From an optimization exercise on the open Yosys and OpenROAD flow, aimed at small area; shortcuts taken in it are not production practice. Function was checked by simulation only, so behaviour that the tests miss may differ from the original. Some runs may be left out. An edit can pass the tests and still lose a function that they never use.

**Run 1: port wiring**

(1.5 px per micron)
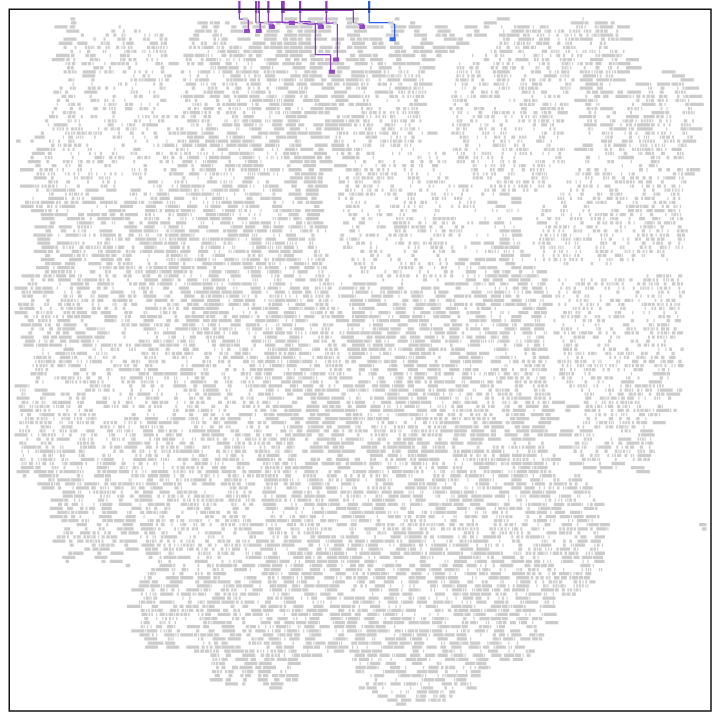
**Run 1: I/O pins on the die edge**

(1 px per micron) Pins as bars across the die edge, other pins in grey.
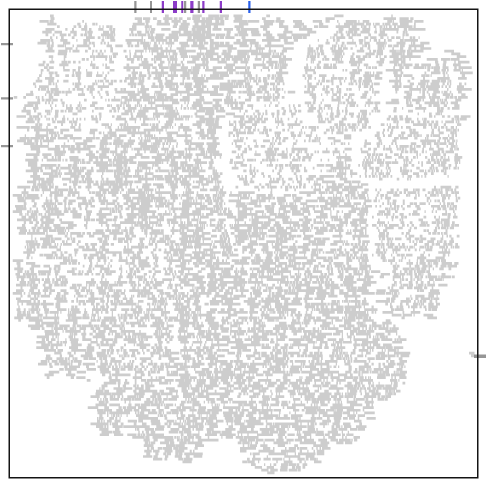
**Run 1: local utilization**

The die is cut into 23 by 23 equal tiles; black is low, pale yellow is high, 0 to 100% covered.
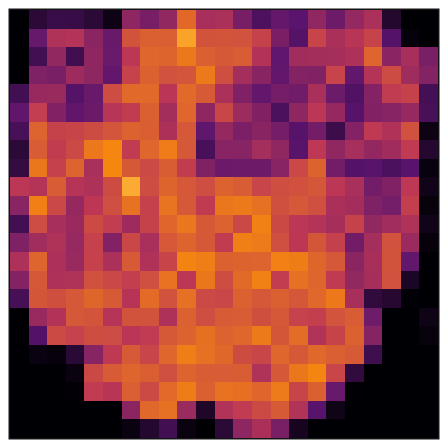
==> flow/design.v, too long to show whole: its modules and the start of the top module <==
// module DeltaSigma: 11 lines
// module osc_c4: 138 lines
// module osc_d4: 138 lines
// module osc_e4: 138 lines
// module osc_f4: 138 lines
// module osc_370: 140 lines
// module Drum: 846 lines
// module audio_core: 1785 lines
module audio_core
          (clk,
           reset,
           clk_enable,
           note_c4,
           note_d4,
           note_e4,
           note_f4,
           run_drum,
           volume_ctrl,
           ce_out,
           out_PDM);
  // ...
==> flow/run.sh <==
#!/bin/bash
# synth_recipe.tcl (not shown) runs the flow's synth.tcl, then flattens the netlist and writes it again
# the make line also repeats each setting of config.mk as NAME=value (left out here)
make -C /OpenROAD-flow-scripts/flow DESIGN_CONFIG=/design/flow/config.mk WORK_HOME=/design/flow/orfs CLKGATE_MAP_FILE= SYNTH_SCRIPT=/design/flow/synth_recipe.tcl finish
==> flow/config.mk <==
export PLATFORM = sky130hd
export DESIGN_NAME = audio_core
export DESIGN_NICKNAME = audio_core
export VERILOG_FILES = /design/flow/design.v
export SDC_FILE = /design/flow/constraint.sdc
export NUM_CORES = 4
export LEC_CHECK = 0
export CAP_MARGIN = 20
export CORE_MARGIN = 2
export CORE_UTILIZATION = 40
export SLEW_MARGIN = 20
==> flow/constraint.sdc <==
create_clock -name core_clock -period 10.0 [get_ports {clk}]
set_input_delay 2.0000 -clock core_clock [delete_from_list [all_inputs] [get_ports {clk}]]
set_output_delay 2.0000 -clock core_clock [all_outputs]
set_load 0.01 [all_outputs]
==> results.yml, run 1 <==
timing:
  min_period_over_period_pct: 95.1
route:
  drt_iter0_drc: 6914
logic_synthesis:
  synth_simple_gate_area_share_pct: 15.2
  yosysTopAreaCell: "fa_1"
  yosysWarnings: 9
  async_reset_ff_share_pct: 100
cells_and_area:
  multi_input_area_share_pct: 69.4
  n_all_inverters: 1506
  num-fill-cells: 21100
  nets: 11900
  register_area_sq_um: 13100
  final_area_sq_um: 93500
  num_antenna_cells: 0
clock_network:
  tritoncts: "built"
  clk_latency_ns: 0.72
  clkTransAtPathRegs_ns: 0.06
global_route:
  grt_util_met2_pct: 41.4
  first_global_vias: 74800
  antenna_found_initial: 1
  grt-busiest-layer: "met2"
placed_design:
  finalWeightedCongestion: 0.988
  dp_hpwl_mm: 219
critical_path:
  r2r_slack_ns: 0.49
  r2r_cells: 37
  worst-path-stages: 37
die:
  boundaryPins: 18
status:
  outcome: "finished clean"
About 'port wiring':
Blue shows note_e4, bits 1, direction input, edge top, end cells 1, buffers 1, wire 31.6 microns. Purple shows volume_ctrl, bits 8, direction input, edge top, end cells 8, buffers 8, wire 258 microns.

About 'I/O pins on the die edge':
Purple shows volume_ctrl, pins 8, direction input, edge top. Blue shows note_e4, pins 1, direction input, edge top.

About 'local utilization':
The emptiest ninth of the die: lower right. The mean over all tiles is 41%. 13% of the tiles are nearly empty. The fullest tile reaches 82%.

**Run 1: congestion heat map**

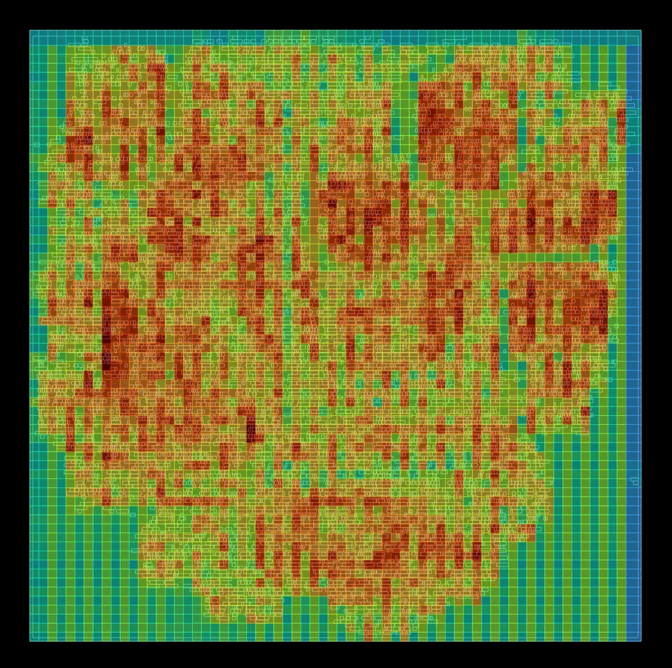

## Run 2: large edit since run 1, in outline
flow/design.v: 3339 -> 3311 lines; modules unchanged: 1
  osc_c4: edited, 138 -> 124 lines
  osc_d4: edited, 138 -> 124 lines
  osc_e4: edited, 138 -> 124 lines
  osc_f4: edited, 138 -> 124 lines
  osc_370: edited, 140 -> 139 lines
  Drum: edited, 846 -> 812 lines
  audio_core: edited, 1785 -> 1848 lines
==> module osc_370 as of run 2 <==
module osc_370 (clk, reset, enb, run, val);
  input clk, reset, enb, run;
  output reg signed [20:0] val;
  reg [5:0] j;
  reg [12:0] cd;
  reg [12:0] nl;
  always @(*) begin
    case (j)
      6'd0: nl = 13'h1538;
      6'd1: nl = 13'h1495;
      6'd2: nl = 13'h1495;
      6'd3: nl = 13'h1538;
      6'd4: nl = 13'h1538;
      6'd5: nl = 13'h1018;
      6'd6: nl = 13'h1018;
      6'd7: nl = 13'h1538;
      6'd8: nl = 13'h1538;
      6'd9: nl = 13'h1495;
      6'd10: nl = 13'h1495;
      6'd11: nl = 13'h1538;
      6'd12: nl = 13'hd1a;
      6'd13: nl = 13'hd19;
      6'd14: nl = 13'h1538;
      6'd15: nl = 13'h1495;
      6'd16: nl = 13'h1495;
      6'd17: nl = 13'h1538;
      6'd18: nl = 13'h1539;
      6'd19: nl = 13'h1017;
      6'd20: nl = 13'h1018;
      6'd21: nl = 13'h1538;
      6'd22: nl = 13'h1538;
      6'd23: nl = 13'h1495;
      6'd24: nl = 13'h1495;
      6'd25: nl = 13'h1539;
      6'd26: nl = 13'hd19;
      6'd27: nl = 13'hd19;
      6'd28: nl = 13'h1538;
      6'd29: nl = 13'h1495;
      6'd30: nl = 13'h1495;
      6'd31: nl = 13'h1539;
      6'd32: nl = 13'h1538;
      6'd33: nl = 13'h1017;
      6'd34: nl = 13'h1018;
      6'd35: nl = 13'h1538;
      6'd36: nl = 13'h1538;
      6'd37: nl = 13'h1495;
      6'd38: nl = 13'h1496;
      6'd39: nl = 13'h1538;
      6'd40: nl = 13'hd19;
      6'd41: nl = 13'hd19;
      6'd42: nl = 13'h1538;
      6'd43: nl = 13'h1495;
      6'd44: nl = 13'h1496;
      6'd45: nl = 13'h1538;
      6'd46: nl = 13'h1538;
      6'd47: nl = 13'h1018;
      6'd48: nl = 13'h1017;
      6'd49: nl = 13'h1538;
      6'd50: nl = 13'h1539;
      6'd51: nl = 13'h1495;
      6'd52: nl = 13'h1495;
      6'd53: nl = 13'h1538;
      6'd54: nl = 13'hd19;
      6'd55: nl = 13'hd1a;
      default: nl = 13'h0;
    endcase
  end
  always @(*) begin
    case (j)
      6'd0: val = 21'h1fe19d;
      6'd1: val = 21'h1ee4d4;
      6'd2: val = 21'h1dea7c;
      6'd3: val = 21'h1d0870;
      6'd4: val = 21'h1c2188;
      6'd5: val = 21'h1b4ba4;
      6'd6: val = 21'h1a86c4;
      6'd7: val = 21'h1a2a66;
      6'd8: val = 21'h19878e;
      6'd9: val = 21'h18ff70;
      6'd10: val = 21'h189210;
      6'd11: val = 21'h1846b6;
      6'd12: val = 21'h1813ac;
      6'd13: val = 21'h180039;
      6'd14: val = 21'h18003b;
      6'd15: val = 21'h1813ac;
      6'd16: val = 21'h1846b6;
      6'd17: val = 21'h18920f;
      6'd18: val = 21'h18ff6f;
      6'd19: val = 21'h19878d;
      6'd20: val = 21'h1a2a65;
      6'd21: val = 21'h1a86c4;
      6'd22: val = 21'h1b4ba4;
      6'd23: val = 21'h1c2188;
      6'd24: val = 21'h1d0870;
      6'd25: val = 21'h1dea7b;
      6'd26: val = 21'h1ee4d5;
      6'd27: val = 21'h1fe19d;
      6'd28: val = 21'h1e63;
      6'd29: val = 21'h11b2c;
      6'd30: val = 21'h21584;
      6'd31: val = 21'h2f790;
      6'd32: val = 21'h3de78;
      6'd33: val = 21'h4b45c;
      6'd34: val = 21'h5793c;
      6'd35: val = 21'h5d59a;
      6'd36: val = 21'h67872;
      6'd37: val = 21'h70090;
      6'd38: val = 21'h76df0;
      6'd39: val = 21'h7b94a;
      6'd40: val = 21'h7ec54;
      6'd41: val = 21'h7ffc7;
      6'd42: val = 21'h7ffc5;
      6'd43: val = 21'h7ec54;
      6'd44: val = 21'h7b94a;
      6'd45: val = 21'h76df1;
      6'd46: val = 21'h70091;
      6'd47: val = 21'h67873;
      6'd48: val = 21'h5d59b;
      6'd49: val = 21'h5793c;
      6'd50: val = 21'h4b45c;
      6'd51: val = 21'h3de78;
      6'd52: val = 21'h2f790;
      6'd53: val = 21'h21585;
      6'd54: val = 21'h11b2b;
      6'd55: val = 21'h1e63;
      default: val = 21'h0;
    endcase
  end
  wire last = (j == 6'd55);
  always @(posedge clk or posedge reset) begin
    if (reset) begin j <= 6'd0; cd <= 13'd3354; end
    else if (enb) begin
      if (run) begin
        if (cd == 13'd0) begin j <= last ? 6'd0 : j + 6'd1; cd <= nl; end
        else cd <= cd - 13'd1;
      end
    end
  end
endmodule
==> module osc_f4 as of run 2 <==
module osc_f4 (clk, reset, enb, run, force0, forceph, pos, mag);
  input clk, reset, enb, run;
  input force0;    
  input forceph;   
  output pos;               
  output reg [29:0] mag;
  reg h;                    
  reg [4:0] q;              
  reg [12:0] cd;
  reg [12:0] nl;
  wire [4:0] msel = force0 ? 5'd27 : forceph ? 5'd26 : q;
  assign pos = forceph | h;
  always @(*) begin
    case ({h, q})
      6'd0: nl = 13'h1622;
      6'd1: nl = 13'h1579;
      6'd2: nl = 13'h1578;
      6'd3: nl = 13'h1623;
      6'd4: nl = 13'h1622;
      6'd5: nl = 13'h10c9;
      6'd6: nl = 13'h10ca;
      6'd7: nl = 13'h1622;
      6'd8: nl = 13'h1623;
      6'd9: nl = 13'h1578;
      6'd10: nl = 13'h1578;
      6'd11: nl = 13'h1623;
      6'd12: nl = 13'h1b55;
      6'd13: nl = 13'h1622;
      6'd14: nl = 13'h1579;
      6'd15: nl = 13'h1578;
      6'd16: nl = 13'h1622;
      6'd17: nl = 13'h1623;
      6'd18: nl = 13'h10c9;
      6'd19: nl = 13'h10c9;
      6'd20: nl = 13'h1623;
      6'd21: nl = 13'h1622;
      6'd22: nl = 13'h1579;
      6'd23: nl = 13'h1578;
      6'd24: nl = 13'h1623;
      6'd25: nl = 13'hda9;
      6'd26: nl = 13'hdaa;
      6'd27: nl = 13'h0;
      6'd28: nl = 13'h0;
      6'd29: nl = 13'h0;
      6'd30: nl = 13'h0;
      6'd31: nl = 13'h0;
      6'd32: nl = 13'h1623;
      6'd33: nl = 13'h1578;
      6'd34: nl = 13'h1579;
      6'd35: nl = 13'h1622;
      6'd36: nl = 13'h1623;
      6'd37: nl = 13'h10c9;
      6'd38: nl = 13'h10c9;
      6'd39: nl = 13'h1623;
      6'd40: nl = 13'h1622;
      6'd41: nl = 13'h1578;
      6'd42: nl = 13'h1579;
      6'd43: nl = 13'h1622;
      6'd44: nl = 13'h1b55;
      6'd45: nl = 13'h1623;
      6'd46: nl = 13'h1578;
      6'd47: nl = 13'h1578;
      6'd48: nl = 13'h1623;
      6'd49: nl = 13'h1622;
      6'd50: nl = 13'h10ca;
      6'd51: nl = 13'h10c9;
      6'd52: nl = 13'h1622;
      6'd53: nl = 13'h1623;
      6'd54: nl = 13'h1578;
      6'd55: nl = 13'h1579;
      6'd56: nl = 13'h1622;
      6'd57: nl = 13'hdaa;
      6'd58: nl = 13'hdaa;
      6'd59: nl = 13'h0;
      6'd60: nl = 13'h0;
      6'd61: nl = 13'h0;
      6'd62: nl = 13'h0;
      6'd63: nl = 13'h0;
      default: nl = 13'h0;
    endcase
  end
  always @(*) begin
    case (msel)
      5'd0: mag = 30'hf30f2f;
      5'd1: mag = 30'h8d9500e;
      5'd2: mag = 30'h10ac1f10;
      5'd3: mag = 30'h17bc7b8b;
      5'd4: mag = 30'h1ef3bbb7;
      5'd5: mag = 30'h25a2deea;
      5'd6: mag = 30'h2bc9e520;
      5'd7: mag = 30'h2eaccb9a;
      5'd8: mag = 30'h33c397da;
      5'd9: mag = 30'h38047fb4;
      5'd10: mag = 30'h3b6f8328;
      5'd11: mag = 30'h3dca4ca6;
      5'd12: mag = 30'h3f62a396;
      5'd13: mag = 30'h3ffe326d;
      5'd14: mag = 30'h3f62a396;
      5'd15: mag = 30'h3dca4ca6;
      5'd16: mag = 30'h3b6f8327;
      5'd17: mag = 30'h38047fb5;
      5'd18: mag = 30'h33c397da;
      5'd19: mag = 30'h2eaccb9a;
      5'd20: mag = 30'h2bc9e520;
      5'd21: mag = 30'h25a2deea;
      5'd22: mag = 30'h1ef3bbb7;
      5'd23: mag = 30'h17bc7b8b;
      5'd24: mag = 30'h10ac1f10;
      5'd25: mag = 30'h8d9500e;
      5'd26: mag = 30'hf30f2f;
      5'd27: mag = 30'h0;
      default: mag = 30'h0;
    endcase
  end
  wire qlast = (q == 5'd26);
  always @(posedge clk or posedge reset) begin
    if (reset) begin h <= 1'b0; q <= 5'd0; cd <= 13'd3498; end
    else if (enb) begin
      if (!run) begin h <= 1'b0; q <= 5'd0; cd <= 13'd3498; end
      else if (cd == 13'd0) begin q <= qlast ? 5'd0 : q + 5'd1; h <= h ^ qlast; cd <= nl; end
      else cd <= cd - 13'd1;
    end
  end
endmodule
==> module osc_d4 as of run 2 <==
module osc_d4 (clk, reset, enb, run, force0, forceph, pos, mag);
  input clk, reset, enb, run;
  input force0;    
  input forceph;   
  output pos;               
  output reg [29:0] mag;
  reg h;                    
  reg [4:0] q;              
  reg [13:0] cd;
  reg [13:0] nl;
  wire [4:0] msel = force0 ? 5'd27 : forceph ? 5'd26 : q;
  assign pos = forceph | h;
  always @(*) begin
    case ({h, q})
      6'd0: nl = 14'h1a52;
      6'd1: nl = 14'h1989;
      6'd2: nl = 14'h1988;
      6'd3: nl = 14'h1a53;
      6'd4: nl = 14'h1a52;
      6'd5: nl = 14'h13f7;
      6'd6: nl = 14'h13f6;
      6'd7: nl = 14'h1a53;
      6'd8: nl = 14'h1a53;
      6'd9: nl = 14'h1988;
      6'd10: nl = 14'h1988;
      6'd11: nl = 14'h1a53;
      6'd12: nl = 14'h2081;
      6'd13: nl = 14'h1a52;
      6'd14: nl = 14'h1989;
      6'd15: nl = 14'h1988;
      6'd16: nl = 14'h1a53;
      6'd17: nl = 14'h1a52;
      6'd18: nl = 14'h13f7;
      6'd19: nl = 14'h13f6;
      6'd20: nl = 14'h1a53;
      6'd21: nl = 14'h1a52;
      6'd22: nl = 14'h1989;
      6'd23: nl = 14'h1988;
      6'd24: nl = 14'h1a53;
      6'd25: nl = 14'h103f;
      6'd26: nl = 14'h1040;
      6'd27: nl = 14'h0;
      6'd28: nl = 14'h0;
      6'd29: nl = 14'h0;
      6'd30: nl = 14'h0;
      6'd31: nl = 14'h0;
      6'd32: nl = 14'h1a53;
      6'd33: nl = 14'h1988;
      6'd34: nl = 14'h1989;
      6'd35: nl = 14'h1a52;
      6'd36: nl = 14'h1a53;
      6'd37: nl = 14'h13f6;
      6'd38: nl = 14'h13f7;
      6'd39: nl = 14'h1a52;
      6'd40: nl = 14'h1a53;
      6'd41: nl = 14'h1988;
      6'd42: nl = 14'h1989;
      6'd43: nl = 14'h1a52;
      6'd44: nl = 14'h2081;
      6'd45: nl = 14'h1a53;
      6'd46: nl = 14'h1988;
      6'd47: nl = 14'h1988;
      6'd48: nl = 14'h1a53;
      6'd49: nl = 14'h1a53;
      6'd50: nl = 14'h13f6;
      6'd51: nl = 14'h13f7;
      6'd52: nl = 14'h1a52;
      6'd53: nl = 14'h1a53;
      6'd54: nl = 14'h1988;
      6'd55: nl = 14'h1989;
      6'd56: nl = 14'h1a52;
      6'd57: nl = 14'h1040;
      6'd58: nl = 14'h1040;
      6'd59: nl = 14'h0;
      6'd60: nl = 14'h0;
      6'd61: nl = 14'h0;
      6'd62: nl = 14'h0;
      6'd63: nl = 14'h0;
      default: nl = 14'h0;
    endcase
  end
  always @(*) begin
    case (msel)
      5'd0: mag = 30'hf30f2f;
      5'd1: mag = 30'h8d9500e;
      5'd2: mag = 30'h10ac1f10;
      5'd3: mag = 30'h17bc7b8b;
      5'd4: mag = 30'h1ef3bbb7;
      5'd5: mag = 30'h25a2deea;
      5'd6: mag = 30'h2bc9e520;
      5'd7: mag = 30'h2eaccb9a;
      5'd8: mag = 30'h33c397da;
      5'd9: mag = 30'h38047fb4;
      5'd10: mag = 30'h3b6f8328;
      5'd11: mag = 30'h3dca4ca6;
      5'd12: mag = 30'h3f62a396;
      5'd13: mag = 30'h3ffe326d;
      5'd14: mag = 30'h3f62a396;
      5'd15: mag = 30'h3dca4ca6;
      5'd16: mag = 30'h3b6f8327;
      5'd17: mag = 30'h38047fb5;
      5'd18: mag = 30'h33c397da;
      5'd19: mag = 30'h2eaccb9a;
      5'd20: mag = 30'h2bc9e520;
      5'd21: mag = 30'h25a2deea;
      5'd22: mag = 30'h1ef3bbb7;
      5'd23: mag = 30'h17bc7b8b;
      5'd24: mag = 30'h10ac1f10;
      5'd25: mag = 30'h8d9500e;
      5'd26: mag = 30'hf30f2f;
      5'd27: mag = 30'h0;
      default: mag = 30'h0;
    endcase
  end
  wire qlast = (q == 5'd26);
  always @(posedge clk or posedge reset) begin
    if (reset) begin h <= 1'b0; q <= 5'd0; cd <= 14'd4160; end
    else if (enb) begin
      if (!run) begin h <= 1'b0; q <= 5'd0; cd <= 14'd4160; end
      else if (cd == 14'd0) begin q <= qlast ? 5'd0 : q + 5'd1; h <= h ^ qlast; cd <= nl; end
      else cd <= cd - 14'd1;
    end
  end
endmodule
==> module osc_e4 as of run 2 <==
module osc_e4 (clk, reset, enb, run, force0, forceph, pos, mag);
  input clk, reset, enb, run;
  input force0;    
  input forceph;   
  output pos;               
  output reg [29:0] mag;
  reg h;                    
  reg [4:0] q;              
  reg [12:0] cd;
  reg [12:0] nl;
  wire [4:0] msel = force0 ? 5'd27 : forceph ? 5'd26 : q;
  assign pos = forceph | h;
  always @(*) begin
    case ({h, q})
      6'd0: nl = 13'h1773;
      6'd1: nl = 13'h16be;
      6'd2: nl = 13'h16bf;
      6'd3: nl = 13'h1773;
      6'd4: nl = 13'h1773;
      6'd5: nl = 13'h11c8;
      6'd6: nl = 13'h11c8;
      6'd7: nl = 13'h1773;
      6'd8: nl = 13'h1773;
      6'd9: nl = 13'h16bf;
      6'd10: nl = 13'h16be;
      6'd11: nl = 13'h1773;
      6'd12: nl = 13'h1cf4;
      6'd13: nl = 13'h1773;
      6'd14: nl = 13'h16bf;
      6'd15: nl = 13'h16bf;
      6'd16: nl = 13'h1772;
      6'd17: nl = 13'h1773;
      6'd18: nl = 13'h11c9;
      6'd19: nl = 13'h11c8;
      6'd20: nl = 13'h1773;
      6'd21: nl = 13'h1773;
      6'd22: nl = 13'h16be;
      6'd23: nl = 13'h16bf;
      6'd24: nl = 13'h1773;
      6'd25: nl = 13'he79;
      6'd26: nl = 13'he7a;
      6'd27: nl = 13'h0;
      6'd28: nl = 13'h0;
      6'd29: nl = 13'h0;
      6'd30: nl = 13'h0;
      6'd31: nl = 13'h0;
      6'd32: nl = 13'h1773;
      6'd33: nl = 13'h16bf;
      6'd34: nl = 13'h16be;
      6'd35: nl = 13'h1773;
      6'd36: nl = 13'h1773;
      6'd37: nl = 13'h11c8;
      6'd38: nl = 13'h11c9;
      6'd39: nl = 13'h1773;
      6'd40: nl = 13'h1772;
      6'd41: nl = 13'h16bf;
      6'd42: nl = 13'h16bf;
      6'd43: nl = 13'h1773;
      6'd44: nl = 13'h1cf4;
      6'd45: nl = 13'h1773;
      6'd46: nl = 13'h16be;
      6'd47: nl = 13'h16bf;
      6'd48: nl = 13'h1773;
      6'd49: nl = 13'h1773;
      6'd50: nl = 13'h11c8;
      6'd51: nl = 13'h11c8;
      6'd52: nl = 13'h1773;
      6'd53: nl = 13'h1773;
      6'd54: nl = 13'h16bf;
      6'd55: nl = 13'h16be;
      6'd56: nl = 13'h1773;
      6'd57: nl = 13'he7a;
      6'd58: nl = 13'he7a;
      6'd59: nl = 13'h0;
      6'd60: nl = 13'h0;
      6'd61: nl = 13'h0;
      6'd62: nl = 13'h0;
      6'd63: nl = 13'h0;
      default: nl = 13'h0;
    endcase
  end
  always @(*) begin
    case (msel)
      5'd0: mag = 30'hf30f2f;
      5'd1: mag = 30'h8d9500e;
      5'd2: mag = 30'h10ac1f10;
      5'd3: mag = 30'h17bc7b8b;
      5'd4: mag = 30'h1ef3bbb7;
      5'd5: mag = 30'h25a2deea;
      5'd6: mag = 30'h2bc9e520;
      5'd7: mag = 30'h2eaccb9a;
      5'd8: mag = 30'h33c397da;
      5'd9: mag = 30'h38047fb4;
      5'd10: mag = 30'h3b6f8328;
      5'd11: mag = 30'h3dca4ca6;
      5'd12: mag = 30'h3f62a396;
      5'd13: mag = 30'h3ffe326d;
      5'd14: mag = 30'h3f62a396;
      5'd15: mag = 30'h3dca4ca6;
      5'd16: mag = 30'h3b6f8327;
      5'd17: mag = 30'h38047fb5;
      5'd18: mag = 30'h33c397da;
      5'd19: mag = 30'h2eaccb9a;
      5'd20: mag = 30'h2bc9e520;
      5'd21: mag = 30'h25a2deea;
      5'd22: mag = 30'h1ef3bbb7;
      5'd23: mag = 30'h17bc7b8b;
      5'd24: mag = 30'h10ac1f10;
      5'd25: mag = 30'h8d9500e;
      5'd26: mag = 30'hf30f2f;
      5'd27: mag = 30'h0;
      default: mag = 30'h0;
    endcase
  end
  wire qlast = (q == 5'd26);
  always @(posedge clk or posedge reset) begin
    if (reset) begin h <= 1'b0; q <= 5'd0; cd <= 13'd3706; end
    else if (enb) begin
      if (!run) begin h <= 1'b0; q <= 5'd0; cd <= 13'd3706; end
      else if (cd == 13'd0) begin q <= qlast ? 5'd0 : q + 5'd1; h <= h ^ qlast; cd <= nl; end
      else cd <= cd - 13'd1;
    end
  end
endmodule
--- a/flow/config.mk
+++ b/flow/config.mk
@@ -8,4 +8,5 @@
 export CAP_MARGIN = 20
 export CORE_MARGIN = 2
-export CORE_UTILIZATION = 40
+export CORE_UTILIZATION = 65
+export PLACE_DENSITY = 0.75
 export SLEW_MARGIN = 20
**Run 2: congestion heat map**

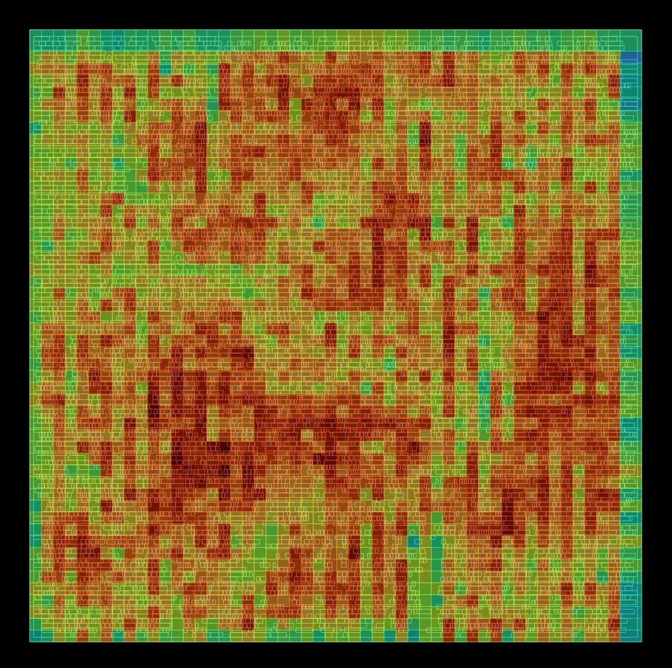
Finished Core Util: 70.1%
GR Util All Layers: 36.8%

**Run 2: local utilization**

(1 px per micron) The die is cut into 36 by 36 equal tiles; black is low, pale yellow is high, 0 to 100% covered.
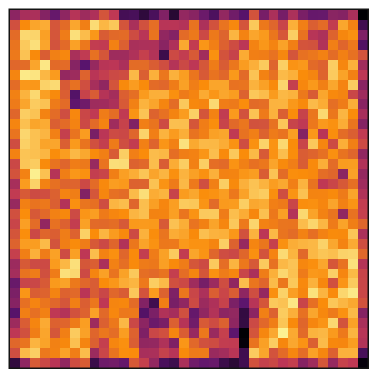
The mean over all tiles is 66%. The emptiest ninth of the die: bottom centre. The fullest tile reaches 97%.

==> run 2 against run 1 <==
Effect of this change: still clean on timing, DRC and antenna; via count is 9.3% lower; sequential share of layout area grew 1.1 points; global-route usage grew 11 points; wire length down 18%; synthesized area is 5.2% lower; critical endpoint is now ds[20]$_DFFE_PP0P_.
==> results.yml, run 2 <==
global_route:
  grt_util_met2_pct: 58.9
  grt-busiest-layer: "met2"
  antenna_found_initial: 2
  first_global_vias: 67900
flow_run:
  max_cap_violations: 0
logic_synthesis:
  synth_simple_gate_area_share_pct: 14.2
  yosysTopAreaCell: "fa_1"
  async_reset_ff_share_pct: 100
  yosysWarnings: 9
cells_and_area:
  num-fill-cells: 9790
  nMultiInputCombCells: 6779
  num_antenna_cells: 0
  largest_class: "multi-input gates"
  register_area_sq_um: 13100
  nets: 11000
  multi_input_area_share_pct: 69.9
  n_all_inverters: 1624
  final_area_sq_um: 86800
placed_design:
  io_buffer_count: 17
  finalWeightedCongestion: 1.04
  dp_hpwl_mm: 179
route:
  ant_nets: 0
  drt_iter0_drc: 6677
  drc: 0
  wl_met2_mm: 108
  wl_mm: 232
critical_path:
  path_max_fanout: 13
  worst-path-stages: 40
  r2r_cells: 40
  r2r_slack_ns: 0.24
timing:
  worstMarginPinSlew_ns: 1.11
  min_period_over_period_pct: 97.6
  holdWs_ns: 0.479
status:
  outcome: "finished clean"
clock_network:
  tritoncts: "built"
  clk_latency_ns: 0.72
  clkTransAtPathRegs_ns: 0.07
die:
  boundaryPins: 18
**Run 2: port wiring**

(2 px per micron)
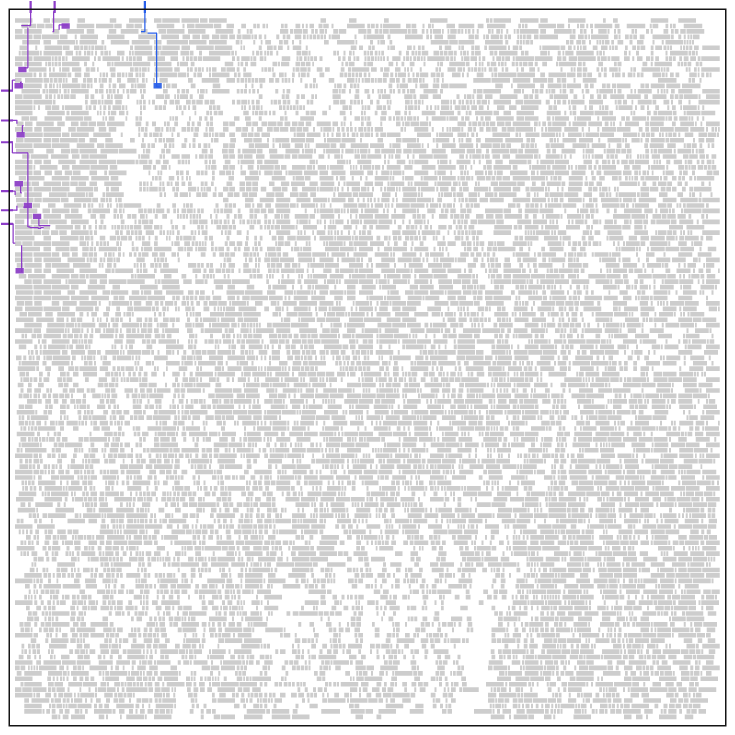
Purple shows volume_ctrl, bits 8, direction input, edge 6 left, 2 top, end cells 8, buffers 8, wire 182 microns. Blue shows note_e4, bits 1, direction input, edge top, end cells 1, buffers 1, wire 45.4 microns.

**Run 2: sequential cells coloured by netlist name**

(1.5 px per micron)
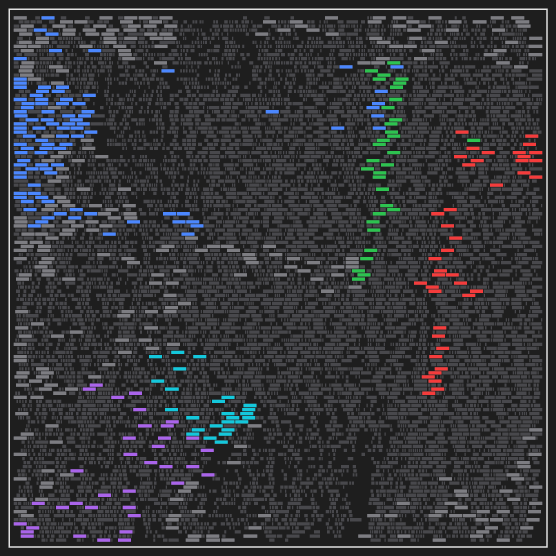

## Run 3: large edit since run 2, in outline
flow/design.v: 3311 -> 3322 lines; modules unchanged: 0
  csa_fa: new, 6 lines
  audio_core: edited, 1848 -> 3314 lines
  removed: DeltaSigma, osc_c4, osc_d4, osc_e4, osc_f4, osc_370, Drum
==> module csa_fa as of run 3 <==
module csa_fa (a, b, c, s, co);
  input a, b, c;
  output s, co;
  assign s = a ^ b ^ c;
  assign co = (a & b) | (a & c) | (b & c);
endmodule
--- a/flow/config.mk
+++ b/flow/config.mk
@@ -8,5 +8,7 @@
 export CAP_MARGIN = 20
 export CORE_MARGIN = 2
-export CORE_UTILIZATION = 65
-export PLACE_DENSITY = 0.75
+export CORE_UTILIZATION = 70
+export PLACE_DENSITY = 0.8
 export SLEW_MARGIN = 20
+export SYNTH_HIERARCHICAL = 1
+export SYNTH_MINIMUM_KEEP_SIZE = 0
**Run 3: sequential cells coloured by netlist name**

(1.5 px per micron)
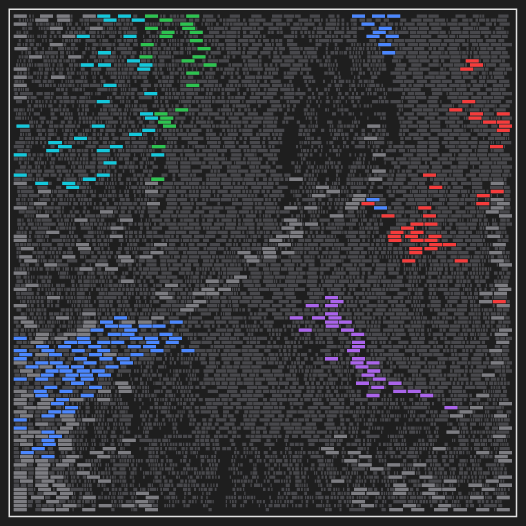
Red shows m, flops 41, where middle right. Purple shows s1, flops 33. Blue shows vd, flops 96. Green shows dr_fc, flops 25. Cyan shows dr_q2, flops 36, where upper left.
Another 291 sequential cells are not coloured.

**Run 3: I/O pins on the die edge**

(1.5 px per micron) Pins as bars across the die edge, other pins in grey.
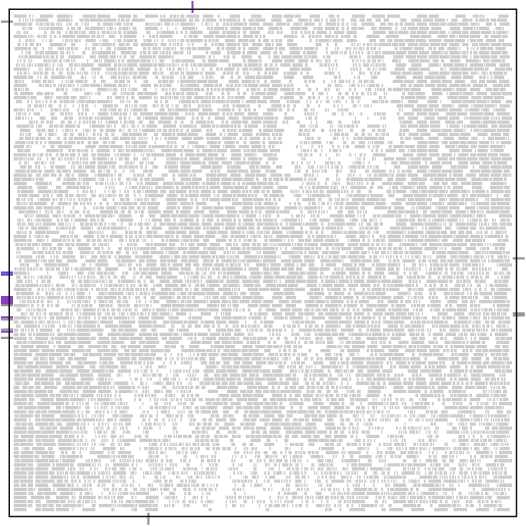
Purple shows volume_ctrl, pins 8, direction input, edge 7 left, 1 top. Blue shows note_e4, pins 1, direction input, edge left.
Buffers on Ports: 17
Die Span X: 337 microns
Die Y: 337 microns

**Run 3: congestion heat map**

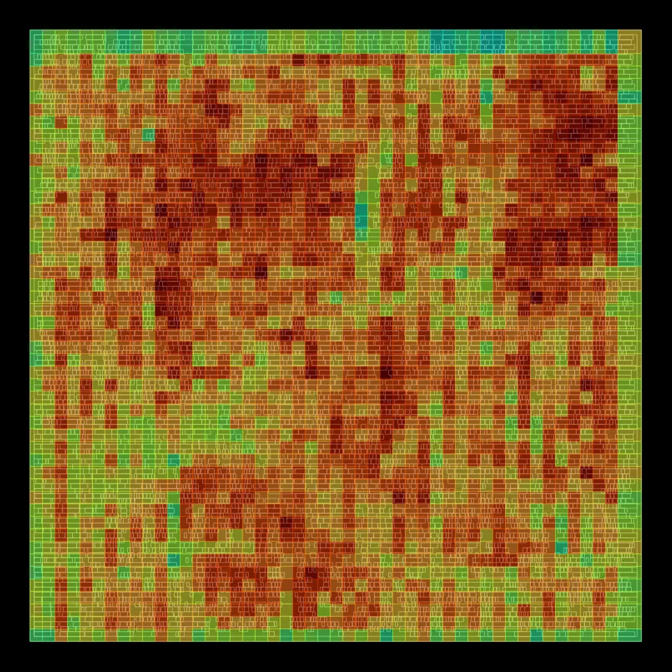
GR Util All Layers: 41.3%
M3 GR Usage: 8.66%

==> run 3 against run 2 <==
Effect of this change: via count is 3.7% lower; setup slack better by 0.039 ns; critical path type unchanged; synthesized cell count is 13% lower; sequential cell count stayed put; first-iteration DRC count is 4.0% lower; fmax is 0.40% higher; non-clock buffer count is 47 lower; global-route usage is 4.5 points higher.
==> results.yml, run 3 <==
route:
  drt_iter0_drc: 6408
  wl_mm: 231
cells_and_area:
  num-fill-cells: 7889
  nMultiInputCombCells: 6893
  largest_class: "multi-input gates"
logic_synthesis:
  yosysTopAreaCell: "fa_1"
  async_reset_ff_share_pct: 100
  yosysWarnings: 8
clock_network:
  clk_latency_ns: 0.69
  tritoncts: "built"
global_route:
  grt_util_met2_pct: 64.4
  antenna_found_initial: 8
  grt-busiest-layer: "met2"
timing:
  worstMarginPinSlew_ns: 1.05
status:
  outcome: "finished clean"
die:
  boundaryPins: 18
critical_path:
  r2r_cells: 35
  worst-path-stages: 35
placed_design:
  finalWeightedCongestion: 1.02
**Run 3: port wiring**

(2 px per micron)
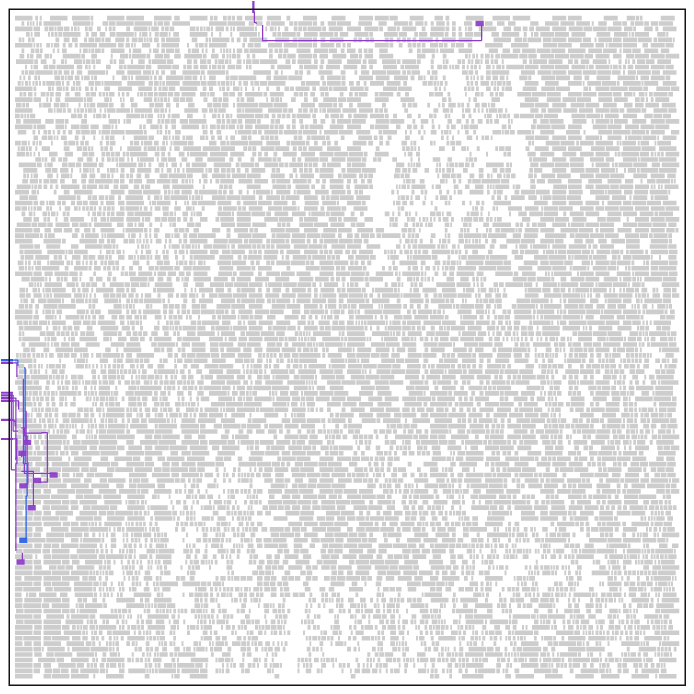

==> run 4: too many edits to list; what changed since run 3 <==
flow/design.v: 3322 -> 3485 lines; modules unchanged: 1
  csa_ha: new, 6 lines
  audio_core: edited, 3314 -> 3471 lines
==> module csa_ha as of run 4 <==
module csa_ha (a, b, s, co);
  input a, b;
  output s, co;
  assign s = a ^ b;
  assign co = a & b;
endmodule
**Run 4: port wiring**

(2 px per micron)
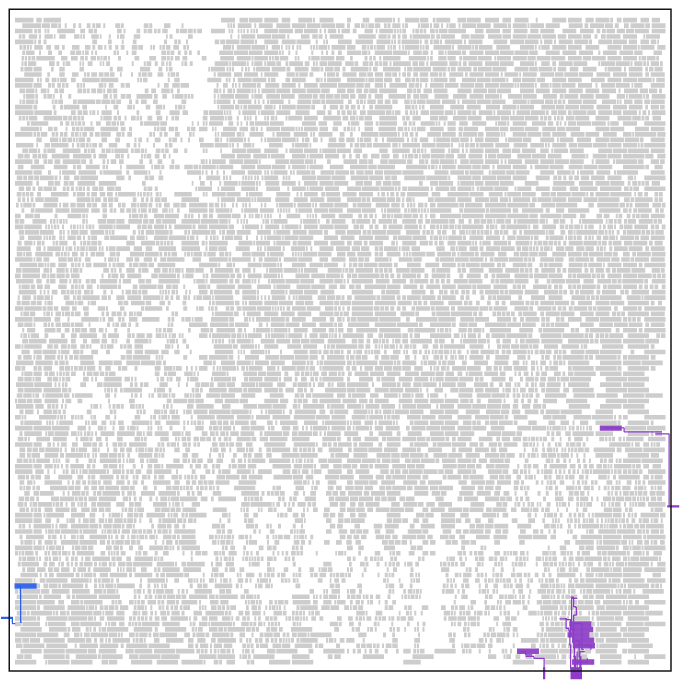
Blue shows note_e4, bits 1, direction input, edge left, end cells 1, buffers 1, wire 24.6 microns. Purple shows volume_ctrl, bits 8, direction input, edge 7 bottom, 1 right, end cells 8, buffers 8, wire 283 microns.
boundary pin count: 18

**Run 4: I/O pins on the die edge**

(1.5 px per micron) Pins as bars across the die edge, other pins in grey.
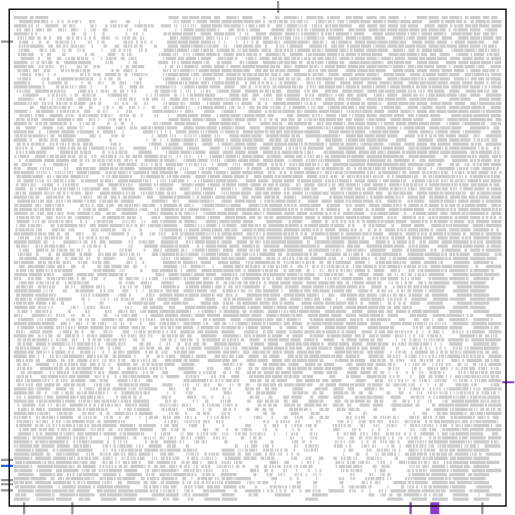
Blue shows note_e4, pins 1, direction input, edge left. Purple shows volume_ctrl, pins 8, direction input, edge 7 bottom, 1 right.
All pins by edge: 10 bottom, 6 left, 1 top, 1 right.

**Run 4: local utilization**

(1 px per micron) The die is cut into 33 by 33 equal tiles; black is low, pale yellow is high, 0 to 100% covered.
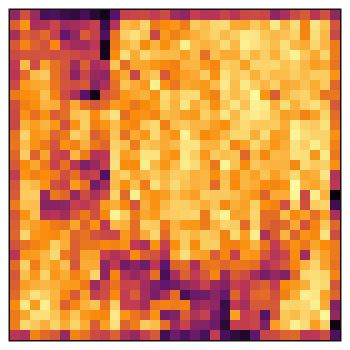
54% of the tiles are over 75% full. The mean over all tiles is 71%. 0.10% of the tiles are nearly empty.

==> run 4 against run 3 <==
Effect of this change: register-to-register slack hardly changed; non-clock buffer count increased by 24; utilization up 0.55 points; critical path depth decreased by 1; worst hold slack worse by 0.076 ns; clock skew rose by 0.0016 ns; first-iteration DRC count increased by 4.1%.
==> results.yml, run 4 <==
placed_design:
  finalWeightedCongestion: 1.01
  dp_hpwl_mm: 165
  io_buffer_count: 17
critical_path:
  path_max_fanout: 8
  r2r_cells: 34
  r2r_slack_ns: 0.28
  worst-path-stages: 34
route:
  drt_iter0_drc: 6669
  drc: 0
  wl_mm: 218
  ant_nets: 0
die:
  die_x_microns: 330
cells_and_area:
  final_area_sq_um: 79300
  register_area_sq_um: 14400
  nets: 9356
  multi_input_area_share_pct: 72.6
  num-fill-cells: 7201
  utilization_pct: 75.3
global_route:
  grt_util_met2_pct: 65.8
  first_global_vias: 62500
timing:
  holdWs_ns: 0.415
  min_period_over_period_pct: 97.2
status:
  outcome: "finished clean"
clock_network:
  tritoncts: "built"
**Run 4: sequential cells coloured by netlist name**

(1.5 px per micron)
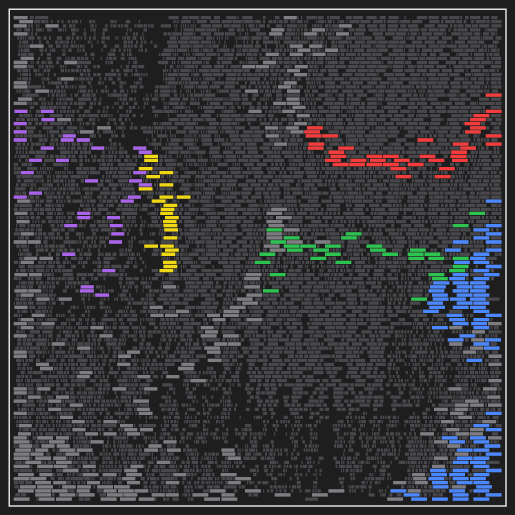

==> run 4 -> run 5 <==
--- a/flow/design.v
+++ b/flow/design.v
@@ -847,69 +847,25 @@
   wire dr_F_dec = dr_F_go & (&dr_ufc[5:0]);
-  reg [18:0] dr_c1, dr_c2;
-  reg dr_t1, dr_t2;
-  wire dr_z1 = (dr_c1 == 19'd0);
-  wire dr_z2 = (dr_c2 == 19'd0);
-  wire dr_T1 = dr_t1 ^ dr_z1;               
-  wire dr_T2 = dr_t2 ^ dr_z2;
-  wire [18:0] dr_c1_inc;
-  wire [19:0] dr_c1_inc_c;
-  assign dr_c1_inc_c[0] = dr_run2;
-  csa_ha dr_c1_inc_h0 (.a(dr_c1[0]), .b(dr_c1_inc_c[0]), .s(dr_c1_inc[0]), .co(dr_c1_inc_c[1]));
-  csa_ha dr_c1_inc_h1 (.a(dr_c1[1]), .b(dr_c1_inc_c[1]), .s(dr_c1_inc[1]), .co(dr_c1_inc_c[2]));
-  csa_ha dr_c1_inc_h2 (.a(dr_c1[2]), .b(dr_c1_inc_c[2]), .s(dr_c1_inc[2]), .co(dr_c1_inc_c[3]));
-  csa_ha dr_c1_inc_h3 (.a(dr_c1[3]), .b(dr_c1_inc_c[3]), .s(dr_c1_inc[3]), .co(dr_c1_inc_c[4]));
-  csa_ha dr_c1_inc_h4 (.a(dr_c1[4]), .b(dr_c1_inc_c[4]), .s(dr_c1_inc[4]), .co(dr_c1_inc_c[5]));
-  csa_ha dr_c1_inc_h5 (.a(dr_c1[5]), .b(dr_c1_inc_c[5]), .s(dr_c1_inc[5]), .co(dr_c1_inc_c[6]));
-  csa_ha dr_c1_inc_h6 (.a(dr_c1[6]), .b(dr_c1_inc_c[6]), .s(dr_c1_inc[6]), .co(dr_c1_inc_c[7]));
-  csa_ha dr_c1_inc_h7 (.a(dr_c1[7]), .b(dr_c1_inc_c[7]), .s(dr_c1_inc[7]), .co(dr_c1_inc_c[8]));
-  csa_ha dr_c1_inc_h8 (.a(dr_c1[8]), .b(dr_c1_inc_c[8]), .s(dr_c1_inc[8]), .co(dr_c1_inc_c[9]));
-  csa_ha dr_c1_inc_h9 (.a(dr_c1[9]), .b(dr_c1_inc_c[9]), .s(dr_c1_inc[9]), .co(dr_c1_inc_c[10]));
-  csa_ha dr_c1_inc_h10 (.a(dr_c1[10]), .b(dr_c1_inc_c[10]), .s(dr_c1_inc[10]), .co(dr_c1_inc_c[11]));
-  csa_ha dr_c1_inc_h11 (.a(dr_c1[11]), .b(dr_c1_inc_c[11]), .s(dr_c1_inc[11]), .co(dr_c1_inc_c[12]));
-  csa_ha dr_c1_inc_h12 (.a(dr_c1[12]), .b(dr_c1_inc_c[12]), .s(dr_c1_inc[12]), .co(dr_c1_inc_c[13]));
-  csa_ha dr_c1_inc_h13 (.a(dr_c1[13]), .b(dr_c1_inc_c[13]), .s(dr_c1_inc[13]), .co(dr_c1_inc_c[14]));
-  csa_ha dr_c1_inc_h14 (.a(dr_c1[14]), .b(dr_c1_inc_c[14]), .s(dr_c1_inc[14]), .co(dr_c1_inc_c[15]));
-  csa_ha dr_c1_inc_h15 (.a(dr_c1[15]), .b(dr_c1_inc_c[15]), .s(dr_c1_inc[15]), .co(dr_c1_inc_c[16]));
-  csa_ha dr_c1_inc_h16 (.a(dr_c1[16]), .b(dr_c1_inc_c[16]), .s(dr_c1_inc[16]), .co(dr_c1_inc_c[17]));
-  csa_ha dr_c1_inc_h17 (.a(dr_c1[17]), .b(dr_c1_inc_c[17]), .s(dr_c1_inc[17]), .co(dr_c1_inc_c[18]));
-  csa_ha dr_c1_inc_h18 (.a(dr_c1[18]), .b(dr_c1_inc_c[18]), .s(dr_c1_inc[18]), .co(dr_c1_inc_c[19]));
-  wire [18:0] dr_c1_n = (dr_run2 & dr_c1[18]) ? 19'd0 : dr_c1_inc;
-  wire [18:0] dr_c2_inc;
-  wire [19:0] dr_c2_k;
-  csa_ha dr_c2_h0 (.a(dr_c2[0]), .b(dr_run2), .s(dr_c2_inc[0]), .co(dr_c2_k[1]));
-  csa_fa dr_c2_f1 (.a(dr_c2[1]), .b(dr_run2), .c(dr_c2_k[1]), .s(dr_c2_inc[1]), .co(dr_c2_k[2]));
-  csa_ha dr_c2_h2 (.a(dr_c2[2]), .b(dr_c2_k[2]), .s(dr_c2_inc[2]), .co(dr_c2_k[3]));
-  csa_ha dr_c2_h3 (.a(dr_c2[3]), .b(dr_c2_k[3]), .s(dr_c2_inc[3]), .co(dr_c2_k[4]));
-  csa_ha dr_c2_h4 (.a(dr_c2[4]), .b(dr_c2_k[4]), .s(dr_c2_inc[4]), .co(dr_c2_k[5]));
-  csa_ha dr_c2_h5 (.a(dr_c2[5]), .b(dr_c2_k[5]), .s(dr_c2_inc[5]), .co(dr_c2_k[6]));
-  csa_ha dr_c2_h6 (.a(dr_c2[6]), .b(dr_c2_k[6]), .s(dr_c2_inc[6]), .co(dr_c2_k[7]));
-  csa_ha dr_c2_h7 (.a(dr_c2[7]), .b(dr_c2_k[7]), .s(dr_c2_inc[7]), .co(dr_c2_k[8]));
-  csa_ha dr_c2_h8 (.a(dr_c2[8]), .b(dr_c2_k[8]), .s(dr_c2_inc[8]), .co(dr_c2_k[9]));
-  csa_ha dr_c2_h9 (.a(dr_c2[9]), .b(dr_c2_k[9]), .s(dr_c2_inc[9]), .co(dr_c2_k[10]));
-  csa_ha dr_c2_h10 (.a(dr_c2[10]), .b(dr_c2_k[10]), .s(dr_c2_inc[10]), .co(dr_c2_k[11]));
-  csa_ha dr_c2_h11 (.a(dr_c2[11]), .b(dr_c2_k[11]), .s(dr_c2_inc[11]), .co(dr_c2_k[12]));
-  csa_ha dr_c2_h12 (.a(dr_c2[12]), .b(dr_c2_k[12]), .s(dr_c2_inc[12]), .co(dr_c2_k[13]));
-  csa_ha dr_c2_h13 (.a(dr_c2[13]), .b(dr_c2_k[13]), .s(dr_c2_inc[13]), .co(dr_c2_k[14]));
-  csa_ha dr_c2_h14 (.a(dr_c2[14]), .b(dr_c2_k[14]), .s(dr_c2_inc[14]), .co(dr_c2_k[15]));
-  csa_ha dr_c2_h15 (.a(dr_c2[15]), .b(dr_c2_k[15]), .s(dr_c2_inc[15]), .co(dr_c2_k[16]));
-  csa_ha dr_c2_h16 (.a(dr_c2[16]), .b(dr_c2_k[16]), .s(dr_c2_inc[16]), .co(dr_c2_k[17]));
-  csa_ha dr_c2_h17 (.a(dr_c2[17]), .b(dr_c2_k[17]), .s(dr_c2_inc[17]), .co(dr_c2_k[18]));
-  csa_ha dr_c2_h18 (.a(dr_c2[18]), .b(dr_c2_k[18]), .s(dr_c2_inc[18]), .co(dr_c2_k[19]));
-  wire [18:0] dr_c2_n = (dr_run2 & (dr_c2 == 19'd524286)) ? 19'd0 : dr_c2_inc;
-  wire dr_z1_n = (dr_c1_n == 19'd0);
-  wire dr_z2_n = (dr_c2_n == 19'd0);
+  reg signed [18:0] dr_v1;
+  reg signed [19:0] dr_v2;
+  reg dr_T1, dr_T2;
+  wire dr_c1max = dr_T1 ? (dr_v1 == -19'sd131072) : (dr_v1 == 19'sd131072);    
+  wire dr_c1min = dr_T1 ? (dr_v1 == 19'sd131072) : (dr_v1 == -19'sd131072);    
+  wire dr_c2max = dr_T2 ? (dr_v2 == -20'sd262142) : (dr_v2 == 20'sd262142);    
+  wire dr_c2min = dr_T2 ? (dr_v2 == 20'sd262144) : (dr_v2 == -20'sd262144);    
+  wire dr_z1_n = dr_run2 ? dr_c1max : dr_c1min;    
+  wire dr_z2_n = dr_run2 ? dr_c2max : dr_c2min;
   wire dr_T1_n = dr_T1 ^ dr_z1_n;
   wire dr_T2_n = dr_T2 ^ dr_z2_n;
-  wire [19:0] dr_w1 = {1'b0, dr_c1} - 20'd131072;
-  wire [19:0] dr_v1 = dr_T1 ? -dr_w1 : dr_w1;
-  wire [19:0] dr_w2 = {1'b0, dr_c2} - 20'd262144;
-  wire [19:0] dr_v2 = dr_T2 ? -dr_w2 : dr_w2;
+  wire signed [18:0] dr_v1_step = dr_v1 + (dr_run2 ? (dr_T1 ? -19'sd1 : 19'sd1) : 19'sd0);
+  wire signed [19:0] dr_v2_step = dr_v2 + (dr_run2 ? (dr_T2 ? -20'sd3 : 20'sd3) : 20'sd0);
+  wire signed [18:0] dr_v1_n = dr_z1_n ? (dr_T1_n ? 19'sd131072 : -19'sd131072) : dr_v1_step;
+  wire signed [19:0] dr_v2_n = dr_z2_n ? (dr_T2_n ? 20'sd262144 : -20'sd262144) : dr_v2_step;
   wire signed [17:0] dr_a1 = dr_v1[18:1];
   wire signed [17:0] dr_a2 = dr_v2[19:2];
-  wire dr_up1 = dr_run2 & ~dr_T1 & dr_c1[0];
-  wire dr_dn1 = dr_run2 &  dr_T1 & ~dr_c1[0];
-  wire dr_up2 = dr_run2 & ~dr_T2 & (dr_c2[1:0] != 2'd0);
-  wire dr_dn2 = dr_run2 &  dr_T2 & (dr_c2[1:0] != 2'd1);
-  wire signed [17:0] dr_a1_n = dr_a1 + {{17{dr_dn1}}, dr_up1 | dr_dn1};
-  wire signed [17:0] dr_a2_n = dr_a2 + {{17{dr_dn2}}, dr_up2 | dr_dn2};
+  wire signed [17:0] dr_a1_n = dr_v1_n[18:1];
+  wire signed [17:0] dr_a2_n = dr_v2_n[19:2];
+  wire dr_up1 = dr_run2 & ~dr_T1 & dr_v1[0];
+  wire dr_dn1 = dr_run2 &  dr_T1 & ~dr_v1[0];
+  wire dr_up2 = dr_run2 & ~dr_T2 & (dr_v2[1:0] != 2'd0);
+  wire dr_dn2 = dr_run2 &  dr_T2 & (dr_v2[1:0] != 2'd3);
   reg [35:0] dr_q1, dr_q2;
@@ -927,3 +883,3 @@
       dr_ufc <= 25'h0ffffff;
-      dr_c1 <= 19'd0; dr_c2 <= 19'd0; dr_t1 <= 1'b1; dr_t2 <= 1'b1;
+      dr_v1 <= -19'sd131072; dr_v2 <= -20'sd262144; dr_T1 <= 1'b0; dr_T2 <= 1'b0;
       dr_q1 <= 36'hc00000000; dr_q2 <= 36'hc00000000;
@@ -931,3 +887,3 @@
       dr_ufc <= dr_ufc_n;
-      dr_c1 <= dr_c1_n; dr_c2 <= dr_c2_n; dr_t1 <= dr_T1; dr_t2 <= dr_T2;
+      dr_v1 <= dr_v1_n; dr_v2 <= dr_v2_n; dr_T1 <= dr_T1_n; dr_T2 <= dr_T2_n;
       dr_q1 <= q1_n; dr_q2 <= q2_n;
**Run 5: sequential cells coloured by netlist name**

(1.5 px per micron)
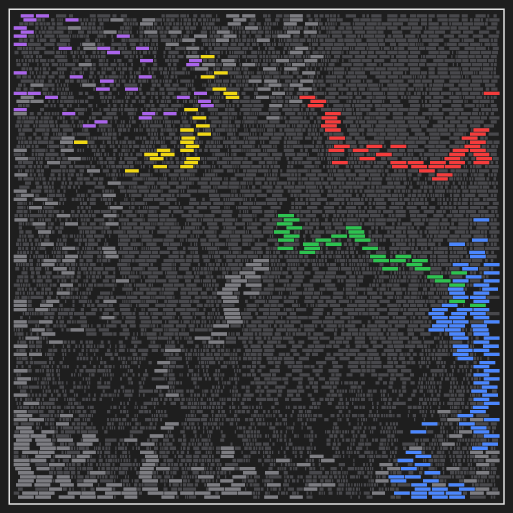
Purple shows dr_q2, flops 36, where upper left. Blue shows vd, flops 96. Green shows s1, flops 33. Yellow shows dr_ufc, flops 25. Red shows m, flops 41.
Another 292 sequential cells are not coloured.

**Run 5: I/O pins on the die edge**

(1.5 px per micron) Pins as bars across the die edge, other pins in grey.
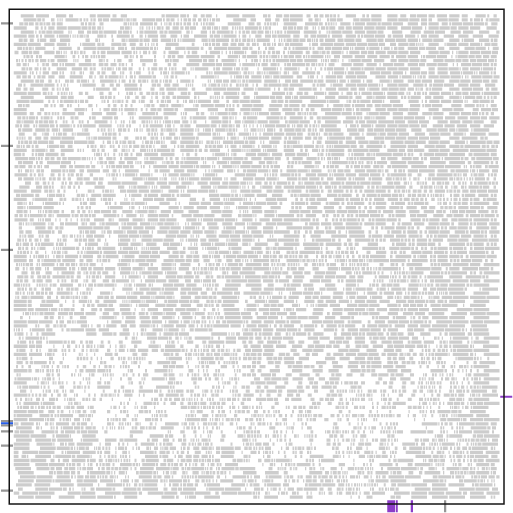
Purple shows volume_ctrl, pins 8, direction input, edge 7 bottom, 1 right. Blue shows note_e4, pins 1, direction input, edge left.
All pins by edge: 9 left, 8 bottom, 1 right.

**Run 5: congestion heat map**

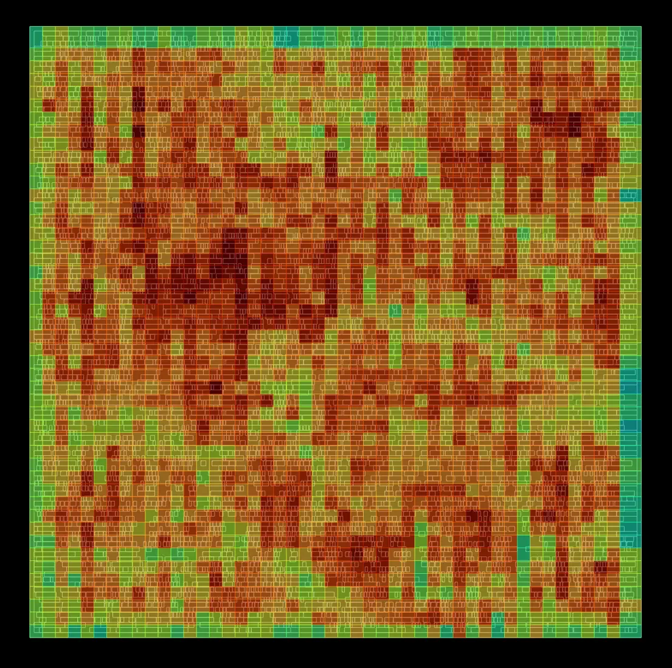
most used routing layer: met2
Finished Core Util: 74.7%
GR Util All Layers: 41.1%

==> run 5 against run 4 <==
Effect of this change: synthesized area shrank 0.75%; non-clock buffer count shrank 69; utilization shrank 0.59 points; sequential cell count grew 1; via count shrank 0.92%; first-iteration DRC count grew 4.7%; register-to-register slack gained 0.16 ns; worst hold slack lost 0.0018 ns; synthesized cell count shrank 0.52%; global-route usage grew 0.38 points.
==> results.yml, run 5 <==
route:
  ant_nets: 0
  wl_met2_mm: 100
  drt_iter0_drc: 6982
  top_layer: "met4"
  wl_mm: 217
  drc: 0
  wl_met1_mm: 83.4
timing:
  holdWs_ns: 0.413
  worstMarginPinSlew_ns: 1.12
  clock.fmax_mhz: 105
critical_path:
  path_max_fanout: 7
  r2r_slack_ns: 0.44
  r2r_cells: 29
  worst-path-stages: 29
cells_and_area:
  multi_input_area_share_pct: 72.6
  design.seq.count: 523
  largest_class: "multi-input gates"
  nMultiInputCombCells: 6260
  layout_common_cells: "1138 x fa_1, 819 x nor2_1, 670 x ha_1"
  n_all_inverters: 323
  num-fill-cells: 7328
  num_antenna_cells: 0
  nets: 9209
  final_area_sq_um: 78400
  clkCellAreaFrac_pct: 2.86
  register_area_sq_um: 14400
logic_synthesis:
  ys_seq_area_share_pct: 19.5
  async_reset_ff_share_pct: 52.8
  synth_adder_area_share_pct: 42.2
  yosysTopAreaCell: "fa_1"
  synth_xor_area_share_pct: 4.23
  yosysWarnings: 8
  synth_simple_gate_area_share_pct: 14.0
clock_network:
  postCtsHoldBufs: 0
  clk_latency_ns: 0.68
  clkTransAtPathRegs_ns: 0.06
  tritoncts: "built"
global_route:
  grt_util_met2_pct: 64.3
  first_global_vias: 61600
  grt_use_met3_pct: 8.26
  use_met1_pct: 55.5
die:
  core_area_sq_um: 105000
  die_h_microns: 329
  die_x_microns: 329
placed_design:
  place_ws_ns: 0.194
  placed_area_sq_um: 75800
  dp_hpwl_mm: 164
  finalWeightedCongestion: 1.00
status:
  outcome: "finished clean"
flow_run:
  max_cap_violations: 0
**Run 5: port wiring**

(2 px per micron)
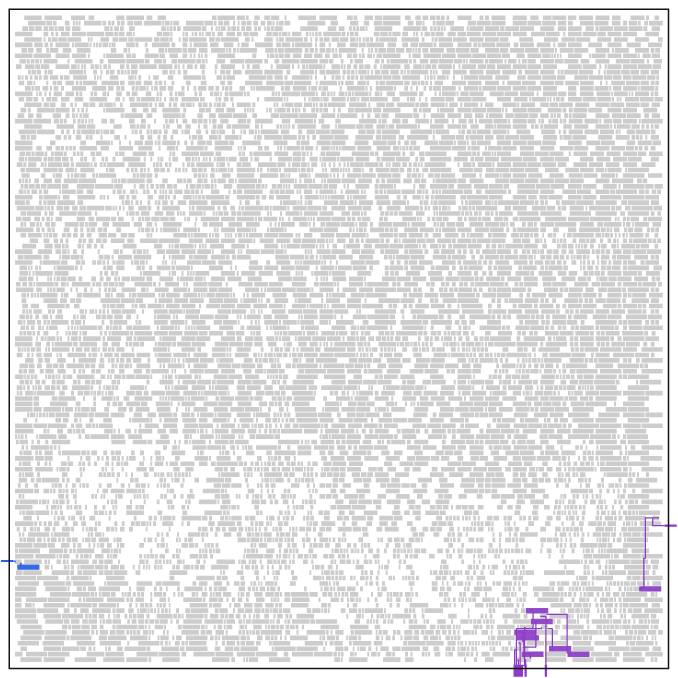

==> run 5 -> run 6 <==
--- a/flow/config.mk
+++ b/flow/config.mk
@@ -10,2 +10,4 @@
 export CORE_UTILIZATION = 70
+export CTS_CLUSTER_DIAMETER = 100
+export CTS_CLUSTER_SIZE = 20
 export PLACE_DENSITY = 0.8
**Run 6: port wiring**

(2 px per micron)
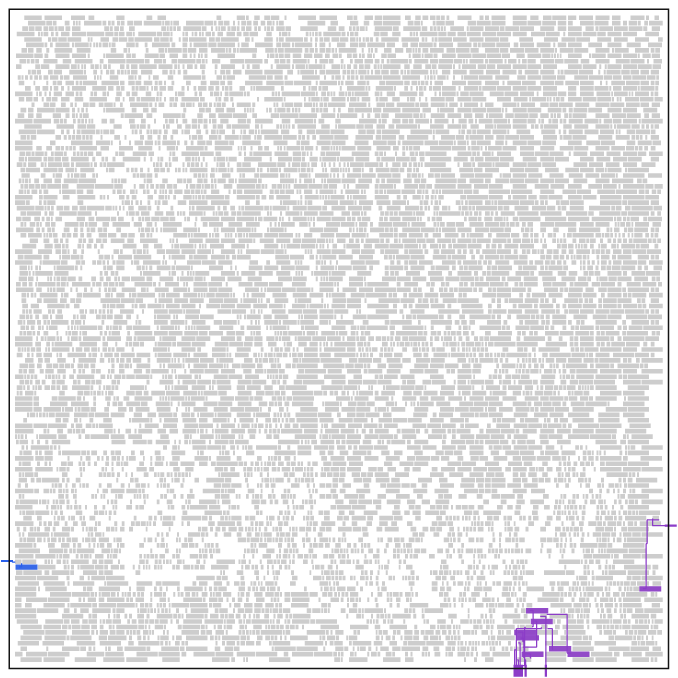
Purple shows volume_ctrl, bits 8, direction input, edge 7 bottom, 1 right, end cells 8, buffers 8, wire 266 microns. Blue shows note_e4, bits 1, direction input, edge left, end cells 1, buffers 1, wire 5.40 microns.

**Run 6: congestion heat map**

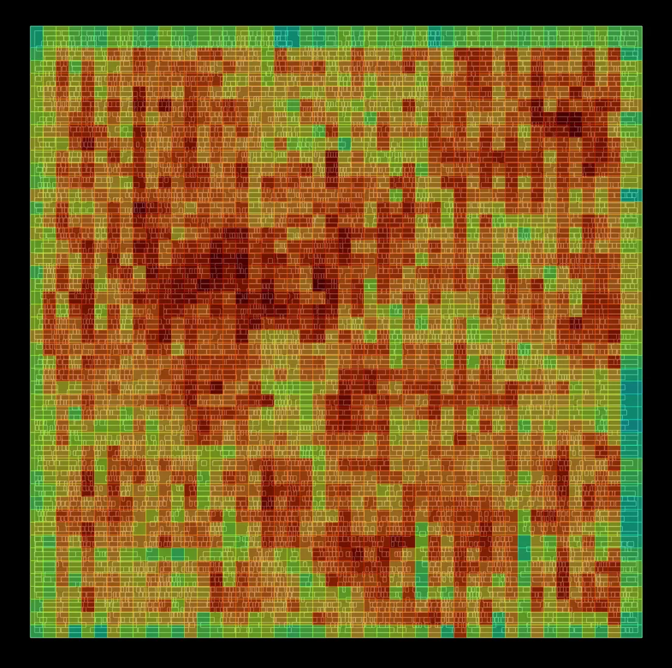
DR WL/cell: 24.5 microns
met1 usage: 55.4%

==> run 6 against run 5 <==
Effect of this change: register-to-register slack about the same; final cell count down 0.59%; setup slack better by 0.011 ns; critical path depth up 3; via count down 0.60%; highest routed layer unchanged; global-route usage down 0.42 points; synthesized cell count unchanged; fmax up 0.11%; clock-buffer cell count down 35; clock skew about the same.
==> results.yml, run 6 <==
cells_and_area:
  register_area_sq_um: 14400
  final_area_sq_um: 77500
  nMultiInputCombCells: 6260
  num-fill-cells: 7465
  largest_class: "multi-input gates"
  n_all_inverters: 323
  utilization_pct: 73.8
  num_antenna_cells: 0
  layout_common_cells: "1138 x fa_1, 819 x nor2_1, 670 x ha_1"
  clkCellAreaFrac_pct: 1.71
  design.seq.count: 523
  nets: 9180
route:
  wl_mm: 215
  drc: 0
  drt_iter0_drc: 7247
  ant_nets: 0
  top_layer: "met4"
  wl_met1_mm: 83.3
  wl_met2_mm: 99.0
logic_synthesis:
  yosysWarnings: 8
  yosysTopAreaCell: "fa_1"
  ys_seq_area_share_pct: 19.5
  synth_simple_gate_area_share_pct: 14.0
  synth_xor_area_share_pct: 4.23
  synth_adder_area_share_pct: 42.2
  async_reset_ff_share_pct: 52.8
  synth_compound_area_share_pct: 15.4
placed_design:
  place_ws_ns: 0.194
  placed_area_sq_um: 75800
  io_buffer_count: 17
  finalWeightedCongestion: 1.00
status:
  outcome: "finished clean"
global_route:
  grt_max_degree: 137
  first_global_vias: 61100
  track_usage_pct: 40.7
  grt-busiest-layer: "met2"
  grt_use_met3_pct: 7.74
critical_path:
  r2r_slack_ns: 0.45
  r2r_cells: 32
  cpLargestDelayFamily: "adder cells"
  worst-path-stages: 32
flow_run:
  max_cap_violations: 0
timing:
  min_period_over_period_pct: 95.5
  slew_violations: 0
  clock.fmax_mhz: 105
  holdWs_ns: 0.413
clock_network:
  postCtsHoldBufs: 0
  clkTransAtPathRegs_ns: 0.09
  clk_latency_ns: 0.66
  tritoncts: "built"
die:
  core_area_sq_um: 105000
  boundaryPins: 18
**Run 6: I/O pins on the die edge**

(1.5 px per micron) Pins as bars across the die edge, other pins in grey.
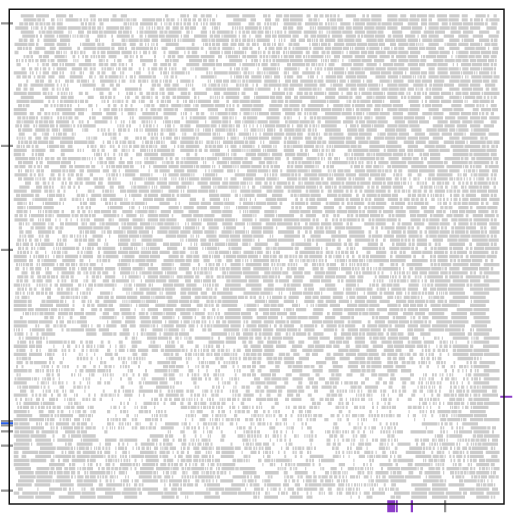
Blue shows note_e4, pins 1, direction input, edge left. Purple shows volume_ctrl, pins 8, direction input, edge 7 bottom, 1 right.
All pins by edge: 9 left, 8 bottom, 1 right.
Die Y: 329 microns
Die Span X: 329 microns

**Run 6: local utilization**

(1 px per micron) The die is cut into 33 by 33 equal tiles; black is low, pale yellow is high, 0 to 100% covered.
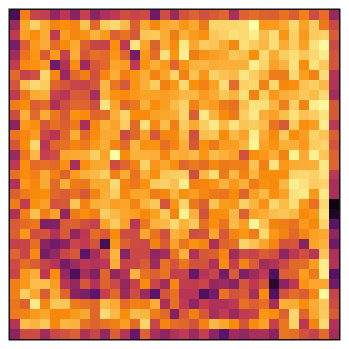

==> run 6 -> run 7 <==
--- a/flow/config.mk
+++ b/flow/config.mk
@@ -10,4 +10,4 @@
 export CORE_UTILIZATION = 70
-export CTS_CLUSTER_DIAMETER = 100
-export CTS_CLUSTER_SIZE = 20
+export CTS_CLUSTER_DIAMETER = 70
+export CTS_CLUSTER_SIZE = 25
 export PLACE_DENSITY = 0.8
**Run 7: local utilization**

(1 px per micron) The die is cut into 33 by 33 equal tiles; black is low, pale yellow is high, 0 to 100% covered.
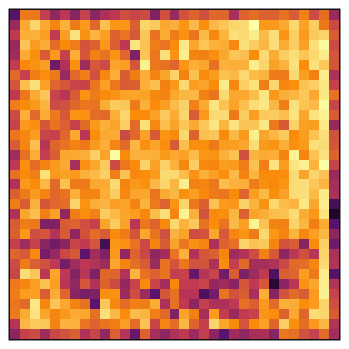
48% of the tiles are over 75% full. The fullest tile reaches 100%. The mean over all tiles is 71%.

**Run 7: sequential cells coloured by netlist name**

(1.5 px per micron)
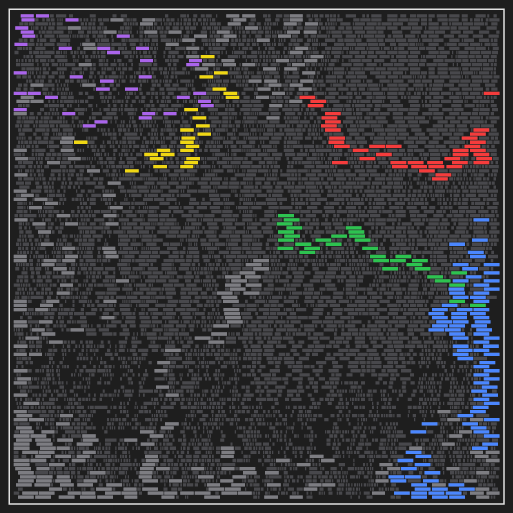
Yellow shows dr_ufc, flops 25. Red shows m, flops 41. Green shows s1, flops 33. Purple shows dr_q2, flops 36, where upper left. Blue shows vd, flops 96.
Another 292 sequential cells are not coloured.
Sequential cell area: 14400 sq um
Finished Core Util: 74.6%
sequential share of cell area: 18.4%

**Run 7: congestion heat map**

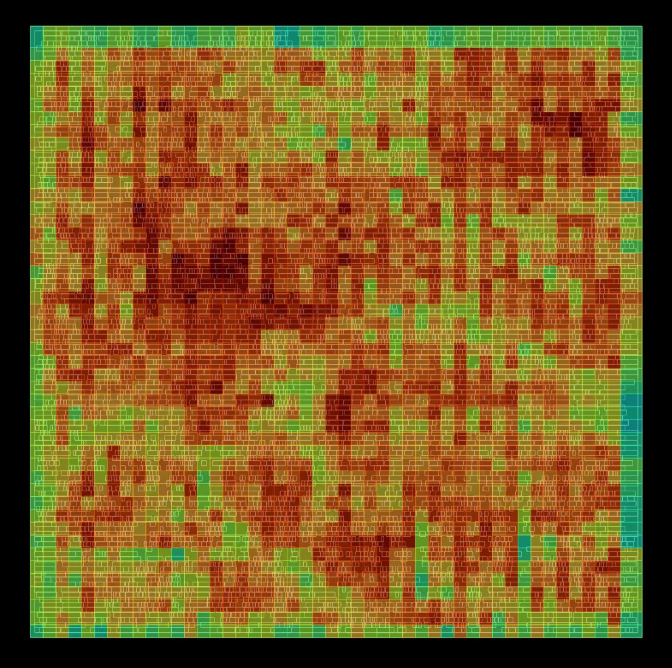
met1 usage: 55.5%
GR Util All Layers: 40.8%
DR WL/cell: 24.6 microns
met2 GRT Util: 64.2%
M3 GR Usage: 7.71%

==> run 7 against run 6 <==
Effect of this change: utilization rose by 0.81 points; wire length grew 0.76%; synthesized area unchanged; critical path depth rose by 8; fmax is 0.12% lower; largest cell class unchanged; clock-buffer cell count up 2; still clean; setup slack lost 0.012 ns; sequential share of layout area is 0.20 points lower; die area unchanged.
==> results.yml, run 7 <==
status:
  outcome: "finished clean"
clock_network:
  clk_latency_ns: 0.71
  clkTransAtPathRegs_ns: 0.08
  tritoncts: "built"
  postCtsHoldBufs: 0
logic_synthesis:
  yosysTopAreaCell: "fa_1"
  synth_adder_area_share_pct: 42.2
  synth_simple_gate_area_share_pct: 14.0
  ys_seq_area_share_pct: 19.5
  synth_xor_area_share_pct: 4.23
  synth_compound_area_share_pct: 15.4
critical_path:
  r2r_cells: 40
  r2r_slack_ns: 0.44
cells_and_area:
  nets: 9198
  num-fill-cells: 7352
  multi_input_area_share_pct: 72.7
  largest_class: "multi-input gates"
  design.seq.count: 523
  num_antenna_cells: 1
  clkCellAreaFrac_pct: 2.66
route:
  wl_met1_mm: 83.3
  top_layer: "met4"
  ant_nets: 0
  drt_iter0_drc: 7356
  wl_met2_mm: 100
global_route:
  grt_max_degree: 137
  first_global_vias: 61300
placed_design:
  place_ws_ns: 0.194
  io_buffer_count: 17
die:
  boundaryPins: 18
  die_x_microns: 329
**Run 7: port wiring**

(2 px per micron)
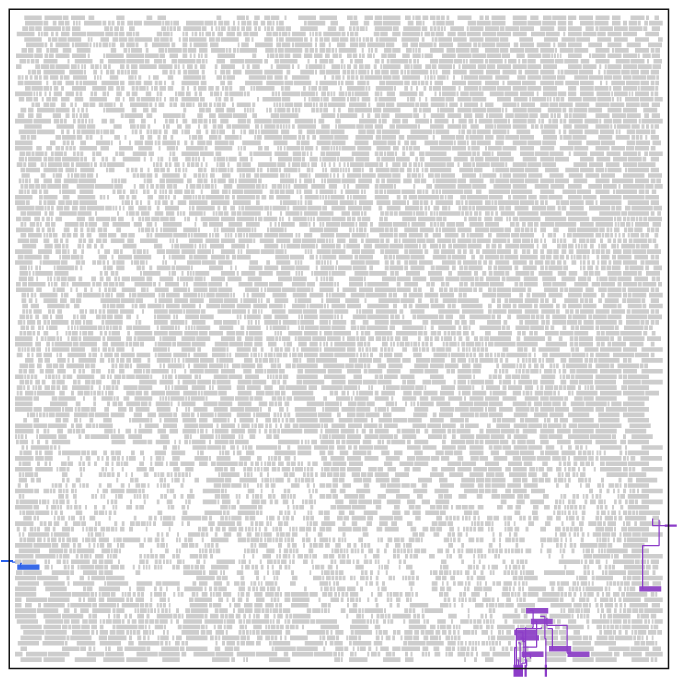

==> run 7 -> run 8 <==
--- a/flow/config.mk
+++ b/flow/config.mk
@@ -10,4 +10,4 @@
 export CORE_UTILIZATION = 70
-export CTS_CLUSTER_DIAMETER = 70
-export CTS_CLUSTER_SIZE = 25
+export CTS_CLUSTER_DIAMETER = 110
+export CTS_CLUSTER_SIZE = 24
 export PLACE_DENSITY = 0.8
**Run 8: port wiring**

(2 px per micron)
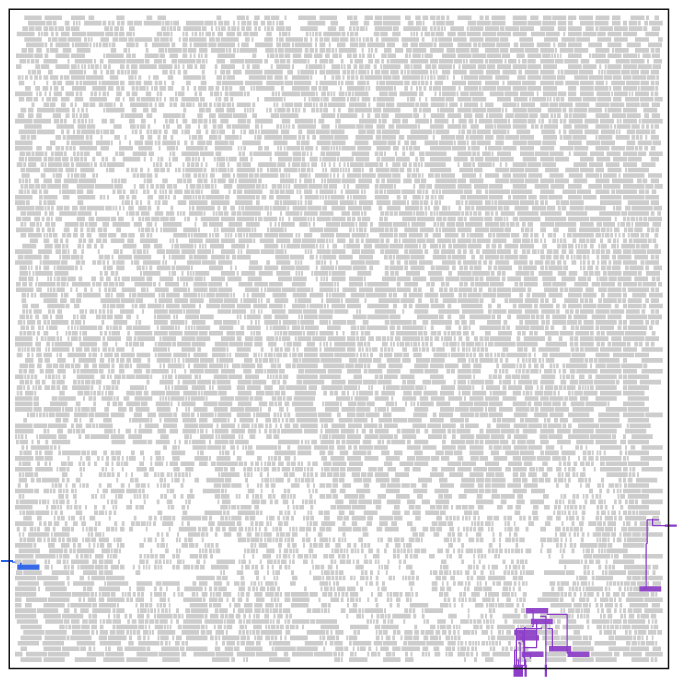
Purple shows volume_ctrl, bits 8, direction input, edge 7 bottom, 1 right, end cells 8, buffers 8, wire 267 microns. Blue shows note_e4, bits 1, direction input, edge left, end cells 1, buffers 1, wire 4.90 microns.

**Run 8: sequential cells coloured by netlist name**

(1.5 px per micron)
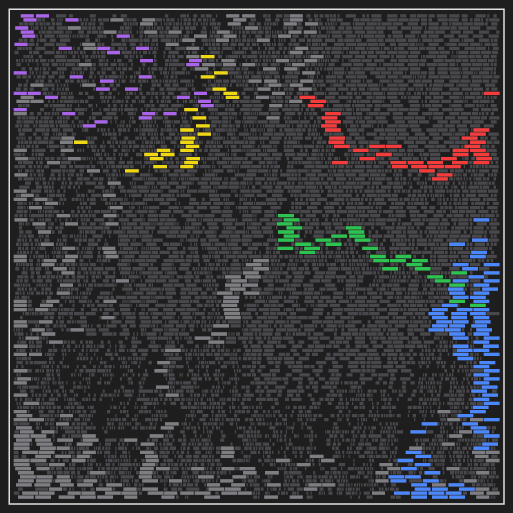
Blue shows vd, flops 96. Purple shows dr_q2, flops 36, where upper left. Red shows m, flops 41. Green shows s1, flops 33. Yellow shows dr_ufc, flops 25.
Another 292 sequential cells are not coloured.

==> run 8 against run 7 <==
Effect of this change: critical path type unchanged; highest routed layer unchanged; final area decreased by 1.2%; global-route usage decreased by 0.094 points.
==> results.yml, run 8 <==
placed_design:
  io_buffer_count: 17
  placed_area_sq_um: 75800
  dp_hpwl_mm: 164
critical_path:
  cpLargestDelayFamily: "adder cells"
  r2r_slack_ns: 0.48
  path_max_fanout: 6
route:
  drt_iter0_drc: 7267
  ant_nets: 0
  top_layer: "met4"
die:
  boundaryPins: 18
  die_h_microns: 329
  die_x_microns: 329
  core_area_sq_um: 105000
timing:
  min_period_over_period_pct: 95.2
  clock.fmax_mhz: 105
logic_synthesis:
  synth_adder_area_share_pct: 42.2
  ys_seq_area_share_pct: 19.5
clock_network:
  clkTransAtPathRegs_ns: 0.10
cells_and_area:
  register_area_sq_um: 14400
  seq_share_pct: 18.6
  largest_class: "multi-input gates"
  nMultiInputCombCells: 6260
global_route:
  grt_use_met3_pct: 7.90
  use_met1_pct: 55.3
  first_global_vias: 61000
status:
  outcome: "finished clean"
**Run 8: congestion heat map**

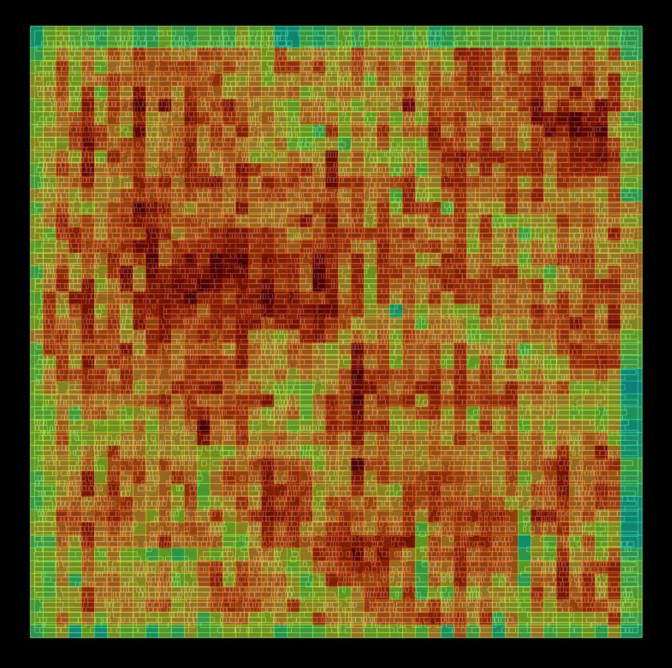
met2 GRT Util: 63.8%
DR WL/cell: 24.6 microns
Finished Core Util: 73.7%
GR Util All Layers: 40.7%


==> gallery <==
Local utilization.
(a)
(1 px per micron) The die is cut into 33 by 33 equal tiles; black is low, pale yellow is high, 0 to 100% covered.
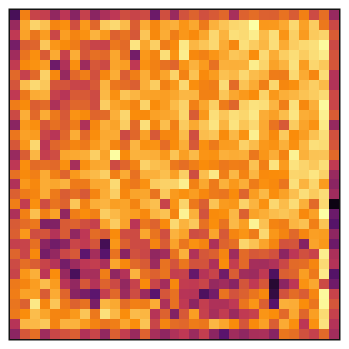
(b)
(1 px per micron) The die is cut into 34 by 34 equal tiles; black is low, pale yellow is high, 0 to 100% covered.
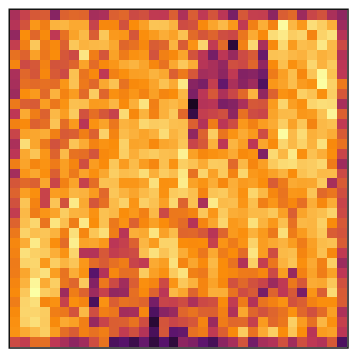
- (b) = run 3
- (a) = run 8


## Gallery

I/O pins on the die edge.
(1.5 px per micron) Pins as bars across the die edge, other pins in grey.
Plate I
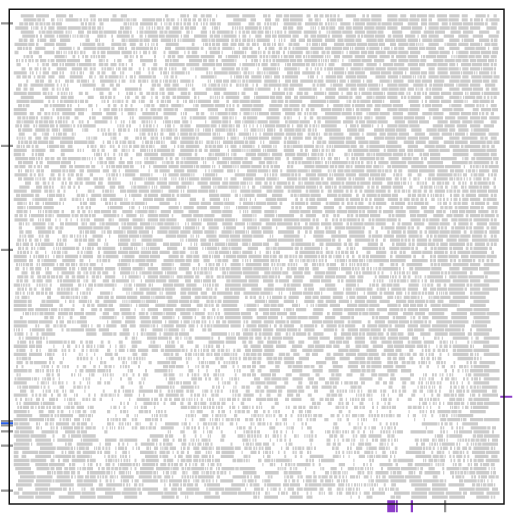
Plate II
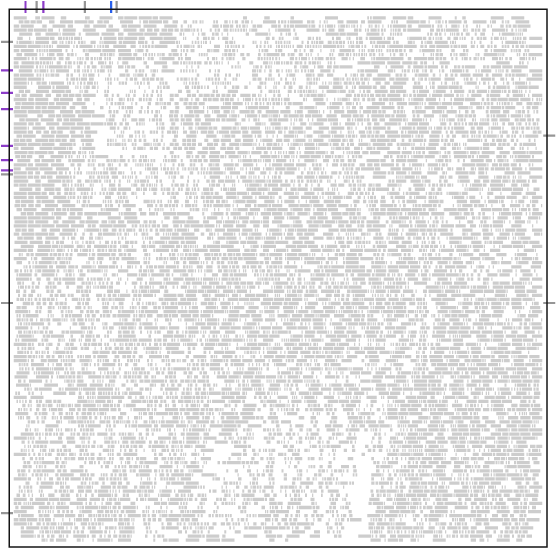
run 2 -> Plate II
run 8 -> Plate I

afterwards: timing with drivers on the ports:
No port has a modelled driver above. Below, the same layouts with a new extraction and two added sets of constraints.
Step 1: set_driving_cell puts a clkbuf_16 on clk and a buf_2 on each other input, an assumption about the parent block.
Step 2 times the ports against the registers' clock, not the clock port: input delays grow and output delays shrink by t, the midpoint of the rising clock arrivals with the driver on.
Slacks: ideal / step 1 / step 2; pairs: ideal / step 1.
run | t, ns | setup WS [ns] | clock arrival spread, ns | worst register clock-pin slew, ns | worst slew at a driven data input, ns
run 1 | 0.789 | 0.492 / 0.492 / 0.492 | 0.045 / 0.046 | 0.07 / 0.07 | 0.06
run 2 | 0.773 | 0.241 / 0.241 / 0.241 | 0.050 / 0.050 | 0.07 / 0.07 | 0.09
run 3 | 0.744 | 0.280 / 0.280 / 0.280 | 0.045 / 0.045 | 0.07 / 0.07 | 0.07
run 4 | 0.777 | 0.285 / 0.285 / 0.285 | 0.052 / 0.052 | 0.07 / 0.07 | 0.05
run 5 | 0.750 | 0.443 / 0.443 / 0.443 | 0.058 / 0.058 | 0.07 / 0.07 | 0.05
run 6 | 0.722 | 0.454 / 0.454 / 0.454 | 0.037 / 0.037 | 0.09 / 0.09 | 0.05
run 7 | 0.745 | 0.442 / 0.442 / 0.442 | 0.090 / 0.090 | 0.10 / 0.10 | 0.05
run 8 | 0.732 | 0.484 / 0.484 / 0.484 | 0.032 / 0.032 | 0.10 / 0.10 | 0.05
After both steps setup and hold are still met in every run listed.
